Context: an optimization exercise on an open-source flow, tuned for small area. The choices shown serve that exercise and are no tape-out recipe.
The RTL was checked by simulation tests, not by an equivalence proof against the original design.
Not every run is shown, and edits may drop behaviour that the tests do not exercise. No driver is modelled on the clock port, so clocking that relies on it looks cheaper here than on a real chip.

File: design.v
module UART_RX #(parameter BAUDRATE = 115200, parameter FREQ = 50_000_000)(
    input                 CLK,
    input                 RESET_n,
    input                 RX,
    output reg    [7:0]   DATA_OUT,
    output reg            VALID
    );
    localparam T = FREQ / BAUDRATE;
    reg                   BUSY;  
	reg    [7:0]          DATA_OUT_reg; 
    reg    [3:0]          cnt_bit;  
    reg    [31:0]         cnt_clk;
    wire                  end_cnt_clk;
    wire                  end_cnt_bit;
    assign                end_cnt_clk = cnt_clk == T - 1;
    assign                end_cnt_bit = end_cnt_clk && cnt_bit == 10 - 1;
    always @(posedge CLK or negedge RESET_n) begin
        if(RESET_n == 0)
            BUSY <= 0; 
        else if(BUSY == 0 && RX == 0)
            BUSY <= 1;
        else if(cnt_bit == 0 && cnt_clk == T / 2 - 1 && RX == 1)
            BUSY <= 0;
        else if(end_cnt_bit)
            BUSY <= 0;
    end
    always @(posedge CLK or negedge RESET_n) begin
        if(RESET_n == 0)
            cnt_clk <= 0;
        else if(BUSY) begin
            if(end_cnt_clk)
                cnt_clk <= 0;
            else
                cnt_clk <= cnt_clk + 1'b1;
        end else
            cnt_clk <= 0;
    end
    always @(posedge CLK or negedge RESET_n) begin
        if(RESET_n == 0)
            cnt_bit <= 0;
        else if(end_cnt_clk) begin
            if(end_cnt_bit)
                cnt_bit <= 0;
            else
                cnt_bit <= cnt_bit + 1'b1;
        end
    end    
    always @(posedge CLK or negedge RESET_n) begin
        if(RESET_n == 0)
            DATA_OUT_reg <= 0;
        else if(cnt_clk == T / 2 - 1 && cnt_bit != 1 - 1 && cnt_bit != 10 - 1)
            DATA_OUT_reg[cnt_bit - 1] <= RX;
    end
    always @(posedge CLK or negedge RESET_n) begin
        if(RESET_n == 0)
            VALID <= 0;
        else if(end_cnt_bit) begin
            VALID <= 1;
        end else
            VALID <= 0;
    end
    always @(posedge CLK) begin
        if(end_cnt_bit)
            DATA_OUT <= DATA_OUT_reg;
    end
endmodule
module uart_tx #(parameter BAUDRATE = 115200, parameter FREQ = 50_000_000)(
input               clk,
input               reset_n,
input               wrreq,
input       [7:0]   wdata,
input               RX,
output reg          TX,
output reg          IDLE
);
localparam T = FREQ / BAUDRATE;
reg         [7:0]   DATA;
reg         [3:0]   cnt_bit;
reg         [31:0]  cnt_clk;
wire                end_cnt_clk;
wire                end_cnt_bit;
assign end_cnt_clk = cnt_clk == T - 1;
assign end_cnt_bit = end_cnt_clk && cnt_bit == 10 - 1;
always @(posedge clk or negedge reset_n) begin
    if(!reset_n)
        IDLE <= 1;
    else if(wrreq) begin
	     DATA <= wdata;
        IDLE <= 0;
    end else if(end_cnt_bit)
        IDLE <= 1;
end
always @(posedge clk or negedge reset_n) begin
    if(!reset_n)
        cnt_clk <= 0;
    else if(IDLE == 0) begin
        if(end_cnt_clk)
            cnt_clk <= 0;
        else
            cnt_clk <= cnt_clk + 1;
    end
end
always @(posedge clk or negedge reset_n) begin
    if(!reset_n)
        cnt_bit <= 0;
    else if(end_cnt_clk) begin
        if(end_cnt_bit)
            cnt_bit <= 0;
        else
            cnt_bit <= cnt_bit + 1;
    end
end
always @(posedge clk or negedge reset_n) begin
    if(!reset_n)
        TX <= 1;
    else if(IDLE == 0 && cnt_clk == 0) begin
        if(cnt_bit == 0)
            TX <= 0;
        else if(cnt_bit == 9)
            TX <= 1;
        else
            TX <= DATA[cnt_bit - 1];
    end
end
endmodule
module LTC2203(
    input   wire           CLK,
    input   wire           RESET_n,
    input   wire           CLKOUT_U10_n,
    input   wire           CLKOUT_U11_n,
    input   wire           CLKOUT_U12_n,
    input   wire           CLKOUT_U13_n,
    input   wire           CLKOUT_U14_n,
    input   wire           CLKOUT_U15_n,
    input   wire           CLKOUT_U16_n,
    input   wire           CLKOUT_U17_n,
    input   wire           CLKOUT_U18_n,
    input   wire           CLKOUT_U19_n,
    input   wire           CLKOUT_U20_n,
    input   wire           CLKOUT_U21_n,
    input   wire           CLKOUT_U22_n,
    input   wire           CLKOUT_U23_n,
    input   wire           CLKOUT_U24_n,
    input   wire           CLKOUT_U25_n,
    input   wire           CLKOUT_U10_p,
    input   wire           CLKOUT_U11_p,
    input   wire           CLKOUT_U12_p,
    input   wire           CLKOUT_U13_p,
    input   wire           CLKOUT_U14_p,
    input   wire           CLKOUT_U15_p,
    input   wire           CLKOUT_U16_p,
    input   wire           CLKOUT_U17_p,
    input   wire           CLKOUT_U18_p,
    input   wire           CLKOUT_U19_p,
    input   wire           CLKOUT_U20_p,
    input   wire           CLKOUT_U21_p,
    input   wire           CLKOUT_U22_p,
    input   wire           CLKOUT_U23_p,
    input   wire           CLKOUT_U24_p,
    input   wire           CLKOUT_U25_p,
    input   wire  [15:0]   DATA_IN_U10,
    input   wire  [15:0]   DATA_IN_U11,
    input   wire  [15:0]   DATA_IN_U12,
    input   wire  [15:0]   DATA_IN_U13,
    input   wire  [15:0]   DATA_IN_U14,
    input   wire  [15:0]   DATA_IN_U15,
    input   wire  [15:0]   DATA_IN_U16,
    input   wire  [15:0]   DATA_IN_U17,
    input   wire  [15:0]   DATA_IN_U18,
    input   wire  [15:0]   DATA_IN_U19,
    input   wire  [15:0]   DATA_IN_U20,
    input   wire  [15:0]   DATA_IN_U21,
    input   wire  [15:0]   DATA_IN_U22,
    input   wire  [15:0]   DATA_IN_U23,
    input   wire  [15:0]   DATA_IN_U24,
    input   wire  [15:0]   DATA_IN_U25,
    output  wire  [15:0]   DATA_OUT_U10,
    output  wire  [15:0]   DATA_OUT_U11,
    output  wire  [15:0]   DATA_OUT_U12,
    output  wire  [15:0]   DATA_OUT_U13,
    output  wire  [15:0]   DATA_OUT_U14,
    output  wire  [15:0]   DATA_OUT_U15,
    output  wire  [15:0]   DATA_OUT_U16,
    output  wire  [15:0]   DATA_OUT_U17,
    output  wire  [15:0]   DATA_OUT_U18,
    output  wire  [15:0]   DATA_OUT_U19,
    output  wire  [15:0]   DATA_OUT_U20,
    output  wire  [15:0]   DATA_OUT_U21,
    output  wire  [15:0]   DATA_OUT_U22,
    output  wire  [15:0]   DATA_OUT_U23,
    output  wire  [15:0]   DATA_OUT_U24,
    output  wire  [15:0]   DATA_OUT_U25
    );
    wire       [15:0]      CLKOUT_n_bus = {CLKOUT_U25_n, CLKOUT_U24_n, CLKOUT_U23_n, CLKOUT_U22_n, CLKOUT_U21_n, CLKOUT_U20_n, CLKOUT_U19_n, CLKOUT_U18_n, CLKOUT_U17_n, CLKOUT_U16_n, CLKOUT_U15_n, CLKOUT_U14_n, CLKOUT_U13_n, CLKOUT_U12_n, CLKOUT_U11_n, CLKOUT_U10_n};
    wire       [255:0]     DATA_IN_bus  = {DATA_IN_U25, DATA_IN_U24, DATA_IN_U23, DATA_IN_U22, DATA_IN_U21, DATA_IN_U20, DATA_IN_U19, DATA_IN_U18, DATA_IN_U17, DATA_IN_U16, DATA_IN_U15, DATA_IN_U14, DATA_IN_U13, DATA_IN_U12, DATA_IN_U11, DATA_IN_U10};
    reg        [15:0]      CLKOUT_n_d;
    reg        [255:0]     DATA_IN_reg;
    always @(posedge CLK or negedge RESET_n) begin
        if (!RESET_n)
            CLKOUT_n_d <= 16'hFFFF;
        else
            CLKOUT_n_d <= CLKOUT_n_bus;
    end
    genvar k;
    generate
        for (k = 0; k < 16; k = k + 1) begin : g_ch
            always @(posedge CLK) begin
                if (CLKOUT_n_bus[k] && !CLKOUT_n_d[k])
                    DATA_IN_reg[16*k +: 16] <= DATA_IN_bus[16*k +: 16];
            end
        end
    endgenerate
    assign                 DATA_OUT_U10 = DATA_IN_reg[15:0];
    assign                 DATA_OUT_U11 = DATA_IN_reg[31:16];
    assign                 DATA_OUT_U12 = DATA_IN_reg[47:32];
    assign                 DATA_OUT_U13 = DATA_IN_reg[63:48];
    assign                 DATA_OUT_U14 = DATA_IN_reg[79:64];
    assign                 DATA_OUT_U15 = DATA_IN_reg[95:80];
    assign                 DATA_OUT_U16 = DATA_IN_reg[111:96];
    assign                 DATA_OUT_U17 = DATA_IN_reg[127:112];
    assign                 DATA_OUT_U18 = DATA_IN_reg[143:128];
    assign                 DATA_OUT_U19 = DATA_IN_reg[159:144];
    assign                 DATA_OUT_U20 = DATA_IN_reg[175:160];
    assign                 DATA_OUT_U21 = DATA_IN_reg[191:176];
    assign                 DATA_OUT_U22 = DATA_IN_reg[207:192];
    assign                 DATA_OUT_U23 = DATA_IN_reg[223:208];
    assign                 DATA_OUT_U24 = DATA_IN_reg[239:224];
    assign                 DATA_OUT_U25 = DATA_IN_reg[255:240];
endmodule
module DATA_TRANS(
    input   wire               CLK_50M,
    input   wire               RESET_n,
    input   wire   [15:0]      DATA_IN_U10,
    input   wire   [15:0]      DATA_IN_U11,
    input   wire   [15:0]      DATA_IN_U12,
    input   wire   [15:0]      DATA_IN_U13,
    input   wire   [15:0]      DATA_IN_U14,
    input   wire   [15:0]      DATA_IN_U15,
    input   wire   [15:0]      DATA_IN_U16,
    input   wire   [15:0]      DATA_IN_U17,
    input   wire   [15:0]      DATA_IN_U18,
    input   wire   [15:0]      DATA_IN_U19,
    input   wire   [15:0]      DATA_IN_U20,
    input   wire   [15:0]      DATA_IN_U21,
    input   wire   [15:0]      DATA_IN_U22,
    input   wire   [15:0]      DATA_IN_U23,
    input   wire   [15:0]      DATA_IN_U24,
    input   wire   [15:0]      DATA_IN_U25,
    input   wire               RX,
    output  wire               TX
    );
    reg             [ 7:0]     CHANNEL;
    reg             [15:0]     DATA[15:0];   
    reg             [ 7:0]     DATA_RX;
    wire            [ 7:0]     DATA_RX_reg;
    reg             [ 7:0]     STATE;
    reg                        SEND_REQ;
    reg             [ 7:0]     SEND_DATA;
    wire                       VALID;
    wire                       IDLE;
    always @(posedge CLK_50M) begin
        if (!RESET_n) begin
            STATE <= 0;
            SEND_REQ <= 0;
        end else begin
            case (STATE)
                0: begin
                    CHANNEL <= 0;
                    STATE <= 1;
                    SEND_REQ <= 0;
                end
                1: begin
                            if(DATA_RX == 8'hFF) begin
                              DATA[0] <= DATA_IN_U10; 
                              DATA[1] <= DATA_IN_U11;
                              DATA[2] <= DATA_IN_U12;
                              DATA[3] <= DATA_IN_U13;
                              DATA[4] <= DATA_IN_U14;
                              DATA[5] <= DATA_IN_U15;
                              DATA[6] <= DATA_IN_U16;
                              DATA[7] <= DATA_IN_U17;
                              DATA[8] <= DATA_IN_U18;
                              DATA[9] <= DATA_IN_U19;
                              DATA[10] <= DATA_IN_U20;
                              DATA[11] <= DATA_IN_U21;
                              DATA[12] <= DATA_IN_U22;
                              DATA[13] <= DATA_IN_U23;
                              DATA[14] <= DATA_IN_U24;
                              DATA[15] <= DATA_IN_U25;
                              STATE <= 2;
                          end
                end
                2: begin
                    if (CHANNEL <= 15) begin
                        SEND_DATA <= DATA[CHANNEL][7:0];
                        STATE <= 3;
                    end else begin
                        if(DATA_RX == 8'h00)
                                    STATE <= 0;
                    end
                end
                3: begin
                    SEND_REQ <= 1;
                    STATE <= 4;
                end
                4: begin
                    SEND_REQ <= 0;
                    STATE <= 5;
                end
                5: begin
                    if (IDLE) begin
                        SEND_DATA <= DATA[CHANNEL][15:8];
                        STATE <= 6;
                    end
                end
                6: begin
                    SEND_REQ <= 1;
                    STATE <= 7;
                end
                7: begin
                    SEND_REQ <= 0;
                    STATE <= 8;
                end
                8: begin
                    if (IDLE) begin
                        CHANNEL <= CHANNEL+1;
                        STATE <= 2;
                    end
                end
                default: 
                    STATE <= 0;
            endcase
        end
    end
     always @(posedge CLK_50M) begin
            if (!RESET_n)
                DATA_RX[7:0] <= 8'h00;
            else if(VALID)
                DATA_RX[7:0] <= DATA_RX_reg[7:0];
     end
    UART_RX i2(
         .CLK        (CLK_50M),
        .RESET_n    (RESET_n),
        .RX         (RX),
        .DATA_OUT   (DATA_RX_reg),
        .VALID      (VALID)
    ); 
    uart_tx i1 (
        .clk        (CLK_50M),
        .reset_n    (RESET_n),
        .wrreq      (SEND_REQ),
        .wdata      (SEND_DATA),
        .RX         (1'b1),
        .TX         (TX),
        .IDLE       (IDLE)
    );
endmodule  
module adc16_top(
 	input                  CLK,
    input                  RESET_n,
	input                  RX1,
	output                 TX1,
    input   wire           CLKOUT_U10_n,
    input   wire           CLKOUT_U11_n,
    input   wire           CLKOUT_U12_n,
    input   wire           CLKOUT_U13_n,
    input   wire           CLKOUT_U14_n,
    input   wire           CLKOUT_U15_n,
    input   wire           CLKOUT_U16_n,
    input   wire           CLKOUT_U17_n,
    input   wire           CLKOUT_U18_n,
    input   wire           CLKOUT_U19_n,
    input   wire           CLKOUT_U20_n,
    input   wire           CLKOUT_U21_n,
    input   wire           CLKOUT_U22_n,
    input   wire           CLKOUT_U23_n,
    input   wire           CLKOUT_U24_n,
    input   wire           CLKOUT_U25_n,
    input   wire           CLKOUT_U10_p,
    input   wire           CLKOUT_U11_p,
    input   wire           CLKOUT_U12_p,
    input   wire           CLKOUT_U13_p,
    input   wire           CLKOUT_U14_p,
    input   wire           CLKOUT_U15_p,
    input   wire           CLKOUT_U16_p,
    input   wire           CLKOUT_U17_p,
    input   wire           CLKOUT_U18_p,
    input   wire           CLKOUT_U19_p,
    input   wire           CLKOUT_U20_p,
    input   wire           CLKOUT_U21_p,
    input   wire           CLKOUT_U22_p,
    input   wire           CLKOUT_U23_p,
    input   wire           CLKOUT_U24_p,
    input   wire           CLKOUT_U25_p,
    input   wire  [15:0]   DATA_IN_U10,
    input   wire  [15:0]   DATA_IN_U11,
    input   wire  [15:0]   DATA_IN_U12,
    input   wire  [15:0]   DATA_IN_U13,
    input   wire  [15:0]   DATA_IN_U14,
    input   wire  [15:0]   DATA_IN_U15,
    input   wire  [15:0]   DATA_IN_U16,
    input   wire  [15:0]   DATA_IN_U17,
    input   wire  [15:0]   DATA_IN_U18,
    input   wire  [15:0]   DATA_IN_U19,
    input   wire  [15:0]   DATA_IN_U20,
    input   wire  [15:0]   DATA_IN_U21,
    input   wire  [15:0]   DATA_IN_U22,
    input   wire  [15:0]   DATA_IN_U23,
    input   wire  [15:0]   DATA_IN_U24,
    input   wire  [15:0]   DATA_IN_U25
	);
    wire          [15:0]   DATA_OUT_U10;
    wire          [15:0]   DATA_OUT_U11;
    wire          [15:0]   DATA_OUT_U12;
    wire          [15:0]   DATA_OUT_U13;
    wire          [15:0]   DATA_OUT_U14;
    wire          [15:0]   DATA_OUT_U15;
    wire          [15:0]   DATA_OUT_U16;
    wire          [15:0]   DATA_OUT_U17;
    wire          [15:0]   DATA_OUT_U18;
    wire          [15:0]   DATA_OUT_U19;
    wire          [15:0]   DATA_OUT_U20;
    wire          [15:0]   DATA_OUT_U21;
    wire          [15:0]   DATA_OUT_U22;
    wire          [15:0]   DATA_OUT_U23;
    wire          [15:0]   DATA_OUT_U24;
    wire          [15:0]   DATA_OUT_U25;
    DATA_TRANS ins2(
        .CLK_50M        (CLK),
        .RESET_n        (RESET_n),
        .DATA_IN_U10    (DATA_OUT_U10),
        .DATA_IN_U11    (DATA_OUT_U11),
        .DATA_IN_U12    (DATA_OUT_U12),
        .DATA_IN_U13    (DATA_OUT_U13),
        .DATA_IN_U14    (DATA_OUT_U14),
        .DATA_IN_U15    (DATA_OUT_U15),
        .DATA_IN_U16    (DATA_OUT_U16),
        .DATA_IN_U17    (DATA_OUT_U17),
        .DATA_IN_U18    (DATA_OUT_U18),
        .DATA_IN_U19    (DATA_OUT_U19),
        .DATA_IN_U20    (DATA_OUT_U20),
        .DATA_IN_U21    (DATA_OUT_U21),
        .DATA_IN_U22    (DATA_OUT_U22),
        .DATA_IN_U23    (DATA_OUT_U23),
        .DATA_IN_U24    (DATA_OUT_U24),
        .DATA_IN_U25    (DATA_OUT_U25),
        .RX             (RX1),
        .TX             (TX1)
    );
    LTC2203 ins3(
        .CLK            (CLK),
        .RESET_n        (RESET_n),
        .CLKOUT_U10_n   (CLKOUT_U10_n),
        .CLKOUT_U11_n   (CLKOUT_U11_n),
        .CLKOUT_U12_n   (CLKOUT_U12_n),
        .CLKOUT_U13_n   (CLKOUT_U13_n),
        .CLKOUT_U14_n   (CLKOUT_U14_n),
        .CLKOUT_U15_n   (CLKOUT_U15_n),
        .CLKOUT_U16_n   (CLKOUT_U16_n),
        .CLKOUT_U17_n   (CLKOUT_U17_n),
        .CLKOUT_U18_n   (CLKOUT_U18_n),
        .CLKOUT_U19_n   (CLKOUT_U19_n),
        .CLKOUT_U20_n   (CLKOUT_U20_n),
        .CLKOUT_U21_n   (CLKOUT_U21_n),
        .CLKOUT_U22_n   (CLKOUT_U22_n),
        .CLKOUT_U23_n   (CLKOUT_U23_n),
        .CLKOUT_U24_n   (CLKOUT_U24_n),
        .CLKOUT_U25_n   (CLKOUT_U25_n),
        .CLKOUT_U10_p   (CLKOUT_U10_p),
        .CLKOUT_U11_p   (CLKOUT_U11_p),
        .CLKOUT_U12_p   (CLKOUT_U12_p),
        .CLKOUT_U13_p   (CLKOUT_U13_p),
        .CLKOUT_U14_p   (CLKOUT_U14_p),
        .CLKOUT_U15_p   (CLKOUT_U15_p),
        .CLKOUT_U16_p   (CLKOUT_U16_p),
        .CLKOUT_U17_p   (CLKOUT_U17_p),
        .CLKOUT_U18_p   (CLKOUT_U18_p),
        .CLKOUT_U19_p   (CLKOUT_U19_p),
        .CLKOUT_U20_p   (CLKOUT_U20_p),
        .CLKOUT_U21_p   (CLKOUT_U21_p),
        .CLKOUT_U22_p   (CLKOUT_U22_p),
        .CLKOUT_U23_p   (CLKOUT_U23_p),
        .CLKOUT_U24_p   (CLKOUT_U24_p),
        .CLKOUT_U25_p   (CLKOUT_U25_p),
        .DATA_IN_U10    (DATA_IN_U10),
        .DATA_IN_U11    (DATA_IN_U11),
        .DATA_IN_U12    (DATA_IN_U12),
        .DATA_IN_U13    (DATA_IN_U13),
        .DATA_IN_U14    (DATA_IN_U14),
        .DATA_IN_U15    (DATA_IN_U15),
        .DATA_IN_U16    (DATA_IN_U16),
        .DATA_IN_U17    (DATA_IN_U17),
        .DATA_IN_U18    (DATA_IN_U18),
        .DATA_IN_U19    (DATA_IN_U19),
        .DATA_IN_U20    (DATA_IN_U20),
        .DATA_IN_U21    (DATA_IN_U21),
        .DATA_IN_U22    (DATA_IN_U22),
        .DATA_IN_U23    (DATA_IN_U23),
        .DATA_IN_U24    (DATA_IN_U24),
        .DATA_IN_U25    (DATA_IN_U25),
        .DATA_OUT_U10   (DATA_OUT_U10),
        .DATA_OUT_U11   (DATA_OUT_U11),
        .DATA_OUT_U12   (DATA_OUT_U12),
        .DATA_OUT_U13   (DATA_OUT_U13),
        .DATA_OUT_U14   (DATA_OUT_U14),
        .DATA_OUT_U15   (DATA_OUT_U15),
        .DATA_OUT_U16   (DATA_OUT_U16),
        .DATA_OUT_U17   (DATA_OUT_U17),
        .DATA_OUT_U18   (DATA_OUT_U18),
        .DATA_OUT_U19   (DATA_OUT_U19),
        .DATA_OUT_U20   (DATA_OUT_U20),
        .DATA_OUT_U21   (DATA_OUT_U21),
        .DATA_OUT_U22   (DATA_OUT_U22),
        .DATA_OUT_U23   (DATA_OUT_U23),
        .DATA_OUT_U24   (DATA_OUT_U24),
        .DATA_OUT_U25   (DATA_OUT_U25)
    );
endmodule
File: run.sh
#!/bin/bash
# synth_recipe.tcl (not shown) runs the flow's synth.tcl, then flattens the netlist and writes it again
# the make line also repeats each setting of config.mk as NAME=value (left out here)
make -C /OpenROAD-flow-scripts/flow DESIGN_CONFIG=/design/flow/config.mk WORK_HOME=/design/flow/orfs CLKGATE_MAP_FILE= SYNTH_SCRIPT=/design/flow/synth_recipe.tcl finish
File: config.mk
export PLATFORM = sky130hd
export DESIGN_NAME = adc16_top
export DESIGN_NICKNAME = adc16_top
export VERILOG_FILES = /design/flow/design.v
export SDC_FILE = /design/flow/constraint.sdc
export NUM_CORES = 4
export LEC_CHECK = 0
export CAP_MARGIN = 20
export CORE_MARGIN = 2
export CORE_UTILIZATION = 40
export SLEW_MARGIN = 20
File: constraint.sdc
create_clock -name core_clock -period 20.0 [get_ports {CLK}]
set_input_delay 4.0000 -clock core_clock [delete_from_list [all_inputs] [get_ports {CLK}]]
set_output_delay 4.0000 -clock core_clock [all_outputs]
set_load 0.01 [all_outputs]
Figure 1. Met1 routing (run 1).
Bar = 100 um. Cells faint in the background.
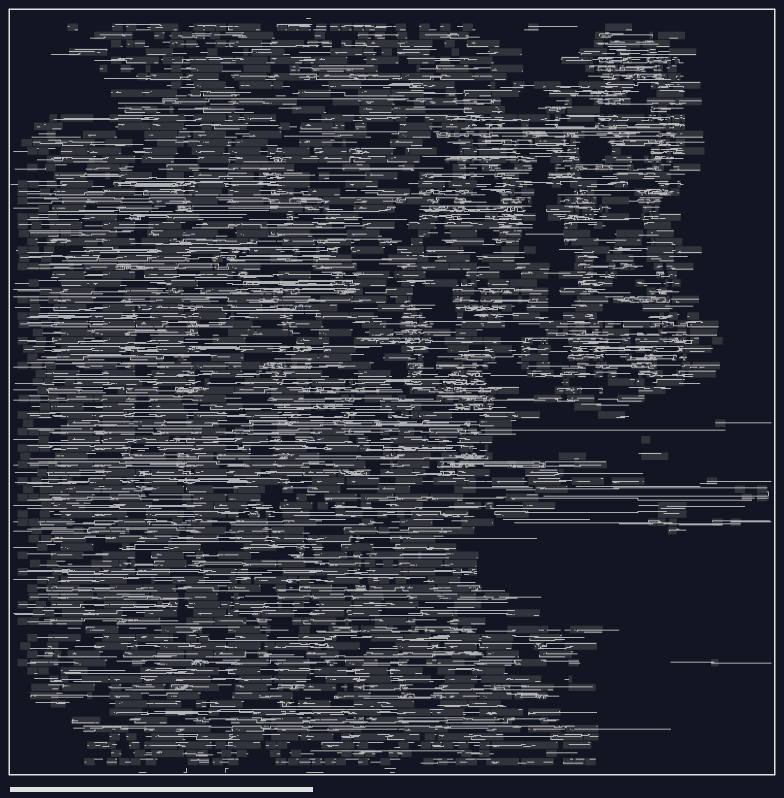
nets with wire on the layer: 1,906
main direction: horizontal
share of all routed wire: 41%
wire length on this layer: 24.9 mm
longest straight run: 80.5 um

Figure 2. Met2 routing (run 1).
Cells faint in the background.
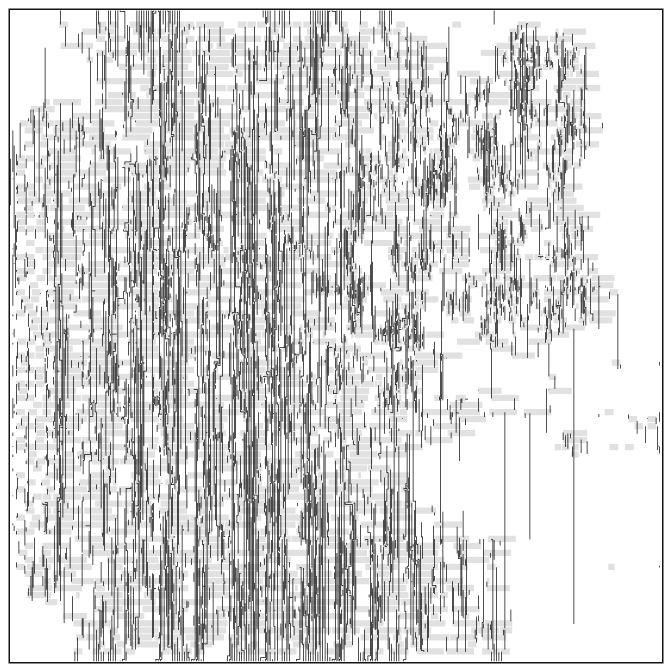
longest straight run: 114 um
nets with wire on the layer: 1,800
main direction: vertical

==> summary.txt, run 1 <==
Post-Synth Adder-Cell Area -> 1.375%
root buf cell -> clkbuf_16
drc violations -> 0
Setup Fix Bufs, Post-CTS -> 0
CP delay by family, top -> buffers and inverters
most common cell after layout, fill and taps aside -> edfxtp_1
Area-dominant class -> registers
sequential cell count -> 657
yosys warns -> 5
buffer share of cell area -> 9.618%
post-layout min period -> 6.286 ns
Area Overhead vs Synth -> 24.54%
worst hold stages -> 1
DR WL met2 -> 30,710 um
buffers and inverters on the worst path -> 3
CP endpoint kind -> flop
WL met1 -> 24,940 um
beginning of the worst hold path -> ins2.SEND_REQ
non-filler instance count after layout -> 2,607
GRT Residual Overflow -> 0
share of cells above drive strength 1 -> 10.89%
highest-delay cell along the critical path -> buf_6
post_cts resized -> 0
Top Usage Layer GRT -> met2
vias in the first global route -> 14.42k
Post-Place Cell Area -> 28,310 um^2
sequential area share after synthesis -> 77.83%
via density per instance -> 5.301
Filler cells -> 5,001
register bit total from synthesis -> 657
flop2flop setup slack -> 16.02 ns
status -> complete, no violations
CTS tree -> yes
leading area contributor after synthesis -> edfxtp_1
CP startpoint -> RESET_n
Well Taps -> 782
die height -> 251.8 um
first drt pass iteration count -> 7
PortBufs -> 275
PnR worst setup slack -> 13.71 ns
Synthesized Nets -> 1,776
largest family of logic cells by synthesized area -> simple AND/OR/NAND/NOR gates
met2 Track Usage GR -> 32.59%
H-tree depth -> 3
Avg WL per Cell -> 23.20 um
library cells used by synthesis -> 75
design area -> 30,600 um^2
vias after detailed routing -> 13.82k
number of synthesized flops with an enable pin -> 544
post-synthesis simple-gate area fraction -> 7.919%
Reg clk slew, reported paths -> 0.06 ns
Worst EP arrival -> 6.51 ns
comb_multi_in -> 714
antenna violations before repair -> 6
r2r worst-path depth -> 6
register area -> 19,120 um^2
Post-Syn Area -> 24,570 um^2
row cnt -> 90
commonest cells after routing, fill and taps aside -> edfxtp_1 (544), clkdlybuf4s50_1 (274), dfrtp_1 (82), nor2_1 (74), clkbuf_16 (72)
Core Region -> 60,580 um^2
Synth Area in XOR/XNOR -> 2.490%
Non-CTS inverters -> 23
DRT iter0 DRCs -> 1,278
period utilisation layout -> 31.43%
count leader, synth -> edfxtp_1
total CTS buffers -> 71
# IOs -> 292
cells after synthesis -> 1,458
multi-input logic area -> 5197 um^2
global routing met3 resource utilization -> 3.043%
hpwl dp -> 40,180 um
Total Nets Final -> 2,083
max cap viols -> 0
r2r startpoint -> ins2.CHANNEL[2]
Seq area share -> 62.49%
RD Place Congestion -> 0.7698
top_reg_cell synth -> edfxtp_1
antenna cells -> 7
Clock Latency Late Sink -> 0.62 ns
hold crit path type -> flop to flop
mux share of post-synthesis cell area -> 2.745%
Fin Hold WS -> 0.4005 ns
Final Setup Violations -> 0
fin. max-slew vios -> 0
Max Root-Sink Buffers -> 3
clk cell area share -> 7.365%
Finished Core Util -> 50.50%
hold-fix buffers at CTS -> 0
Critical Path Sink -> ins2.DATA[15][8]
setup tns final -> 0 ns
final hold vios -> 0
R2R Path End -> ins2.SEND_DATA[5]
Die X -> 251.8 um
FFs w/ async S/R, synth -> 15.22%
Clock Skew -> 0.02934 ns
unrepaired setup endpoints after global routing -> no
largest net degree at the start of global routing -> 168
worst-path maximum fanout -> 167
hold endpoint -> ins2.i1.IDLE
multi-input combinational area share -> 16.99%
post-synth top area share -> 66.49%
crit path cell chain -> buf_4 -> nand3_1 -> nor3_4 -> buf_12 -> buf_6
GRT met1 Usage -> 24.93%
top area cells in the synthesized netlist -> edfxtp_1 (66%), dfrtp_1 (8.4%), dfstp_2 (1.9%)
synth cell count leaders -> edfxtp_1 (544), dfrtp_1 (82), nor2_1 (74)
CP peak stage delay -> 0.70 ns
first-pass GRT wire length -> 89,110 um
Cells after DPL -> 2,474
met3 wire len -> 3372 um
die area -> 63,420 um^2
Synth Area in Compound Gates -> 6.244%
clock sinks -> 657
kind of critical path -> primary input to flop
Place WS -> 12.73 ns
Routed Antenna Nets -> 0
startpoint types -> primary input
Worst-Margin Slew -> 1.053 ns
Crit. path cell count -> 5
Relative slew margins -> 29.83%
Non-Clock Buffer Count -> 298
CLK BUF -> 92
syn avg cell area -> 16.85 um^2
initial cell density of the core -> 40.55%
drt total wl -> 60,490 um
highest metal used -> met4
Total GRT Usage -> 19.18%
max frequency -> 159.1 MHz
Data required, critical path -> 20.23 ns
Figure 3. M3 wires (run 1).
Cells faint in the background.
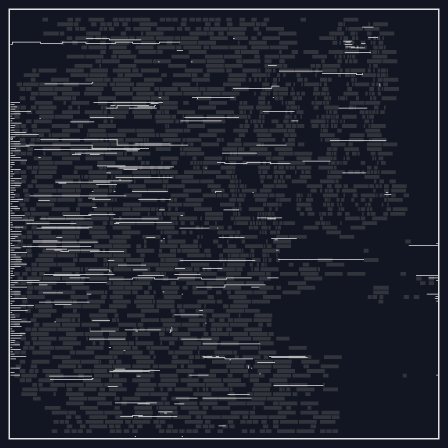
nets with wire on the layer: 219
longest straight run: 61.6 um

Figure 4. The metal 4 layer (run 1).
Bar = 100 um.
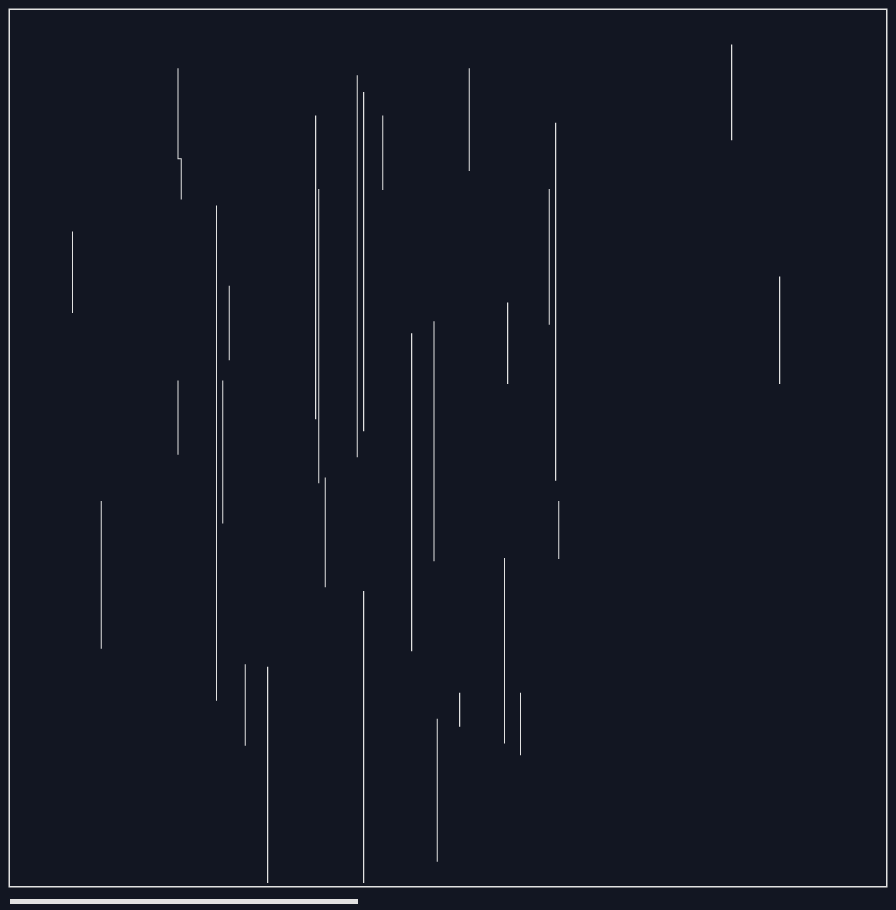
share of all routed wire: 2.4%
main direction: vertical
longest straight run: 142 um

## Run 2: what changed since run 1
--- a/design.v
+++ b/design.v
@@ -3,64 +3,65 @@
     input                 RESET_n,
     input                 RX,
-    output reg    [7:0]   DATA_OUT,
-    output reg            VALID
+    output reg            RX_FF,
+    output reg            RX_00
     );
     localparam T = FREQ / BAUDRATE;
-    reg                   BUSY;  
-	reg    [7:0]          DATA_OUT_reg; 
-    reg    [3:0]          cnt_bit;  
-    reg    [31:0]         cnt_clk;
-    wire                  end_cnt_clk;
-    wire                  end_cnt_bit;
-    assign                end_cnt_clk = cnt_clk == T - 1;
-    assign                end_cnt_bit = end_cnt_clk && cnt_bit == 10 - 1;
+    reg                   BUSY;
+    reg    [3:0]          cnt_bit;
+    reg    [8:0]          cnt_clk;
+    reg                   ones;
+    reg                   zeros;
+    reg                   VALID;
+    wire                  end_cnt_clk = cnt_clk == T - 1;
+    wire                  end_cnt_bit = end_cnt_clk && cnt_bit == 10 - 1;
+    wire                  mid         = cnt_clk == T / 2 - 1;
     always @(posedge CLK or negedge RESET_n) begin
-        if(RESET_n == 0)
-            BUSY <= 0; 
-        else if(BUSY == 0 && RX == 0)
+        if (RESET_n == 0)
+            BUSY <= 0;
+        else if (BUSY == 0 && RX == 0)
             BUSY <= 1;
-        else if(cnt_bit == 0 && cnt_clk == T / 2 - 1 && RX == 1)
+        else if (cnt_bit == 0 && mid && RX == 1)
             BUSY <= 0;
-        else if(end_cnt_bit)
+        else if (end_cnt_bit)
             BUSY <= 0;
     end
     always @(posedge CLK or negedge RESET_n) begin
-        if(RESET_n == 0)
+        if (RESET_n == 0)
             cnt_clk <= 0;
-        else if(BUSY) begin
-            if(end_cnt_clk)
-                cnt_clk <= 0;
-            else
-                cnt_clk <= cnt_clk + 1'b1;
-        end else
+        else if (BUSY && !end_cnt_clk)
+            cnt_clk <= cnt_clk + 1'b1;
+        else
             cnt_clk <= 0;
     end
     always @(posedge CLK or negedge RESET_n) begin
-        if(RESET_n == 0)
+        if (RESET_n == 0)
             cnt_bit <= 0;
-        else if(end_cnt_clk) begin
-            if(end_cnt_bit)
+        else if (end_cnt_clk) begin
+            if (end_cnt_bit)
                 cnt_bit <= 0;
             else
                 cnt_bit <= cnt_bit + 1'b1;
         end
-    end    
-    always @(posedge CLK or negedge RESET_n) begin
-        if(RESET_n == 0)
-            DATA_OUT_reg <= 0;
-        else if(cnt_clk == T / 2 - 1 && cnt_bit != 1 - 1 && cnt_bit != 10 - 1)
-            DATA_OUT_reg[cnt_bit - 1] <= RX;
+    end
+    always @(posedge CLK) begin
+        if (mid && cnt_bit != 0 && cnt_bit != 10 - 1) begin
+            ones  <= RX & (ones | cnt_bit == 1);
+            zeros <= !RX & (zeros | cnt_bit == 1);
+        end
     end
     always @(posedge CLK or negedge RESET_n) begin
-        if(RESET_n == 0)
-            VALID <= 0;
-        else if(end_cnt_bit) begin
-            VALID <= 1;
-        end else
+        if (RESET_n == 0)
             VALID <= 0;
+        else
+            VALID <= end_cnt_bit;
     end
     always @(posedge CLK) begin
-        if(end_cnt_bit)
-            DATA_OUT <= DATA_OUT_reg;
+        if (!RESET_n) begin
+            RX_FF <= 1'b0;
+            RX_00 <= 1'b1;
+        end else if (VALID) begin
+            RX_FF <= ones;
+            RX_00 <= zeros;
+        end
     end
 endmodule
@@ -68,57 +69,40 @@
 input               clk,
 input               reset_n,
-input               wrreq,
-input       [7:0]   wdata,
-input               RX,
-output reg          TX,
-output reg          IDLE
+input               busy,
+input               wbit,
+output      [2:0]   widx,
+output              done,
+output reg          TX
 );
 localparam T = FREQ / BAUDRATE;
-reg         [7:0]   DATA;
 reg         [3:0]   cnt_bit;
-reg         [31:0]  cnt_clk;
-wire                end_cnt_clk;
-wire                end_cnt_bit;
-assign end_cnt_clk = cnt_clk == T - 1;
-assign end_cnt_bit = end_cnt_clk && cnt_bit == 10 - 1;
+reg         [8:0]   cnt_clk;
+wire                end_cnt_clk = cnt_clk == T - 1;
+assign widx = cnt_bit[2:0];
+assign done = busy && end_cnt_clk && cnt_bit == 8;
 always @(posedge clk or negedge reset_n) begin
-    if(!reset_n)
-        IDLE <= 1;
-    else if(wrreq) begin
-	     DATA <= wdata;
-        IDLE <= 0;
-    end else if(end_cnt_bit)
-        IDLE <= 1;
-end
-always @(posedge clk or negedge reset_n) begin
-    if(!reset_n)
+    if (!reset_n)
+        cnt_clk <= 0;
+    else if (busy && !end_cnt_clk)
+        cnt_clk <= cnt_clk + 1'b1;
+    else
         cnt_clk <= 0;
-    else if(IDLE == 0) begin
-        if(end_cnt_clk)
-            cnt_clk <= 0;
-        else
-            cnt_clk <= cnt_clk + 1;
-    end
 end
 always @(posedge clk or negedge reset_n) begin
-    if(!reset_n)
-        cnt_bit <= 0;
-    else if(end_cnt_clk) begin
-        if(end_cnt_bit)
-            cnt_bit <= 0;
-        else
-            cnt_bit <= cnt_bit + 1;
-    end
+    if (!reset_n)
+        cnt_bit <= 4'hF;
+    else if (busy && end_cnt_clk)
+        cnt_bit <= (cnt_bit == 8) ? 4'hF : cnt_bit + 1'b1;
 end
 always @(posedge clk or negedge reset_n) begin
-    if(!reset_n)
+    if (!reset_n)
         TX <= 1;
-    else if(IDLE == 0 && cnt_clk == 0) begin
-        if(cnt_bit == 0)
+    else if (busy && cnt_clk == 0) begin
+        if (cnt_bit == 4'hF)
             TX <= 0;
-        else if(cnt_bit == 9)
+        else if (cnt_bit == 8)
             TX <= 1;
         else
-            TX <= DATA[cnt_bit - 1];
+            TX <= wbit;
     end
 end
@@ -250,110 +234,68 @@
     output  wire               TX
     );
-    reg             [ 7:0]     CHANNEL;
-    reg             [15:0]     DATA[15:0];   
-    reg             [ 7:0]     DATA_RX;
-    wire            [ 7:0]     DATA_RX_reg;
-    reg             [ 7:0]     STATE;
-    reg                        SEND_REQ;
-    reg             [ 7:0]     SEND_DATA;
-    wire                       VALID;
-    wire                       IDLE;
+    localparam S_START = 3'd0,   
+               S_WAIT  = 3'd1,   
+               S_NEXT  = 3'd2,   
+               S_SET   = 3'd3,
+               S_REQ   = 3'd4,
+               S_BUSY  = 3'd5,   
+               S_POST  = 3'd6;   
+    wire            [255:0]    DATA_IN = {DATA_IN_U25, DATA_IN_U24, DATA_IN_U23, DATA_IN_U22, DATA_IN_U21, DATA_IN_U20, DATA_IN_U19, DATA_IN_U18, DATA_IN_U17, DATA_IN_U16, DATA_IN_U15, DATA_IN_U14, DATA_IN_U13, DATA_IN_U12, DATA_IN_U11, DATA_IN_U10};
+    reg             [255:0]    DATA;
+    reg             [ 2:0]     STATE;
+    reg             [ 5:0]     BYTE;       
+    wire                       RX_FF;
+    wire                       RX_00;
+    wire            [ 2:0]     widx;
+    wire                       done;
+    always @(posedge CLK_50M) begin
+        if (STATE == S_WAIT && RX_FF)
+            DATA <= DATA_IN;
+    end
     always @(posedge CLK_50M) begin
         if (!RESET_n) begin
-            STATE <= 0;
-            SEND_REQ <= 0;
+            STATE <= S_START;
         end else begin
             case (STATE)
-                0: begin
-                    CHANNEL <= 0;
-                    STATE <= 1;
-                    SEND_REQ <= 0;
-                end
-                1: begin
-                            if(DATA_RX == 8'hFF) begin
-                              DATA[0] <= DATA_IN_U10; 
-                              DATA[1] <= DATA_IN_U11;
-                              DATA[2] <= DATA_IN_U12;
-                              DATA[3] <= DATA_IN_U13;
-                              DATA[4] <= DATA_IN_U14;
-                              DATA[5] <= DATA_IN_U15;
-                              DATA[6] <= DATA_IN_U16;
-                              DATA[7] <= DATA_IN_U17;
-                              DATA[8] <= DATA_IN_U18;
-                              DATA[9] <= DATA_IN_U19;
-                              DATA[10] <= DATA_IN_U20;
-                              DATA[11] <= DATA_IN_U21;
-                              DATA[12] <= DATA_IN_U22;
-                              DATA[13] <= DATA_IN_U23;
-                              DATA[14] <= DATA_IN_U24;
-                              DATA[15] <= DATA_IN_U25;
-                              STATE <= 2;
-                          end
+                S_START: STATE <= S_WAIT;
+                S_WAIT: begin
+                    BYTE <= 0;
+                    if (RX_FF)
+                        STATE <= S_NEXT;
                 end
-                2: begin
-                    if (CHANNEL <= 15) begin
-                        SEND_DATA <= DATA[CHANNEL][7:0];
-                        STATE <= 3;
-                    end else begin
-                        if(DATA_RX == 8'h00)
-                                    STATE <= 0;
-                    end
+                S_NEXT: begin
+                    if (!BYTE[5])
+                        STATE <= S_SET;
+                    else if (RX_00)
+                        STATE <= S_START;
                 end
-                3: begin
-                    SEND_REQ <= 1;
-                    STATE <= 4;
+                S_SET:  STATE <= S_REQ;
+                S_REQ:  STATE <= S_BUSY;
+                S_BUSY: if (done) STATE <= S_POST;
+                S_POST: begin
+                    BYTE <= BYTE + 1'b1;
+                    STATE <= BYTE[0] ? S_NEXT : S_SET;
                 end
-                4: begin
-                    SEND_REQ <= 0;
-                    STATE <= 5;
-                end
-                5: begin
-                    if (IDLE) begin
-                        SEND_DATA <= DATA[CHANNEL][15:8];
-                        STATE <= 6;
-                    end
-                end
-                6: begin
-                    SEND_REQ <= 1;
-                    STATE <= 7;
-                end
-                7: begin
-                    SEND_REQ <= 0;
-                    STATE <= 8;
-                end
-                8: begin
-                    if (IDLE) begin
-                        CHANNEL <= CHANNEL+1;
-                        STATE <= 2;
-                    end
-                end
-                default: 
-                    STATE <= 0;
+                default: STATE <= S_START;
             endcase
         end
     end
-     always @(posedge CLK_50M) begin
-            if (!RESET_n)
-                DATA_RX[7:0] <= 8'h00;
-            else if(VALID)
-                DATA_RX[7:0] <= DATA_RX_reg[7:0];
-     end
     UART_RX i2(
-         .CLK        (CLK_50M),
+        .CLK        (CLK_50M),
         .RESET_n    (RESET_n),
         .RX         (RX),
-        .DATA_OUT   (DATA_RX_reg),
-        .VALID      (VALID)
-    ); 
+        .RX_FF      (RX_FF),
+        .RX_00      (RX_00)
+    );
     uart_tx i1 (
         .clk        (CLK_50M),
         .reset_n    (RESET_n),
-        .wrreq      (SEND_REQ),
-        .wdata      (SEND_DATA),
-        .RX         (1'b1),
-        .TX         (TX),
-        .IDLE       (IDLE)
+        .busy       (STATE == S_BUSY),
+        .wbit       (DATA[{BYTE[4:0], widx}]),
+        .widx       (widx),
+        .done       (done),
+        .TX         (TX)
     );
-endmodule  
+endmodule
 module adc16_top(
  	input                  CLK,
==> flow/run.sh (new file) <==
#!/bin/bash
set -euo pipefail
bash standard.sh "BUFFER_PORTS_ARGS=-buffer_cell sky130_fd_sc_hd__buf_1" finish > standard.log 2>&1
==> standard.sh (new file) <==
#!/bin/bash
# synth_recipe.tcl (not shown) runs the flow's synth.tcl, then flattens the netlist and writes it again
# the make line also repeats each setting of config.mk as NAME=value (left out here)
make -C /OpenROAD-flow-scripts/flow DESIGN_CONFIG=/design/flow/config.mk WORK_HOME=/design/flow/orfs CLKGATE_MAP_FILE= SYNTH_SCRIPT=/design/flow/synth_recipe.tcl "${@:-finish}"
removed: run.sh
Figure 5. Met2 routing (run 2).
Cells faint in the background.
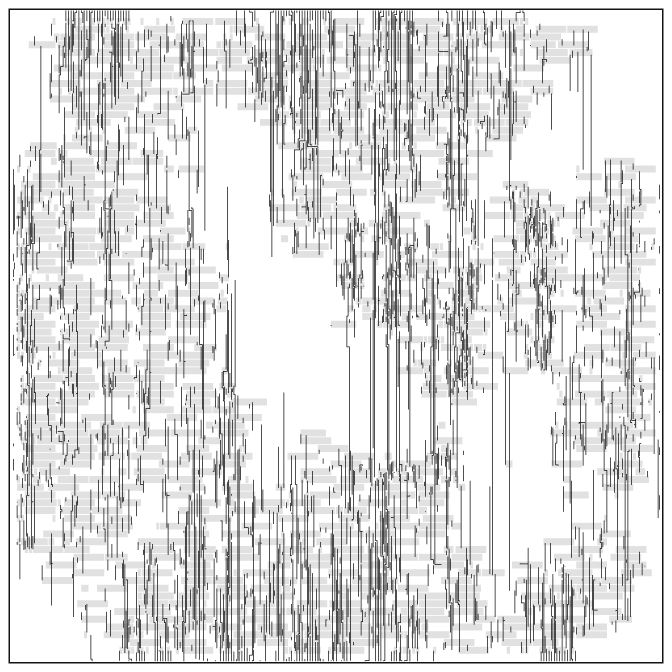
nets with wire on the layer: 1,358
main direction: vertical
wire length on this layer: 19,700 um
longest straight run: 103 um

Figure 6. M3 wires (run 2).
Cells faint in the background.
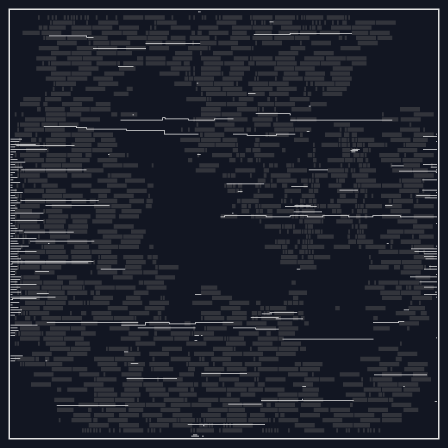
main direction: horizontal
nets with wire on the layer: 139

==> run 2 against run 1 <==
  * Critical path depth down 4
  * Count of clock-buffer cells in the layout down 22
  * Die area down 18%
  * Maximum frequency up 18%
  * Setup slack better by 0.95 ns
  * Global-route usage down 4.1 points
  * Routed wire length down 36%
  * Critical endpoint is now TX1
  * Cell count down 24%
  * Synthesized cell count down 36%
==> summary.txt, run 2 <==
Core Region -> 49,970 um^2
Non-Clock Buffer Count -> 297
r2r worst-path depth -> 8
Filler cells -> 4,198
post-synthesis simple-gate area fraction -> 3.584%
cells after synthesis -> 926
vias after detailed routing -> 9,399
clk cell area share -> 7.775%
root buf cell -> clkbuf_16
comb_multi_in -> 319
register area -> 16,870 um^2
Die X -> 228.4 um
leading area contributor after synthesis -> edfxtp_1
sequential area share after synthesis -> 83.73%
Synth Area in XOR/XNOR -> 0.7826%
Post-Place Cell Area -> 22,060 um^2
Area Overhead vs Synth -> 18.96%
max cap viols -> 0
Total Nets Final -> 1,562
drc violations -> 0
highest metal used -> met4
worst hold stages -> 0
Total GRT Usage -> 15.09%
post-synth top area share -> 77.52%
CP endpoint kind -> output pin
period utilisation layout -> 26.69%
yosys warns -> 4
Worst EP arrival -> 1.34 ns
multi-input logic area -> 3100 um^2
hold endpoint -> ins2.DATA[201]
startpoint types -> flop
clock sinks -> 570
fin. max-slew vios -> 0
unrepaired setup endpoints after global routing -> no
PortBufs -> 275
Synth Area in Compound Gates -> 1.888%
Max Root-Sink Buffers -> 3
H-tree depth -> 2
Non-CTS inverters -> 14
WL met1 -> 15,830 um
vias in the first global route -> 10.02k
library cells used by synthesis -> 58
R2R Path End -> ins2.i1.TX
Avg WL per Cell -> 19.42 um
initial cell density of the core -> 40.32%
FFs w/ async S/R, synth -> 7.895%
CTS tree -> yes
row cnt -> 82
die area -> 52,170 um^2
antenna violations before repair -> 5
DR WL met2 -> 19,690 um
Cells after DPL -> 1,871
design area -> 23,960 um^2
GRT Residual Overflow -> 0
CP startpoint -> ins2.i1.TX
Data required, critical path -> 16.00 ns
buffers and inverters on the worst path -> 1
max frequency -> 187.3 MHz
top_reg_cell synth -> edfxtp_1
buffer share of cell area -> 5.086%
r2r startpoint -> ins2.i1.cnt_bit[0]
met3 wire len -> 2038 um
first-pass GRT wire length -> 58,700 um
register bit total from synthesis -> 570
Routed Antenna Nets -> 0
mux share of post-synthesis cell area -> 8.329%
worst-path maximum fanout -> 2
beginning of the worst hold path -> ins3.DATA_IN_reg[201]
RD Place Congestion -> 0.7641
die height -> 228.4 um
global routing met3 resource utilization -> 3.593%
CP peak stage delay -> 0.54 ns
highest-delay cell along the critical path -> dfstp_2
CP delay by family, top -> flip-flops
commonest cells after routing, fill and taps aside -> edfxtp_1 (520), buf_1 (274), mux4_2 (62), clkbuf_16 (57), nor2_1 (49)
Seq area share -> 70.42%
met2 Track Usage GR -> 26.05%
number of synthesized flops with an enable pin -> 520
total CTS buffers -> 57
share of cells above drive strength 1 -> 16.00%
Well Taps -> 672
antenna cells -> 5
synth cell count leaders -> edfxtp_1 (520), mux4_2 (62), nor2_1 (49)
Critical Path Sink -> TX1
DRT iter0 DRCs -> 667
hold crit path type -> flop to flop
sequential cell count -> 570
via density per instance -> 4.740
# IOs -> 292
Place WS -> 14.66 ns
post_cts resized -> 0
hpwl dp -> 25,460 um
status -> complete, no violations
top area cells in the synthesized netlist -> edfxtp_1 (78%), mux4_2 (6.9%), dfrtp_1 (3.0%)
Clock Latency Late Sink -> 0.60 ns
Post-Syn Area -> 20,140 um^2
syn avg cell area -> 21.75 um^2
count leader, synth -> edfxtp_1
Setup Fix Bufs, Post-CTS -> 0
Synthesized Nets -> 1,229
Area-dominant class -> registers
Crit. path cell count -> 1
largest net degree at the start of global routing -> 85
Reg clk slew, reported paths -> 0.06 ns
Relative slew margins -> 32.12%
crit path cell chain -> buf_1
hold-fix buffers at CTS -> 0
largest family of logic cells by synthesized area -> multiplexers
CLK BUF -> 70
drt total wl -> 38,500 um
Post-Synth Adder-Cell Area -> 0.7453%
most common cell after layout, fill and taps aside -> edfxtp_1
Fin Hold WS -> 0.4085 ns
Worst-Margin Slew -> 1.018 ns
Clock Skew -> 0.02168 ns
first drt pass iteration count -> 4
Final Setup Violations -> 0
final hold vios -> 0
kind of critical path -> flop to output pin
flop2flop setup slack -> 15.95 ns
Top Usage Layer GRT -> met2
multi-input combinational area share -> 12.94%
GRT met1 Usage -> 18.84%
Figure 7. Path with the least slack (run 2).
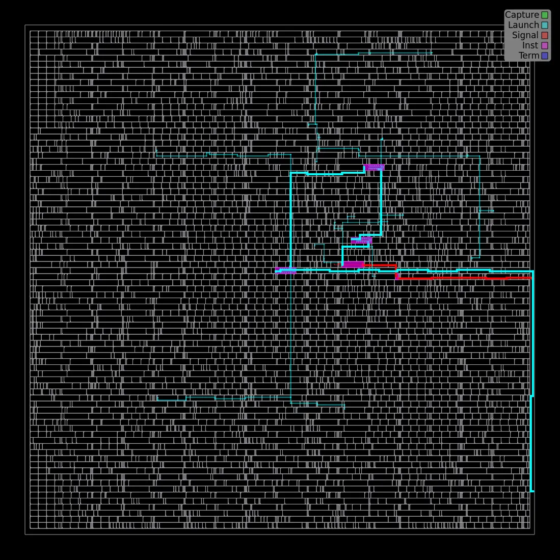
Finished Core Util: 47.96%
PnR worst setup slack: 14.66 ns
setup tns final: 0 ns
post-layout min period: 5.338 ns
non-filler instance count after layout: 1,983

Figure 8. The metal 4 layer (run 2).
Bar = 50 um.
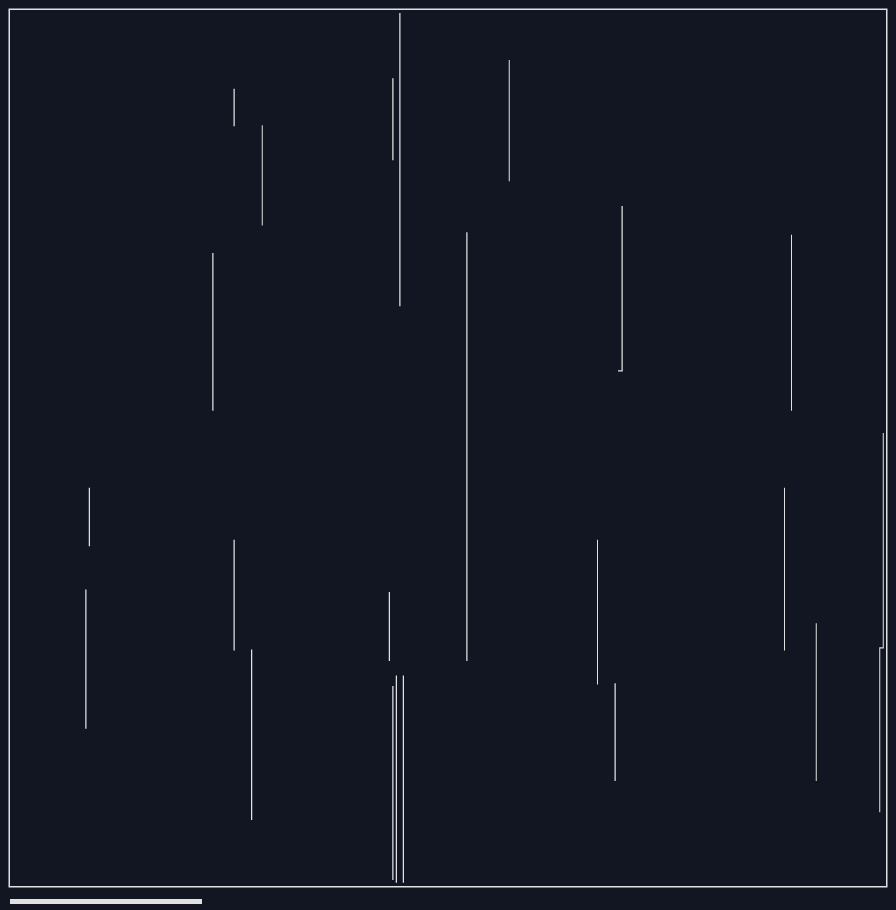
share of all routed wire: 2.5%
nets with wire on the layer: 10
main direction: vertical

Figure 9. Met1 routing (run 2).
Bar = 50 um. Cells faint in the background.
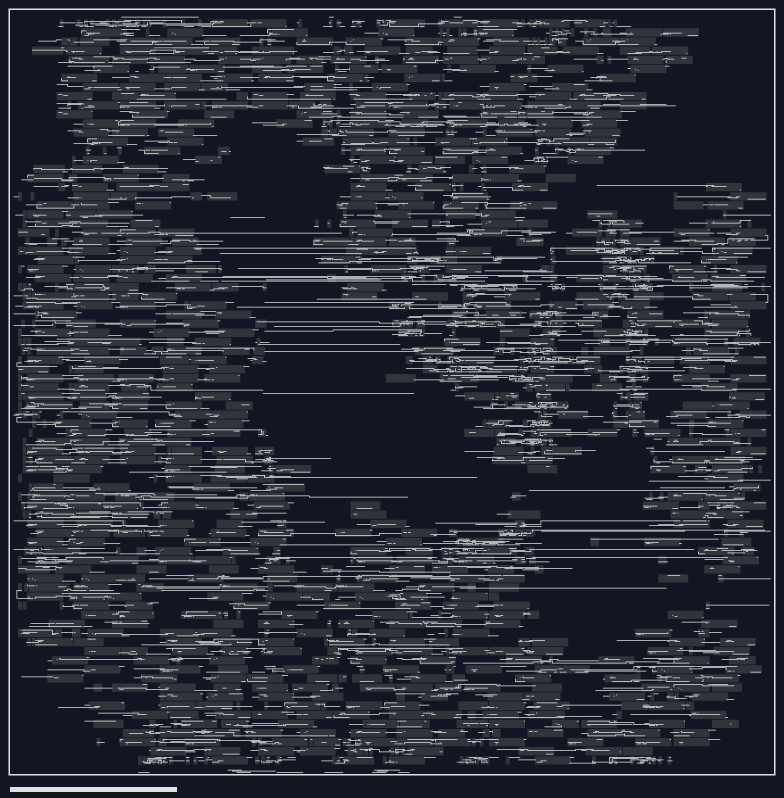

## Run 3: what changed since run 2
==> run.sh (new file) <==
#!/bin/bash
# synth_recipe.tcl (not shown) runs the flow's synth.tcl, then flattens the netlist and writes it again
# the make line also repeats each setting of config.mk as NAME=value (left out here)
make -C /OpenROAD-flow-scripts/flow DESIGN_CONFIG=/design/flow/config.mk WORK_HOME=/design/flow/orfs CLKGATE_MAP_FILE= SYNTH_SCRIPT=/design/flow/synth_recipe.tcl finish
removed: flow/run.sh
removed: standard.sh
Figure 10. Met1 routing (run 3).
Bar = 50 um. Cells faint in the background.
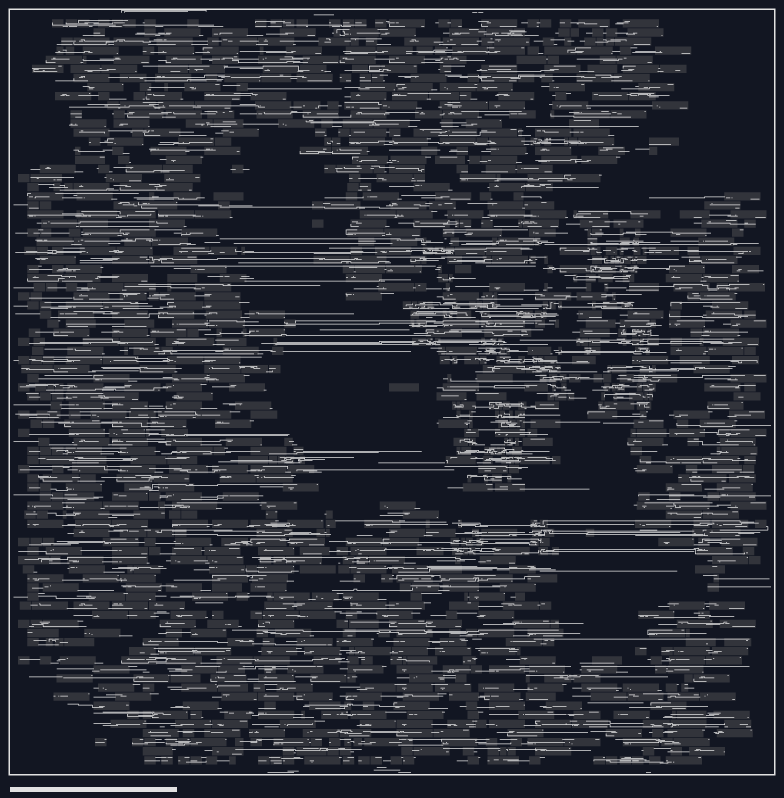
longest straight run: 78.7 um
main direction: horizontal
share of all routed wire: 41%
wire length on this layer: 16,000 um

Figure 11. Met2 routing (run 3).
Cells faint in the background.
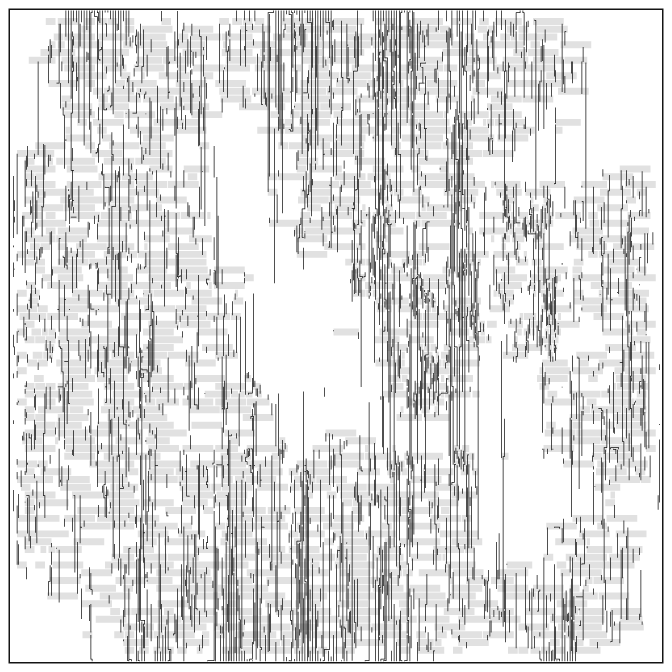
longest straight run: 81.0 um
nets with wire on the layer: 1,363
main direction: vertical
wire length on this layer: 19,800 um
share of all routed wire: 50%

Figure 12. Path with the least slack (run 3).
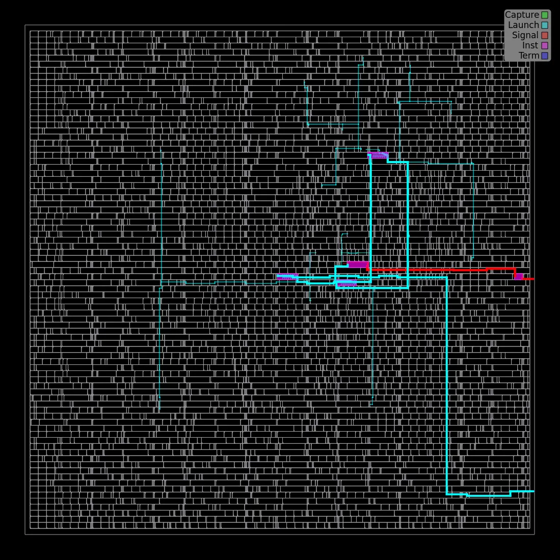
non-filler instance count after layout: 1,986
Finished Core Util: 51.54%
PnR worst setup slack: 14.29 ns
post-layout min period: 5.706 ns

Figure 13. The metal 4 layer (run 3).
Bar = 50 um.
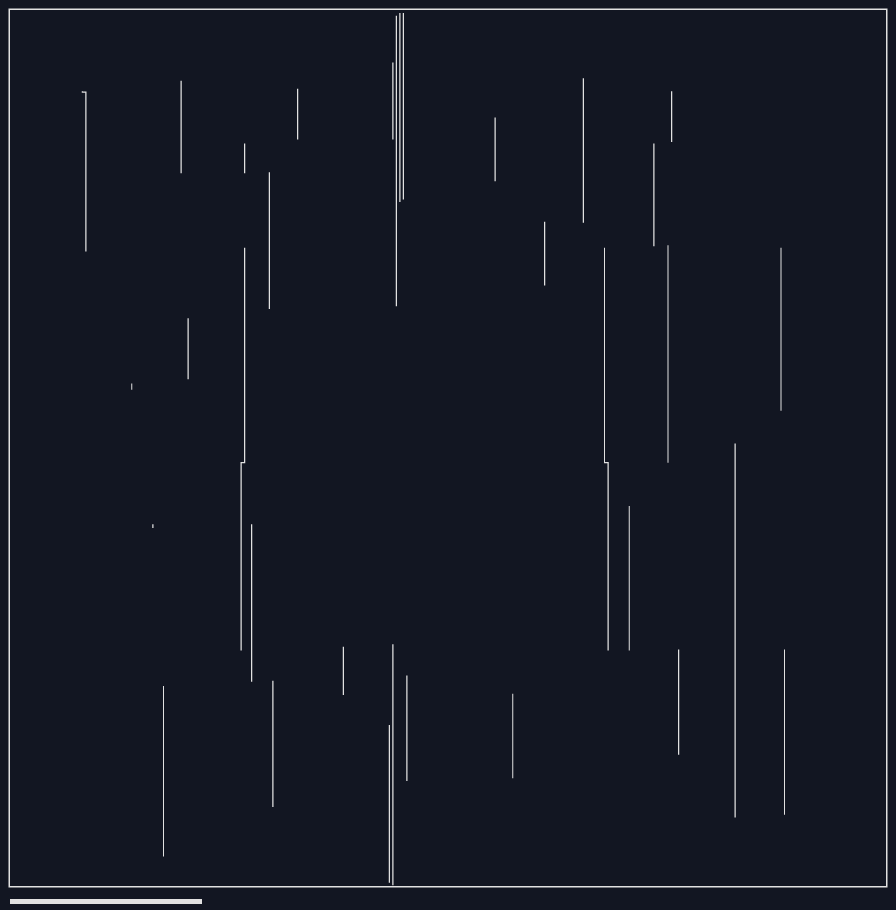
main direction: vertical
share of all routed wire: 3.2%
nets with wire on the layer: 14

==> run 3 against run 2 <==
  * Synthesized area did not move
  * Highest routed layer is now met5
  * Critical path depth is the same
  * Setup slack worse by 0.37 ns
  * Count of clock-buffer cells in the layout grew 15
  * Sequential share of layout area shrank 4.9 points
  * Routed wire length up 1.9%
  * Utilization rose by 3.6 points
  * Clock skew down 0.0055 ns
  * Sequential cell count is the same
  * Critical path type unchanged
  * Still clean on timing, DRC and antenna
==> summary.txt, run 3 <==
drc violations -> 0
setup tns final -> 0 ns
Data required, critical path -> 16.00 ns
antenna cells -> 5
Fin Hold WS -> 0.4117 ns
top area cells in the synthesized netlist -> edfxtp_1 (78%), mux4_2 (6.9%), dfrtp_1 (3.0%)
# IOs -> 292
sequential area share after synthesis -> 83.73%
number of synthesized flops with an enable pin -> 520
Reg clk slew, reported paths -> 0.06 ns
unrepaired setup endpoints after global routing -> no
final hold vios -> 0
global routing met3 resource utilization -> 3.555%
Die X -> 228.4 um
beginning of the worst hold path -> ins3.DATA_IN_reg[202]
Worst-Margin Slew -> 1.061 ns
hold endpoint -> ins2.DATA[202]
Synth Area in XOR/XNOR -> 0.7826%
met3 wire len -> 2243 um
Clock Latency Late Sink -> 0.60 ns
Final Setup Violations -> 0
CTS tree -> yes
count leader, synth -> edfxtp_1
r2r worst-path depth -> 8
multi-input logic area -> 3098 um^2
die area -> 52,170 um^2
max frequency -> 175.2 MHz
Total GRT Usage -> 15.28%
library cells used by synthesis -> 58
register area -> 16,870 um^2
Worst EP arrival -> 1.71 ns
DRT iter0 DRCs -> 608
hold crit path type -> flop to flop
Relative slew margins -> 29.25%
Synthesized Nets -> 1,229
Area-dominant class -> registers
post-synth top area share -> 77.52%
Non-Clock Buffer Count -> 299
Cells after DPL -> 1,873
worst-path maximum fanout -> 2
antenna violations before repair -> 8
hpwl dp -> 26,160 um
fin. max-slew vios -> 0
worst hold stages -> 0
via density per instance -> 4.738
largest net degree at the start of global routing -> 85
hold-fix buffers at CTS -> 0
status -> complete, no violations
post-synthesis simple-gate area fraction -> 3.584%
most common cell after layout, fill and taps aside -> edfxtp_1
clk cell area share -> 7.486%
Seq area share -> 65.52%
vias in the first global route -> 9,937
top_reg_cell synth -> edfxtp_1
Clock Skew -> 0.01617 ns
Well Taps -> 672
met2 Track Usage GR -> 25.77%
Area Overhead vs Synth -> 27.85%
RD Place Congestion -> 0.7658
first drt pass iteration count -> 5
multi-input combinational area share -> 12.03%
Max Root-Sink Buffers -> 3
sequential cell count -> 570
## Run 4: what changed since run 3
--- a/config.mk
+++ b/config.mk
@@ -9,3 +9,4 @@
 export CORE_MARGIN = 2
 export CORE_UTILIZATION = 40
+export CTS_BUF_LIST = sky130_fd_sc_hd__clkbuf_4 sky130_fd_sc_hd__clkbuf_8
 export SLEW_MARGIN = 20
==> run 4 against run 3 <==
  * Still clean
  * Hold slack worse by 0.0038 ns
  * Routed wire length up 1.7%
  * Non-clock buffer count unchanged
==> summary.txt, run 4 <==
period utilisation layout -> 28.90%
worst hold stages -> 0
Synth Area in Compound Gates -> 1.888%
Total GRT Usage -> 15.69%
synth cell count leaders -> edfxtp_1 (520), mux4_2 (62), nor2_1 (49)
FFs w/ async S/R, synth -> 7.895%
share of cells above drive strength 1 -> 20.04%
sequential cell count -> 570
R2R Path End -> ins2.i1.TX
largest net degree at the start of global routing -> 85
Cells after DPL -> 1,873
die height -> 228.4 um
beginning of the worst hold path -> ins3.DATA_IN_reg[199]
row cnt -> 82
Max Root-Sink Buffers -> 3
leading area contributor after synthesis -> edfxtp_1
register bit total from synthesis -> 570
comb_multi_in -> 319
syn avg cell area -> 21.75 um^2
buffers and inverters on the worst path -> 1
GRT met1 Usage -> 18.88%
initial cell density of the core -> 40.32%
number of synthesized flops with an enable pin -> 520
non-filler instance count after layout -> 2,049
Finished Core Util -> 51.55%
GRT Residual Overflow -> 0
post-layout min period -> 5.780 ns
CLK BUF -> 136
Fin Hold WS -> 0.4079 ns
Filler cells -> 4,027
commonest cells after routing, fill and taps aside -> edfxtp_1 (520), clkdlybuf4s50_1 (274), clkbuf_8 (100), mux4_2 (62), nor2_1 (49)
Worst-Margin Slew -> 1.052 ns
first drt pass iteration count -> 5
max frequency -> 173.0 MHz
Synthesized Nets -> 1,229
startpoint types -> flop
register area -> 16,870 um^2
hold crit path type -> flop to flop
most common cell after layout, fill and taps aside -> edfxtp_1
clk cell area share -> 7.491%
total CTS buffers -> 94
Top Usage Layer GRT -> met2
multi-input logic area -> 3098 um^2
vias in the first global route -> 10.35k
count leader, synth -> edfxtp_1
Post-Synth Adder-Cell Area -> 0.7453%
hpwl dp -> 26,160 um
r2r startpoint -> ins2.i1.cnt_bit[0]
PortBufs -> 275
Data required, critical path -> 16.00 ns
Well Taps -> 672
CP endpoint kind -> output pin
r2r worst-path depth -> 8
vias after detailed routing -> 9,602
status -> complete, no violations
Figure 14. Met1 routing (run 4).
Bar = 50 um. Cells faint in the background.
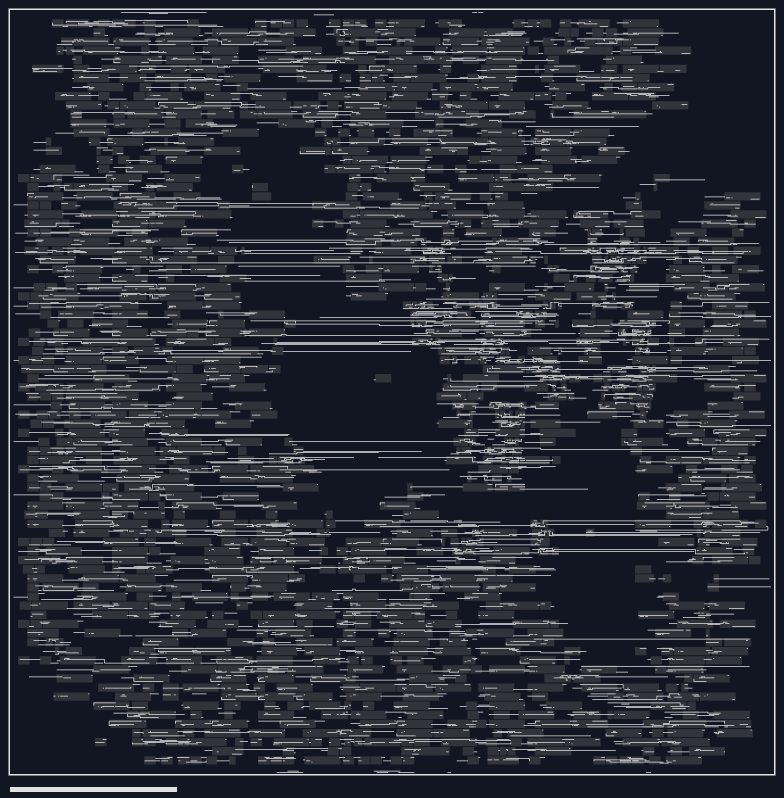
share of all routed wire: 41%
nets with wire on the layer: 1,474

Figure 15. Met2 routing (run 4).
Cells faint in the background.
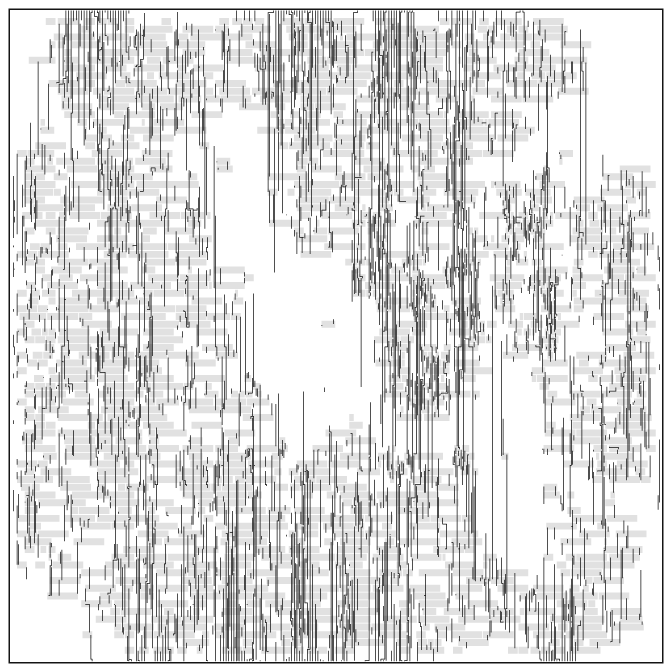
wire length on this layer: 20.1 mm
main direction: vertical
longest straight run: 103 um
share of all routed wire: 50%
nets with wire on the layer: 1,397

Figure 16. M3 wires (run 4).
Cells faint in the background.
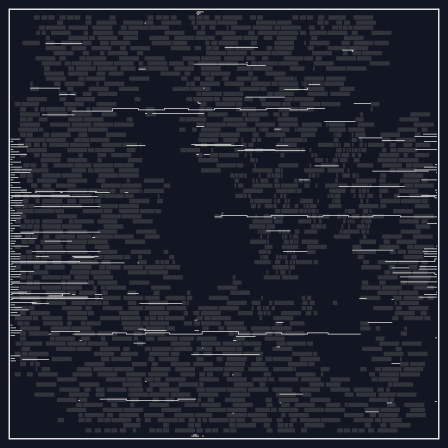
wire length on this layer: 2,350 um
main direction: horizontal
nets with wire on the layer: 140

Figure 17. The metal 4 layer (run 4).
Bar = 50 um.
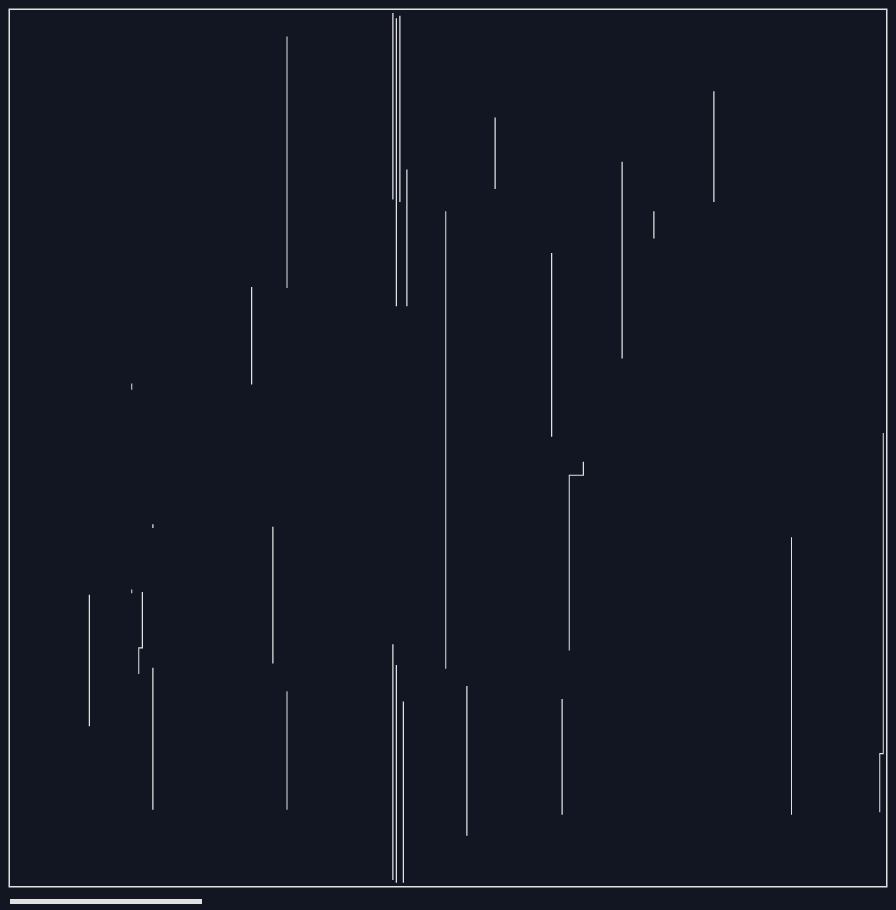
share of all routed wire: 3.0%
main direction: vertical

## Run 5: what changed since run 4
==> flow/run.sh (new file) <==
#!/bin/bash
set -euo pipefail
bash standard.sh \
  "BUFFER_PORTS_ARGS=-buffer_cell sky130_fd_sc_hd__buf_1" \
  "CTS_ARGS=-sink_clustering_enable -repair_clock_nets -sink_clustering_size 30 -sink_clustering_max_diameter 200 -dont_use_dummy_load" \
  finish > standard.log 2>&1
==> standard.sh (new file) <==
#!/bin/bash
# synth_recipe.tcl (not shown) runs the flow's synth.tcl, then flattens the netlist and writes it again
# the make line also repeats each setting of config.mk as NAME=value (left out here)
make -C /OpenROAD-flow-scripts/flow DESIGN_CONFIG=/design/flow/config.mk WORK_HOME=/design/flow/orfs CLKGATE_MAP_FILE= SYNTH_SCRIPT=/design/flow/synth_recipe.tcl "${@:-finish}"
--- a/config.mk
+++ b/config.mk
@@ -9,4 +9,3 @@
 export CORE_MARGIN = 2
 export CORE_UTILIZATION = 40
-export CTS_BUF_LIST = sky130_fd_sc_hd__clkbuf_4 sky130_fd_sc_hd__clkbuf_8
 export SLEW_MARGIN = 20
removed: run.sh
Figure 18. M3 wires (run 5).
Cells faint in the background.
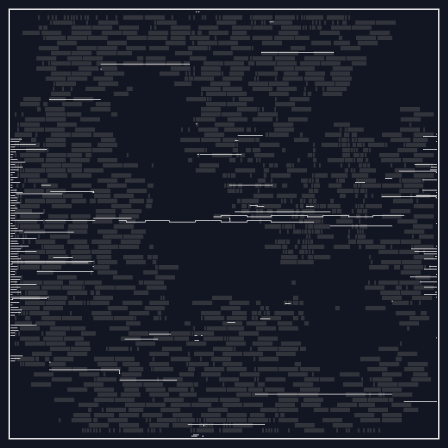
wire length on this layer: 1,590 um
share of all routed wire: 4.2%
nets with wire on the layer: 133
main direction: horizontal
longest straight run: 72.9 um

Figure 19. Path with the least slack (run 5).
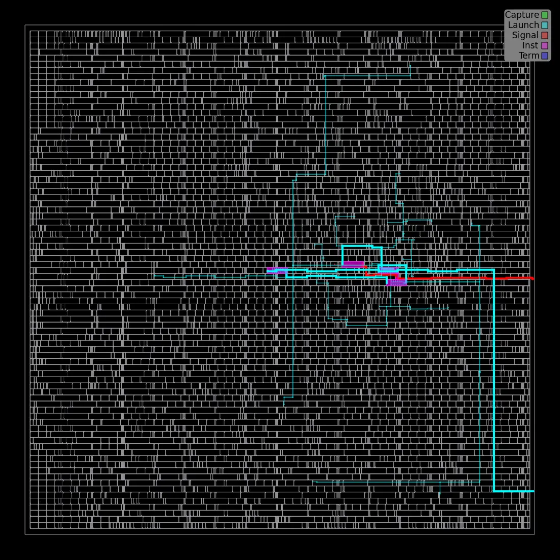
PnR worst setup slack: 14.66 ns
post-layout min period: 5.345 ns
Finished Core Util: 45.28%
non-filler instance count after layout: 1,899

==> run 5 against run 4 <==
  * Cell count is 7.3% lower
  * Sequential cell count is the same
  * Synthesized area is the same
  * Maximum frequency increased by 8.1%
  * Critical path depth is the same
==> summary.txt, run 5 <==
worst hold stages -> 0
commonest cells after routing, fill and taps aside -> edfxtp_1 (520), buf_1 (274), mux4_2 (62), nor2_1 (49), dfrtp_1 (24)
antenna cells -> 6
WL met1 -> 15,940 um
Cells after DPL -> 1,871
post_cts resized -> 0
Area-dominant class -> registers
kind of critical path -> flop to output pin
final hold vios -> 0
largest family of logic cells by synthesized area -> multiplexers
Non-Clock Buffer Count -> 296
startpoint types -> flop
max frequency -> 187.1 MHz
Post-Place Cell Area -> 22,060 um^2
Routed Antenna Nets -> 0
R2R Path End -> ins2.i1.TX
buffers and inverters on the worst path -> 1
sequential cell count -> 570
GRT Residual Overflow -> 0
Synthesized Nets -> 1,229
top area cells in the synthesized netlist -> edfxtp_1 (78%), mux4_2 (6.9%), dfrtp_1 (3.0%)
status -> complete, no violations
synth cell count leaders -> edfxtp_1 (520), mux4_2 (62), nor2_1 (49)
max cap viols -> 0
drt total wl -> 37,670 um
register area -> 16,870 um^2
hpwl dp -> 25,460 um
buffer share of cell area -> 5.265%
crit path cell chain -> buf_1
Reg clk slew, reported paths -> 0.11 ns
highest-delay cell along the critical path -> dfstp_2
clk cell area share -> 2.433%
CP peak stage delay -> 0.56 ns
Post-Syn Area -> 20,140 um^2
mux share of post-synthesis cell area -> 8.329%
Clock Skew -> 0.01752 ns
GRT met1 Usage -> 18.59%
register bit total from synthesis -> 570
unrepaired setup endpoints after global routing -> no
top_reg_cell synth -> edfxtp_1
Post-Synth Adder-Cell Area -> 0.7453%
count leader, synth -> edfxtp_1
r2r worst-path depth -> 8
first-pass GRT wire length -> 56,700 um
post-synth top area share -> 77.52%
CLK BUF -> 22
leading area contributor after synthesis -> edfxtp_1
post-synthesis simple-gate area fraction -> 3.584%
design area -> 22,630 um^2
Critical Path Sink -> TX1
Relative slew margins -> 29.23%
RD Place Congestion -> 0.7641
share of cells above drive strength 1 -> 11.38%
DRT iter0 DRCs -> 704
multi-input logic area -> 3100 um^2
die area -> 52,170 um^2
Synth Area in Compound Gates -> 1.888%
Die X -> 228.4 um
worst-path maximum fanout -> 2
Place WS -> 14.66 ns
r2r startpoint -> ins2.i1.cnt_bit[0]
CP endpoint kind -> output pin
CP startpoint -> ins2.i1.TX
multi-input combinational area share -> 13.70%
met3 wire len -> 1585 um
Setup Fix Bufs, Post-CTS -> 0
Figure 20. Met2 routing (run 5).
Cells faint in the background.
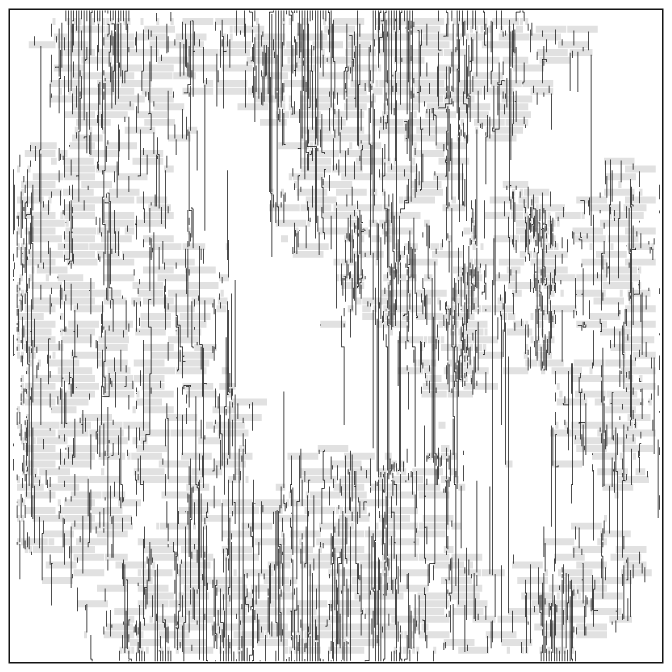
share of all routed wire: 51%
longest straight run: 103 um
wire length on this layer: 19,300 um
nets with wire on the layer: 1,319
main direction: vertical

Figure 21. Met1 routing (run 5).
Bar = 50 um. Cells faint in the background.
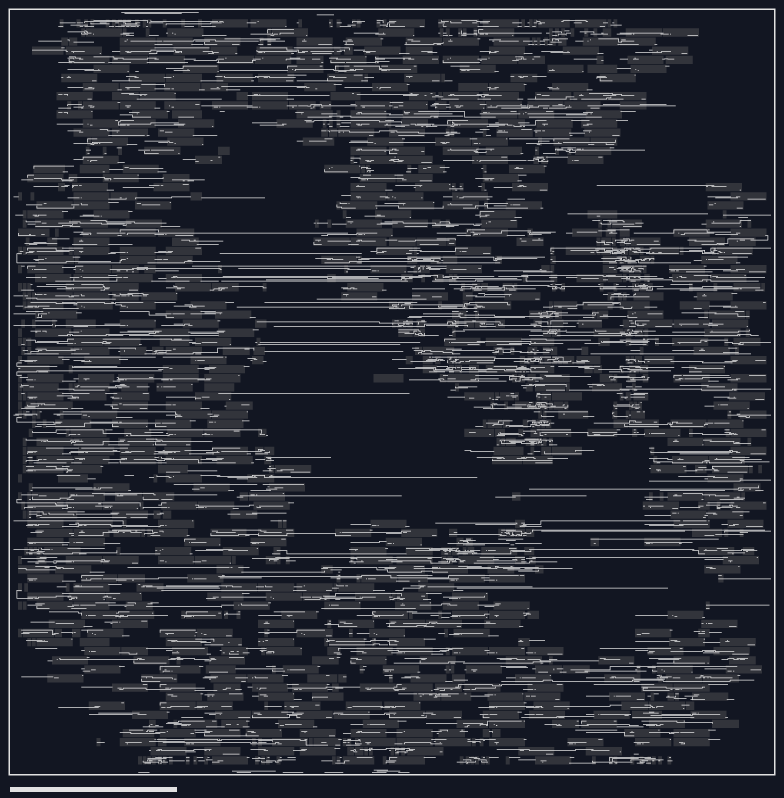
share of all routed wire: 42%
nets with wire on the layer: 1,398
longest straight run: 69.5 um
main direction: horizontal

## Run 6: what changed since run 5
--- a/design.v
+++ b/design.v
@@ -1,3 +1,3 @@
-module UART_RX #(parameter BAUDRATE = 115200, parameter FREQ = 50_000_000)(
+module UART_RX (
     input                 CLK,
     input                 RESET_n,
@@ -6,5 +6,6 @@
     output reg            RX_00
     );
-    localparam T = FREQ / BAUDRATE;
+    localparam [8:0] L_MID = 9'h026;   
+    localparam [8:0] L_END = 9'h0b6;   
     reg                   BUSY;
     reg    [3:0]          cnt_bit;
@@ -13,9 +14,9 @@
     reg                   zeros;
     reg                   VALID;
-    wire                  end_cnt_clk = cnt_clk == T - 1;
+    wire                  end_cnt_clk = cnt_clk == L_END;
     wire                  end_cnt_bit = end_cnt_clk && cnt_bit == 10 - 1;
-    wire                  mid         = cnt_clk == T / 2 - 1;
-    always @(posedge CLK or negedge RESET_n) begin
-        if (RESET_n == 0)
+    wire                  mid         = cnt_clk == L_MID;
+    always @(posedge CLK) begin
+        if (!RESET_n)
             BUSY <= 0;
         else if (BUSY == 0 && RX == 0)
@@ -26,14 +27,12 @@
             BUSY <= 0;
     end
-    always @(posedge CLK or negedge RESET_n) begin
-        if (RESET_n == 0)
-            cnt_clk <= 0;
-        else if (BUSY && !end_cnt_clk)
-            cnt_clk <= cnt_clk + 1'b1;
+    always @(posedge CLK) begin
+        if (RESET_n && BUSY && !end_cnt_clk)
+            cnt_clk <= {cnt_clk[7:0], ~(cnt_clk[8] ^ cnt_clk[4])};
         else
             cnt_clk <= 0;
     end
-    always @(posedge CLK or negedge RESET_n) begin
-        if (RESET_n == 0)
+    always @(posedge CLK) begin
+        if (!RESET_n)
             cnt_bit <= 0;
         else if (end_cnt_clk) begin
@@ -50,9 +49,6 @@
         end
     end
-    always @(posedge CLK or negedge RESET_n) begin
-        if (RESET_n == 0)
-            VALID <= 0;
-        else
-            VALID <= end_cnt_bit;
+    always @(posedge CLK) begin
+        VALID <= RESET_n && end_cnt_bit;
     end
     always @(posedge CLK) begin
@@ -66,5 +62,5 @@
     end
 endmodule
-module uart_tx #(parameter BAUDRATE = 115200, parameter FREQ = 50_000_000)(
+module uart_tx (
 input               clk,
 input               reset_n,
@@ -75,23 +71,21 @@
 output reg          TX
 );
-localparam T = FREQ / BAUDRATE;
+localparam [8:0] L_END = 9'h0b6;   
 reg         [3:0]   cnt_bit;
 reg         [8:0]   cnt_clk;
-wire                end_cnt_clk = cnt_clk == T - 1;
-assign widx = cnt_bit[2:0];
-assign done = busy && end_cnt_clk && cnt_bit == 8;
-always @(posedge clk or negedge reset_n) begin
-    if (!reset_n)
-        cnt_clk <= 0;
-    else if (busy && !end_cnt_clk)
-        cnt_clk <= cnt_clk + 1'b1;
+wire                end_cnt_clk = cnt_clk == L_END;
+assign widx = ~cnt_bit[2:0];
+assign done = busy && end_cnt_clk && cnt_bit == 7;
+always @(posedge clk) begin
+    if (reset_n && busy && !end_cnt_clk)
+        cnt_clk <= {cnt_clk[7:0], ~(cnt_clk[8] ^ cnt_clk[4])};
     else
         cnt_clk <= 0;
 end
-always @(posedge clk or negedge reset_n) begin
-    if (!reset_n)
-        cnt_bit <= 4'hF;
+always @(posedge clk) begin
+    if (!reset_n || done)
+        cnt_bit <= 0;
     else if (busy && end_cnt_clk)
-        cnt_bit <= (cnt_bit == 8) ? 4'hF : cnt_bit + 1'b1;
+        cnt_bit <= cnt_bit - 1'b1;
 end
 always @(posedge clk or negedge reset_n) begin
@@ -99,7 +93,7 @@
         TX <= 1;
     else if (busy && cnt_clk == 0) begin
-        if (cnt_bit == 4'hF)
+        if (cnt_bit == 0)
             TX <= 0;
-        else if (cnt_bit == 8)
+        else if (cnt_bit == 7)
             TX <= 1;
         else
--- a/config.mk
+++ b/config.mk
@@ -6,6 +6,6 @@
 export NUM_CORES = 4
 export LEC_CHECK = 0
-export CAP_MARGIN = 20
+export CAP_MARGIN = 0
 export CORE_MARGIN = 2
 export CORE_UTILIZATION = 40
-export SLEW_MARGIN = 20
+export SLEW_MARGIN = 0
Figure 22. Met2 routing (run 6).
Cells faint in the background.
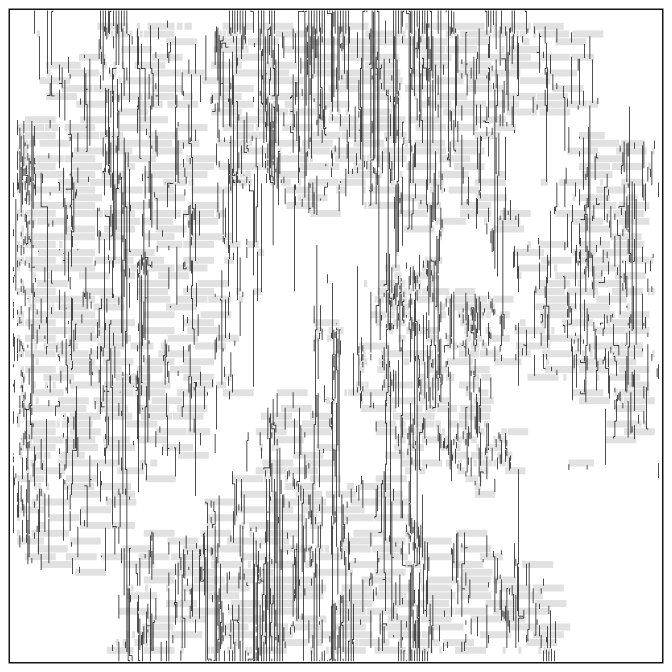
main direction: vertical
nets with wire on the layer: 1,281
longest straight run: 75.6 um
share of all routed wire: 49%

Figure 23. Path with the least slack (run 6).
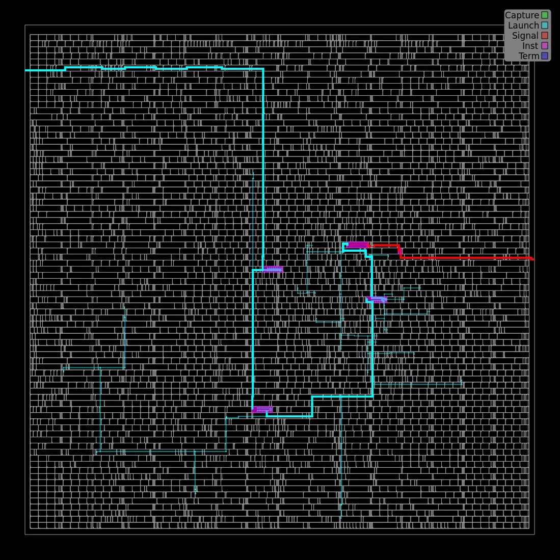
PnR worst setup slack: 14.67 ns
non-filler instance count after layout: 1,871
Finished Core Util: 45.54%

Figure 24. Met1 routing (run 6).
Bar = 50 um. Cells faint in the background.
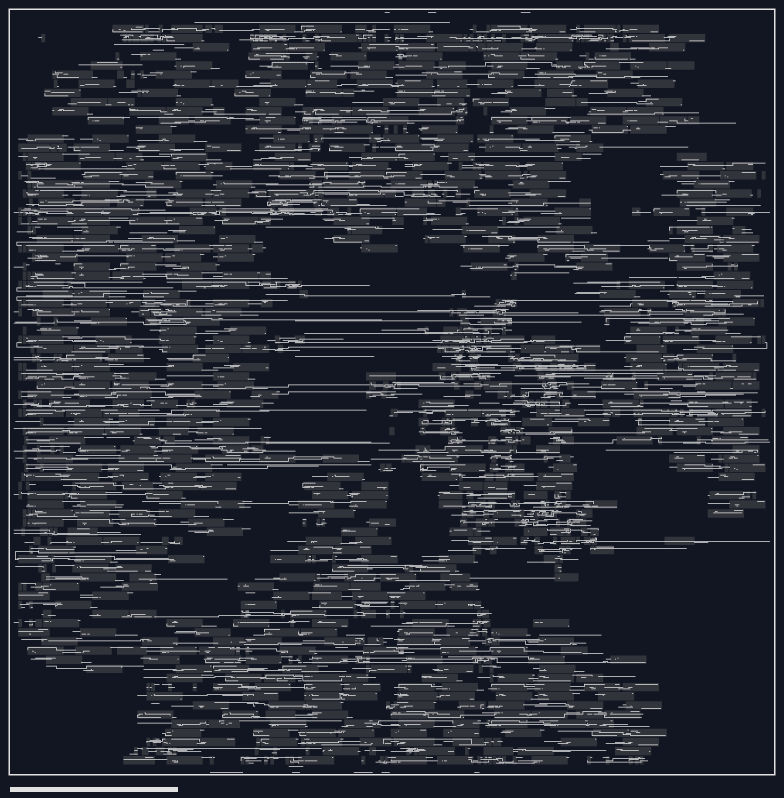
nets with wire on the layer: 1,356
longest straight run: 75.9 um
share of all routed wire: 43%
main direction: horizontal

Figure 25. M3 wires (run 6).
Cells faint in the background.
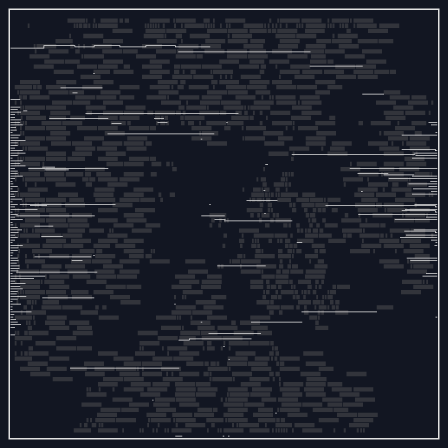
nets with wire on the layer: 158
main direction: horizontal
share of all routed wire: 5.3%
wire length on this layer: 1,970 um

==> run 6 against run 5 <==
  * Count of clock-buffer cells in the layout unchanged
  * First-iteration DRC count down 1.8%
  * Critical path type unchanged
  * Largest cell class unchanged
==> summary.txt, run 6 <==
status -> complete, no violations
CP peak stage delay -> 0.55 ns
hold-fix buffers at CTS -> 0
sequential cell count -> 570
max cap viols -> 0
Max Root-Sink Buffers -> 3
register area -> 16,730 um^2
Top Usage Layer GRT -> met2
Relative slew margins -> 27.09%
synth cell count leaders -> edfxtp_1 (520), mux4_2 (46), dfxtp_1 (33)
Critical Path Sink -> TX1
Final Setup Violations -> 0
leading area contributor after synthesis -> edfxtp_1
Total Nets Final -> 1,505
sequential area share after synthesis -> 83.83%
first drt pass iteration count -> 4
count leader, synth -> edfxtp_1
drc violations -> 0
syn avg cell area -> 21.82 um^2
r2r worst-path depth -> 8
hold crit path type -> flop to flop
unrepaired setup endpoints after global routing -> no
Worst EP arrival -> 1.33 ns
largest net degree at the start of global routing -> 85
antenna cells -> 1
Post-Synth Adder-Cell Area -> 0.3763%
Area Overhead vs Synth -> 11.98%
Clock Latency Late Sink -> 0.56 ns
most common cell after layout, fill and taps aside -> edfxtp_1
top area cells in the synthesized netlist -> edfxtp_1 (78%), mux4_2 (5.2%), dfxtp_1 (3.3%)
startpoint types -> flop
Data required, critical path -> 16.00 ns
CP delay by family, top -> flip-flops
Non-CTS inverters -> 7
Filler cells -> 4,232
worst-path maximum fanout -> 2
Die X -> 227.3 um
# IOs -> 292
crit path cell chain -> buf_1
highest-delay cell along the critical path -> dfstp_2
kind of critical path -> flop to output pin
row cnt -> 81
Seq area share -> 74.90%
library cells used by synthesis -> 56
clk cell area share -> 2.465%
Worst-Margin Slew -> 1.094 ns
FFs w/ async S/R, synth -> 2.982%
hpwl dp -> 25,170 um
Core Region -> 49,050 um^2
WL met1 -> 15,930 um
Well Taps -> 664
commonest cells after routing, fill and taps aside -> edfxtp_1 (520), buf_1 (274), mux4_2 (46), mux2i_1 (32)
Area-dominant class -> registers
Setup Fix Bufs, Post-CTS -> 0
flop2flop setup slack -> 16.62 ns
highest metal used -> met4
buffer share of cell area -> 5.400%
RD Place Congestion -> 0.7405
CP endpoint kind -> output pin
Post-Syn Area -> 19,950 um^2
setup tns final -> 0 ns
drt total wl -> 36,860 um
total CTS buffers -> 22
max frequency -> 187.6 MHz
Synthesized Nets -> 1,211
clock sinks -> 570
Fin Hold WS -> 0.4211 ns
period utilisation layout -> 26.66%
via density per instance -> 4.767
H-tree depth -> 1
DRT iter0 DRCs -> 691
largest family of logic cells by synthesized area -> multiplexers
Routed Antenna Nets -> 0
post-synth top area share -> 78.28%
multi-input combinational area share -> 13.39%
final hold vios -> 0
CP startpoint -> ins2.i1.TX
Post-Place Cell Area -> 21,780 um^2
Cells after DPL -> 1,848
Avg WL per Cell -> 19.70 um
cells after synthesis -> 914
Clock Skew -> 0.01473 ns
Reg clk slew, reported paths -> 0.12 ns
global routing met3 resource utilization -> 2.246%
share of cells above drive strength 1 -> 9.950%
initial cell density of the core -> 40.67%
die area -> 51,670 um^2
number of synthesized flops with an enable pin -> 520
mux share of post-synthesis cell area -> 8.229%
DR WL met2 -> 18,210 um
Synth Area in XOR/XNOR -> 0.3073%
GRT met1 Usage -> 19.75%
beginning of the worst hold path -> ins3.DATA_IN_reg[56]
antenna violations before repair -> 1
register bit total from synthesis -> 570
multi-input logic area -> 2990 um^2
fin. max-slew vios -> 0
GRT Residual Overflow -> 0
design area -> 22,340 um^2
buffers and inverters on the worst path -> 1
met3 wire len -> 1967 um
top_reg_cell synth -> edfxtp_1
Non-Clock Buffer Count -> 298
die height -> 227.3 um
vias in the first global route -> 9,305
## Run 7: what changed since run 6
--- a/config.mk
+++ b/config.mk
@@ -9,3 +9,4 @@
 export CORE_MARGIN = 2
 export CORE_UTILIZATION = 40
+export GPL_TIMING_DRIVEN = 0
 export SLEW_MARGIN = 0
==> run 7 against run 6 <==
  * Still clean
  * Count of clock-buffer cells in the layout unchanged
  * Non-clock buffer count rose by 10
  * Hold slack lost 0.027 ns
  * Highest routed layer is now met5
==> summary.txt, run 7 <==
status -> complete, no violations
initial cell density of the core -> 40.67%
GRT met1 Usage -> 20.67%
Area-dominant class -> registers
largest family of logic cells by synthesized area -> multiplexers
Total Nets Final -> 1,515
RD Place Congestion -> 0.7457
largest net degree at the start of global routing -> 67
CLK BUF -> 22
drt total wl -> 39,230 um
die height -> 227.3 um
leading area contributor after synthesis -> edfxtp_1
syn avg cell area -> 21.82 um^2
Synth Area in Compound Gates -> 2.145%
Area Overhead vs Synth -> 12.93%
setup tns final -> 0 ns
total CTS buffers -> 22
Synth Area in XOR/XNOR -> 0.3073%
antenna cells -> 1
Cells after DPL -> 1,858
final hold vios -> 0
r2r worst-path depth -> 9
Top Usage Layer GRT -> met2
CP startpoint -> ins2.i1.TX
share of cells above drive strength 1 -> 10.69%
global routing met3 resource utilization -> 2.801%
startpoint types -> flop
hpwl dp -> 27,930 um
hold endpoint -> ins2.DATA[74]
Non-Clock Buffer Count -> 308
crit path cell chain -> buf_1
kind of critical path -> flop to output pin
register area -> 16,720 um^2
WL met1 -> 17,060 um
hold crit path type -> flop to flop
multi-input combinational area share -> 13.40%
Clock Skew -> 0.07032 ns
root buf cell -> clkbuf_16
max cap viols -> 0
met2 Track Usage GR -> 25.73%
CP endpoint kind -> output pin
Reg clk slew, reported paths -> 0.12 ns
Routed Antenna Nets -> 0
Fin Hold WS -> 0.3943 ns
DRT iter0 DRCs -> 675
Critical Path Sink -> TX1
highest-delay cell along the critical path -> dfstp_2
Total GRT Usage -> 15.24%
design area -> 22,530 um^2
Final Setup Violations -> 0
Core Region -> 49,050 um^2
Well Taps -> 664
beginning of the worst hold path -> ins3.DATA_IN_reg[74]
Data required, critical path -> 16.00 ns
Setup Fix Bufs, Post-CTS -> 0
cells after synthesis -> 914
flop2flop setup slack -> 16.36 ns
Clock Latency Late Sink -> 0.60 ns
highest metal used -> met5
post-synthesis simple-gate area fraction -> 3.908%
number of synthesized flops with an enable pin -> 520
PortBufs -> 275
multi-input logic area -> 3018 um^2
antenna violations before repair -> 3
row cnt -> 81
yosys warns -> 4
Post-Synth Adder-Cell Area -> 0.3763%
post-layout min period -> 5.407 ns
sequential area share after synthesis -> 83.83%
CP peak stage delay -> 0.55 ns
Crit. path cell count -> 1
worst-path maximum fanout -> 2
most common cell after layout, fill and taps aside -> edfxtp_1
# IOs -> 292
library cells used by synthesis -> 56
FFs w/ async S/R, synth -> 2.982%
met3 wire len -> 2037 um
period utilisation layout -> 27.03%
Filler cells -> 4,206
GRT Residual Overflow -> 0
Max Root-Sink Buffers -> 3
clk cell area share -> 2.444%
Post-Syn Area -> 19,950 um^2
CP delay by family, top -> flip-flops
vias after detailed routing -> 9,040
top_reg_cell synth -> edfxtp_1
Synthesized Nets -> 1,211
Worst EP arrival -> 1.41 ns
synth cell count leaders -> edfxtp_1 (520), mux4_2 (46), dfxtp_1 (33)
top area cells in the synthesized netlist -> edfxtp_1 (78%), mux4_2 (5.2%), dfxtp_1 (3.3%)
fin. max-slew vios -> 0
buffers and inverters on the worst path -> 1
Worst-Margin Slew -> 1.336 ns
CTS tree -> yes
H-tree depth -> 1
Place WS -> 14.24 ns
r2r startpoint -> ins2.i1.cnt_bit[1]
unrepaired setup endpoints after global routing -> no
first drt pass iteration count -> 5
count leader, synth -> edfxtp_1
comb_multi_in -> 309
worst hold stages -> 0
register bit total from synthesis -> 570
buffer share of cell area -> 6.115%
clock sinks -> 570
Seq area share -> 74.23%
mux share of post-synthesis cell area -> 8.229%
post-synth top area share -> 78.28%
DR WL met2 -> 19,490 um
max frequency -> 184.9 MHz
Non-CTS inverters -> 7
R2R Path End -> ins2.i1.TX
via density per instance -> 4.806
hold-fix buffers at CTS -> 0
drc violations -> 0
Relative slew margins -> 10.78%
Die X -> 227.3 um
sequential cell count -> 570
post_cts resized -> 0
die area -> 51,670 um^2
Avg WL per Cell -> 20.86 um
commonest cells after routing, fill and taps aside -> edfxtp_1 (520), buf_1 (276), mux4_2 (46), dfxtp_1 (33), mux2i_1 (32)
Post-Place Cell Area -> 21,950 um^2
Finished Core Util -> 45.93%
vias in the first global route -> 9,517
first-pass GRT wire length -> 57,470 um
Figure 26. Met2 routing (run 7).
Cells faint in the background.
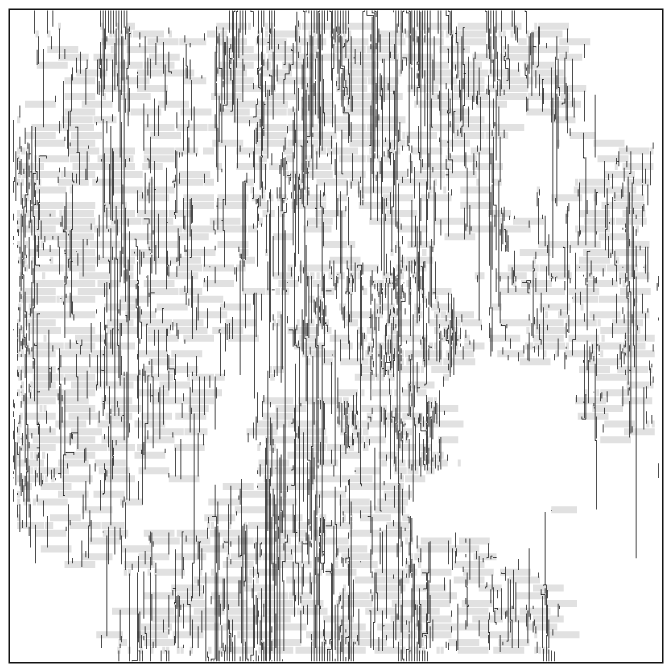
main direction: vertical
nets with wire on the layer: 1,294
wire length on this layer: 19,500 um
longest straight run: 107 um
share of all routed wire: 50%

Figure 27. Path with the least slack (run 7).
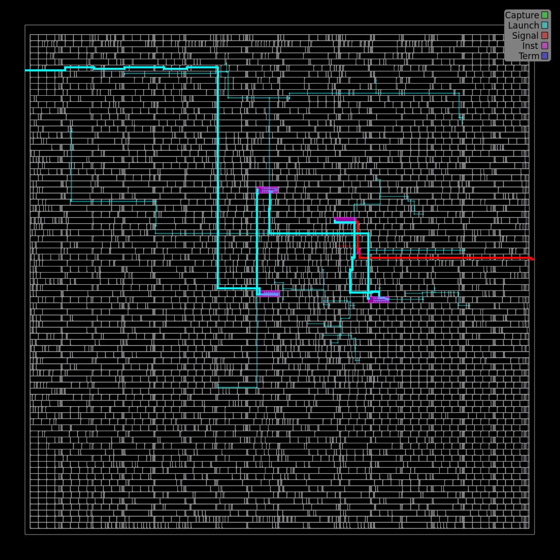
PnR worst setup slack: 14.59 ns
non-filler instance count after layout: 1,881

Figure 28. Met1 routing (run 7).
Bar = 50 um. Cells faint in the background.
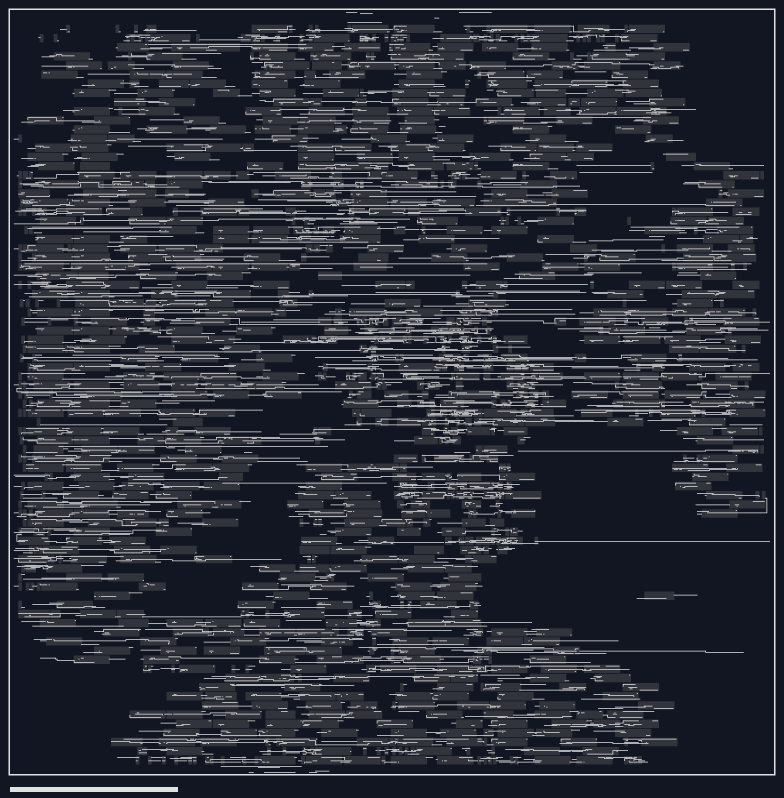
longest straight run: 100 um
wire length on this layer: 17,100 um
main direction: horizontal
share of all routed wire: 43%
nets with wire on the layer: 1,385

Figure 29. M3 wires (run 7).
Cells faint in the background.
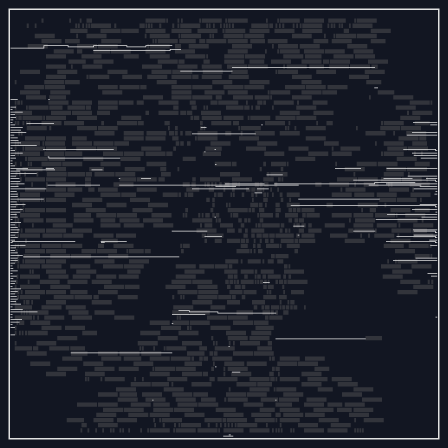
main direction: horizontal
longest straight run: 95.0 um
nets with wire on the layer: 153
wire length on this layer: 2,040 um

## Run 8: what changed since run 7
--- a/config.mk
+++ b/config.mk
@@ -6,7 +6,6 @@
 export NUM_CORES = 4
 export LEC_CHECK = 0
-export CAP_MARGIN = 0
+export CAP_MARGIN = 20
 export CORE_MARGIN = 2
 export CORE_UTILIZATION = 40
-export GPL_TIMING_DRIVEN = 0
-export SLEW_MARGIN = 0
+export SLEW_MARGIN = 20
Figure 30. Path with the least slack (run 8).
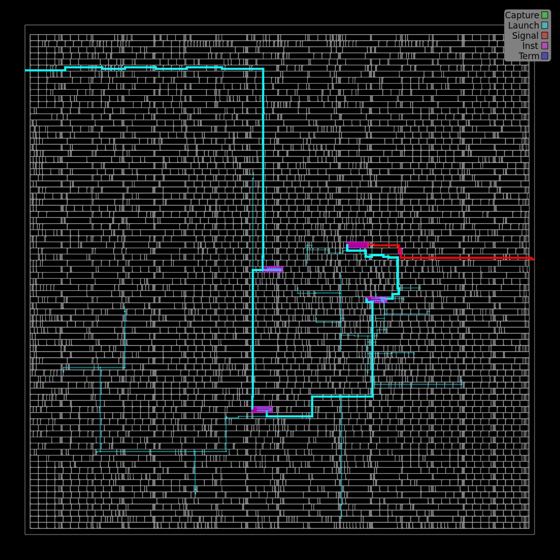
non-filler instance count after layout: 1,872
Finished Core Util: 45.59%

Figure 31. Met2 routing (run 8).
Cells faint in the background.
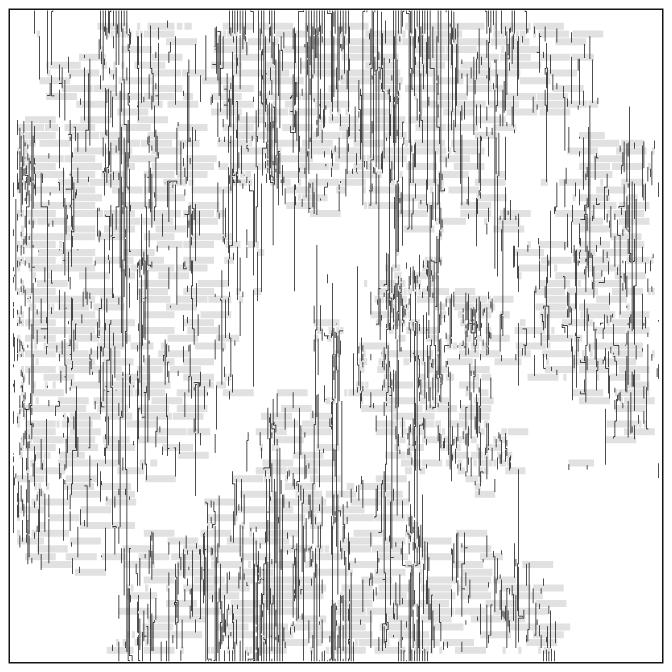
longest straight run: 75.6 um
nets with wire on the layer: 1,280

Figure 32. Met1 routing (run 8).
Bar = 50 um. Cells faint in the background.
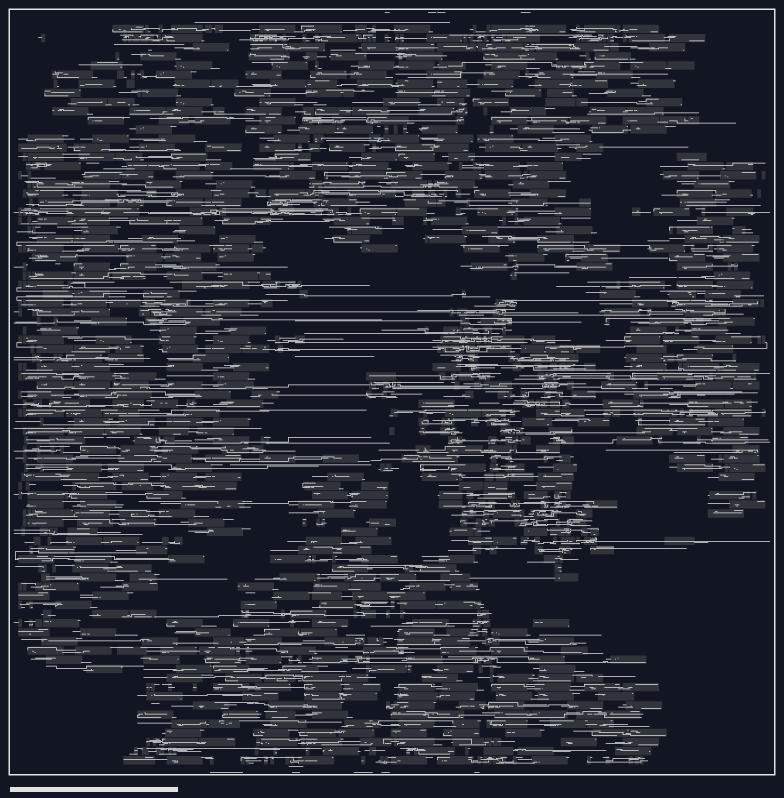
longest straight run: 75.9 um
share of all routed wire: 43%
main direction: horizontal

Figure 33. M3 wires (run 8).
Cells faint in the background.
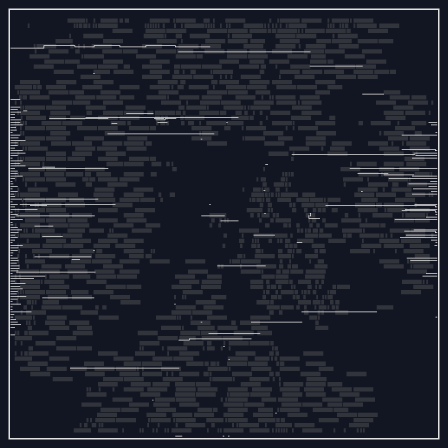
nets with wire on the layer: 159
longest straight run: 81.0 um
main direction: horizontal
wire length on this layer: 1,920 um

==> run 8 against run 7 <==
  * Still clean on timing, DRC and antenna
  * Count of clock-buffer cells in the layout stayed put
  * Global-route usage is 1.0 points lower
  * Synthesized area stayed put
  * Non-clock buffer count is 9 lower
  * Synthesized cell count stayed put
  * Clock skew is 0.059 ns lower
  * Die area stayed put
  * Critical path type unchanged
==> summary.txt, run 8 <==
Area Overhead vs Synth -> 12.12%
drc violations -> 0
worst-path maximum fanout -> 2
vias in the first global route -> 9,305
Data required, critical path -> 16.00 ns
post-synthesis simple-gate area fraction -> 3.908%
Setup Fix Bufs, Post-CTS -> 0
Top Usage Layer GRT -> met2
clock sinks -> 570
register bit total from synthesis -> 570
Clock Skew -> 0.01126 ns
Clock Latency Late Sink -> 0.56 ns
Well Taps -> 664
initial cell density of the core -> 40.67%
Reg clk slew, reported paths -> 0.12 ns
Area-dominant class -> registers
Max Root-Sink Buffers -> 3
sequential cell count -> 570
hpwl dp -> 25,170 um
share of cells above drive strength 1 -> 10.02%
# IOs -> 292
hold endpoint -> ins2.DATA[56]
status -> complete, no violations
setup tns final -> 0 ns
H-tree depth -> 1
Synthesized Nets -> 1,211
Worst EP arrival -> 1.33 ns
CLK BUF -> 22
first-pass GRT wire length -> 54,410 um
R2R Path End -> ins2.i1.TX
max cap viols -> 0
top_reg_cell synth -> edfxtp_1
Crit. path cell count -> 1
startpoint types -> flop
largest family of logic cells by synthesized area -> multiplexers
syn avg cell area -> 21.82 um^2
Post-Place Cell Area -> 21,780 um^2
Die X -> 227.3 um
WL met1 -> 15,960 um
period utilisation layout -> 26.64%
multi-input logic area -> 2990 um^2
CP startpoint -> ins2.i1.TX
post-layout min period -> 5.328 ns
number of synthesized flops with an enable pin -> 520
unrepaired setup endpoints after global routing -> no
Post-Syn Area -> 19,950 um^2
DRT iter0 DRCs -> 703
drt total wl -> 36,860 um
Total GRT Usage -> 14.24%
fin. max-slew vios -> 0
hold-fix buffers at CTS -> 0
Non-Clock Buffer Count -> 299
most common cell after layout, fill and taps aside -> edfxtp_1
worst hold stages -> 0
design area -> 22,370 um^2
global routing met3 resource utilization -> 2.246%
highest-delay cell along the critical path -> dfstp_2
Final Setup Violations -> 0
Filler cells -> 4,229
Cells after DPL -> 1,848
die area -> 51,670 um^2
count leader, synth -> edfxtp_1
buffers and inverters on the worst path -> 1
cells after synthesis -> 914
Fin Hold WS -> 0.4217 ns
crit path cell chain -> buf_1
clk cell area share -> 2.462%
yosys warns -> 4
post-synth top area share -> 78.28%
mux share of post-synthesis cell area -> 8.229%
antenna violations before repair -> 1
PortBufs -> 275
synth cell count leaders -> edfxtp_1 (520), mux4_2 (46), dfxtp_1 (33)
die height -> 227.3 um
GRT met1 Usage -> 19.75%
antenna cells -> 1
Synth Area in Compound Gates -> 2.145%
root buf cell -> clkbuf_16
first drt pass iteration count -> 4
vias after detailed routing -> 8,925
final hold vios -> 0
CTS tree -> yes
CP delay by family, top -> flip-flops
flop2flop setup slack -> 16.64 ns
register area -> 16,730 um^2
RD Place Congestion -> 0.7405
sequential area share after synthesis -> 83.83%
highest metal used -> met4
via density per instance -> 4.768
row cnt -> 81
post_cts resized -> 0
total CTS buffers -> 22
CP endpoint kind -> output pin
Post-Synth Adder-Cell Area -> 0.3763%
Synth Area in XOR/XNOR -> 0.3073%
PnR worst setup slack -> 14.67 ns
max frequency -> 187.7 MHz
largest net degree at the start of global routing -> 85
Core Region -> 49,050 um^2
FFs w/ async S/R, synth -> 2.982%
met3 wire len -> 1920 um
Total Nets Final -> 1,506
comb_multi_in -> 309
## Run 9: what changed since run 8
==> flow/run.sh (replaced) <==
#!/bin/bash
# The standard layout (standard.sh) with three changes:
#  - synthesis maps the combinational logic with an area-oriented ABC script;
#  - port buffers are sky130_fd_sc_hd__buf_1 instead of the default cell;
#  - clock-tree sinks are clustered into groups of up to 30, without dummy loads.
set -euo pipefail
W=$PWD
export CUSTOM_ABC_SCRIPT=$W/flow/abc_area.script
export FLOW_SYNTH_TCL=$W/synth_recipe.tcl
bash standard.sh \
  "SYNTH_SCRIPT=$W/flow/synth.tcl" \
  "BUFFER_PORTS_ARGS=-buffer_cell sky130_fd_sc_hd__buf_1" \
  "CTS_ARGS=-sink_clustering_enable -repair_clock_nets -sink_clustering_size 30 -sink_clustering_max_diameter 200 -dont_use_dummy_load" \
  finish > standard.log 2>&1
==> flow/abc_area.script (new file) <==
strash
&get -n
&st
&syn2
&dch
&put
amap -m
==> flow/synth.tcl (new file) <==
# The standard synthesis (synth_recipe.tcl), with Yosys's abc pass given
# an area-oriented ABC script (abc_area.script beside this file) in place of
# ORFS's speed script. Only the combinational mapping changes: the flip-flops
# are mapped by dfflibmap before abc runs, exactly as in the standard flow.
proc abc {args} {
  set i [lsearch -exact $args -script]
  if {$i >= 0} { lset args [expr {$i + 1}] $::env(CUSTOM_ABC_SCRIPT) }
  yosys abc {*}$args
}
source $::env(FLOW_SYNTH_TCL)
--- a/config.mk
+++ b/config.mk
@@ -6,6 +6,6 @@
 export NUM_CORES = 4
 export LEC_CHECK = 0
-export CAP_MARGIN = 20
+export CAP_MARGIN = 0
 export CORE_MARGIN = 2
 export CORE_UTILIZATION = 40
-export SLEW_MARGIN = 20
+export SLEW_MARGIN = 0
Figure 34. M3 wires (run 9).
Cells faint in the background.
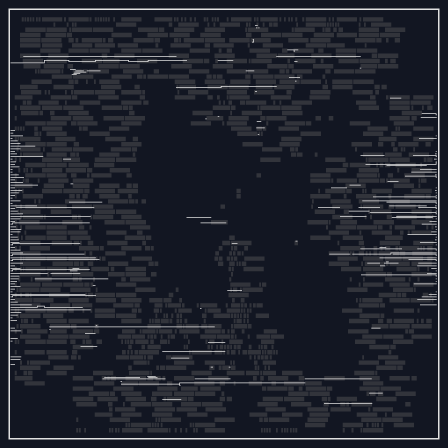
wire length on this layer: 2,420 um
share of all routed wire: 5.9%

Figure 35. The metal 4 layer (run 9).
Bar = 50 um.
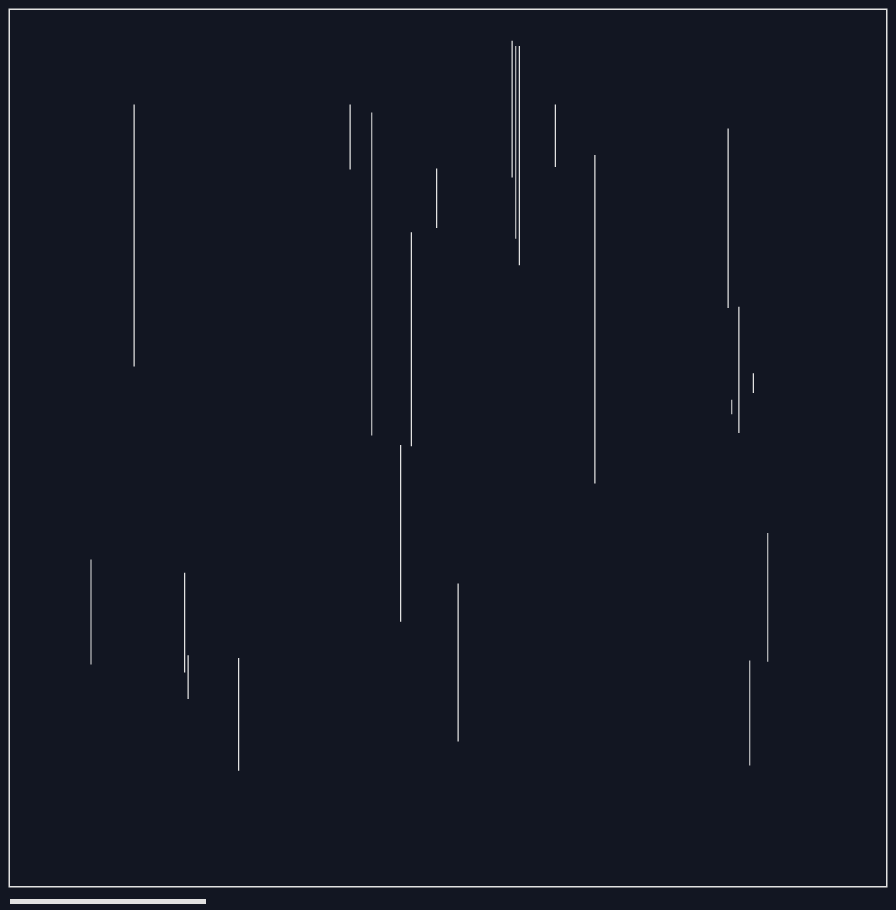
wire length on this layer: 794 um
share of all routed wire: 2.0%
longest straight run: 83.6 um
main direction: vertical
nets with wire on the layer: 12

Figure 36. Met1 routing (run 9).
Bar = 50 um. Cells faint in the background.
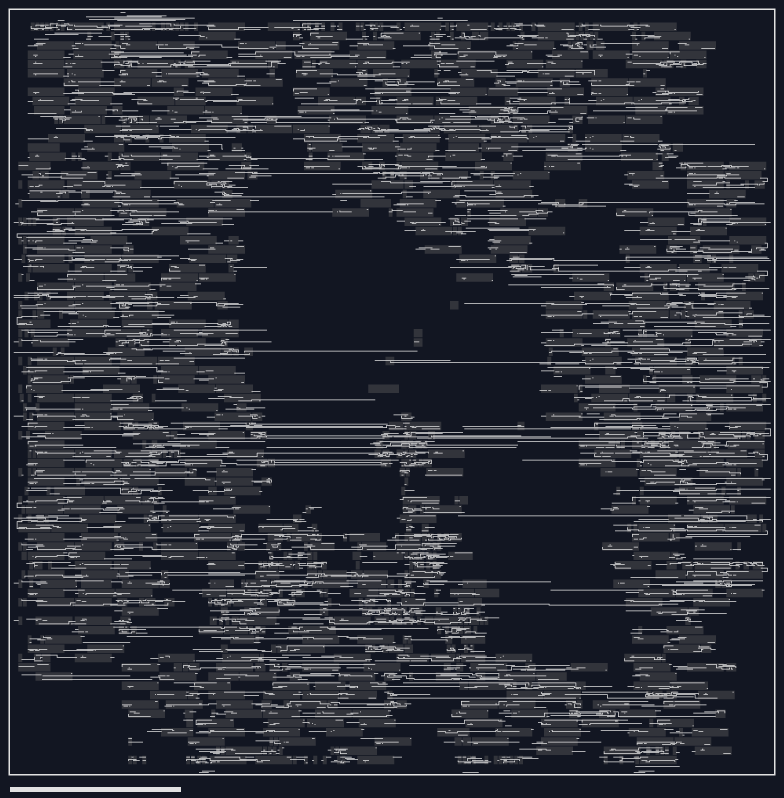
longest straight run: 68.1 um
nets with wire on the layer: 1,459
main direction: horizontal
share of all routed wire: 43%
wire length on this layer: 17,500 um

Figure 37. Path with the least slack (run 9).
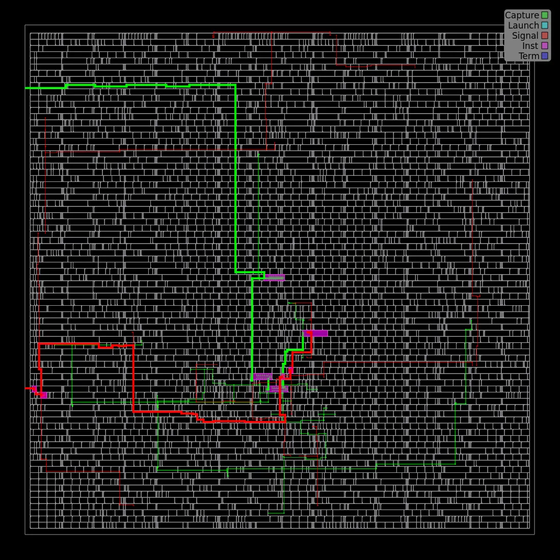
non-filler instance count after layout: 1,910
post-layout min period: 5.475 ns

==> run 9 against run 8 <==
  * Still clean
  * Die area decreased by 3.0%
  * Hold slack got worse by 0.0071 ns
==> summary.txt, run 9 <==
status -> complete, no violations
met3 wire len -> 2416 um
Final Setup Violations -> 0
beginning of the worst hold path -> ins2.i2.cnt_clk[5]
vias after detailed routing -> 10.09k
hpwl dp -> 26,170 um
Clock Skew -> 0.01645 ns
design area -> 21,920 um^2
Max Root-Sink Buffers -> 3
max cap viols -> 0
cells after synthesis -> 969
Avg WL per Cell -> 21.30 um
top_reg_cell synth -> edfxtp_1
clock sinks -> 570
crit path cell chain -> clkbuf_2 -> buf_4 -> clkinv_1 -> a21oi_1
syn avg cell area -> 19.96 um^2
first drt pass iteration count -> 4
Critical Path Sink -> ins2.BYTE[4]
flop2flop setup slack -> 16.36 ns
share of cells above drive strength 1 -> 5.723%
first-pass GRT wire length -> 59,690 um
die height -> 223.9 um
Post-Syn Area -> 19,340 um^2
Non-Clock Buffer Count -> 302
clk cell area share -> 2.512%
register area -> 16,730 um^2
antenna cells -> 2
kind of critical path -> primary input to flop
sequential area share after synthesis -> 86.46%
H-tree depth -> 1
commonest cells after routing, fill and taps aside -> edfxtp_1 (520), buf_1 (274), o221ai_1 (129), nand3_1 (56), nor2_1 (43)
count leader, synth -> edfxtp_1
Non-CTS inverters -> 38
setup tns final -> 0 ns
Worst EP arrival -> 5.69 ns
synth cell count leaders -> edfxtp_1 (520), o221ai_1 (129), nand3_1 (56)
sequential cell count -> 570
CP endpoint kind -> flop
r2r worst-path depth -> 12
Area Overhead vs Synth -> 13.33%
antenna violations before repair -> 4
drt total wl -> 40,690 um
R2R Path End -> ins2.i1.TX
Fin Hold WS -> 0.4146 ns
number of synthesized flops with an enable pin -> 520
post_cts resized -> 0
multi-input combinational area share -> 11.33%
leading area contributor after synthesis -> edfxtp_1
met2 Track Usage GR -> 26.79%
worst-path maximum fanout -> 22
Finished Core Util -> 45.91%
Routed Antenna Nets -> 0
GRT Residual Overflow -> 0
post-synth top area share -> 80.73%
Cells after DPL -> 1,886
root buf cell -> clkbuf_16
global routing met3 resource utilization -> 3.240%
multi-input logic area -> 2484 um^2
hold-fix buffers at CTS -> 0
largest family of logic cells by synthesized area -> compound AO/OA/AOI/OAI gates
GRT met1 Usage -> 21.13%
PortBufs -> 275
hold endpoint -> ins2.i2.cnt_clk[6]
CP startpoint -> RESET_n
Clock Latency Late Sink -> 0.56 ns
top area cells in the synthesized netlist -> edfxtp_1 (81%), o221ai_1 (5.8%), dfxtp_1 (3.4%)
PnR worst setup slack -> 14.53 ns
library cells used by synthesis -> 30
Synth Area in Compound Gates -> 8.617%
Post-Place Cell Area -> 21,360 um^2
via density per instance -> 5.280
CP delay by family, top -> buffers and inverters
total CTS buffers -> 22
Data required, critical path -> 20.21 ns
Place WS -> 13.87 ns
max frequency -> 182.7 MHz
Crit. path cell count -> 4
highest-delay cell along the critical path -> a21oi_1
yosys warns -> 4
register bit total from synthesis -> 570
row cnt -> 80
vias in the first global route -> 10.21k
r2r startpoint -> ins2.i1.cnt_bit[1]

[separate check: timing with driven ports]
No port has a modelled driver above. Below, the same layouts with a new extraction and two added sets of constraints.
Step 1: set_driving_cell puts a clkbuf_16 on CLK and a buf_2 on each other input, an assumption about the parent block.
Step 2 also shifts input and output timing later by t, the mid clock arrival at the registers, as if the neighbouring blocks saw the same clock.
Slacks: ideal / step 1 / step 2; pairs: ideal / step 1.
run	shift t [ns]	setup slack, ns	hold WS [ns]	latest minus earliest clock arrival (ns)	cell pins on the clock port's net
run 1	0.663	13.714 / 13.741 / 13.078	0.400 / 0.400 / 0.400	0.033 / 0.033	1
run 2	0.643	14.662 / 14.607 / 14.735	0.409 / 0.409 / 0.409	0.023 / 0.023	1
run 3	0.651	14.294 / 14.237 / 14.413	0.412 / 0.412 / 0.412	0.017 / 0.016	1
run 4	0.710	14.220 / 14.167 / 14.391	0.408 / 0.408 / 0.408	0.030 / 0.030	1
run 5	0.617	14.655 / 14.596 / 14.755	0.416 / 0.416 / 0.416	0.019 / 0.018	1
run 6	0.607	14.668 / 14.616 / 14.658	0.421 / 0.421 / 0.421	0.024 / 0.024	1
run 7	0.625	14.593 / 14.535 / 14.283	0.394 / 0.394 / 0.394	0.071 / 0.071	1
run 8	0.609	14.672 / 14.619 / 14.634	0.422 / 0.422 / 0.422	0.021 / 0.021	1
run 9	0.607	14.525 / 14.554 / 13.947	0.415 / 0.415 / 0.415	0.023 / 0.023	1
After both steps setup and hold are still met in every run listed. The setup slack of run 1, which loses most, moves by +0.027 ns with the drivers and by -0.636 ns with both steps.
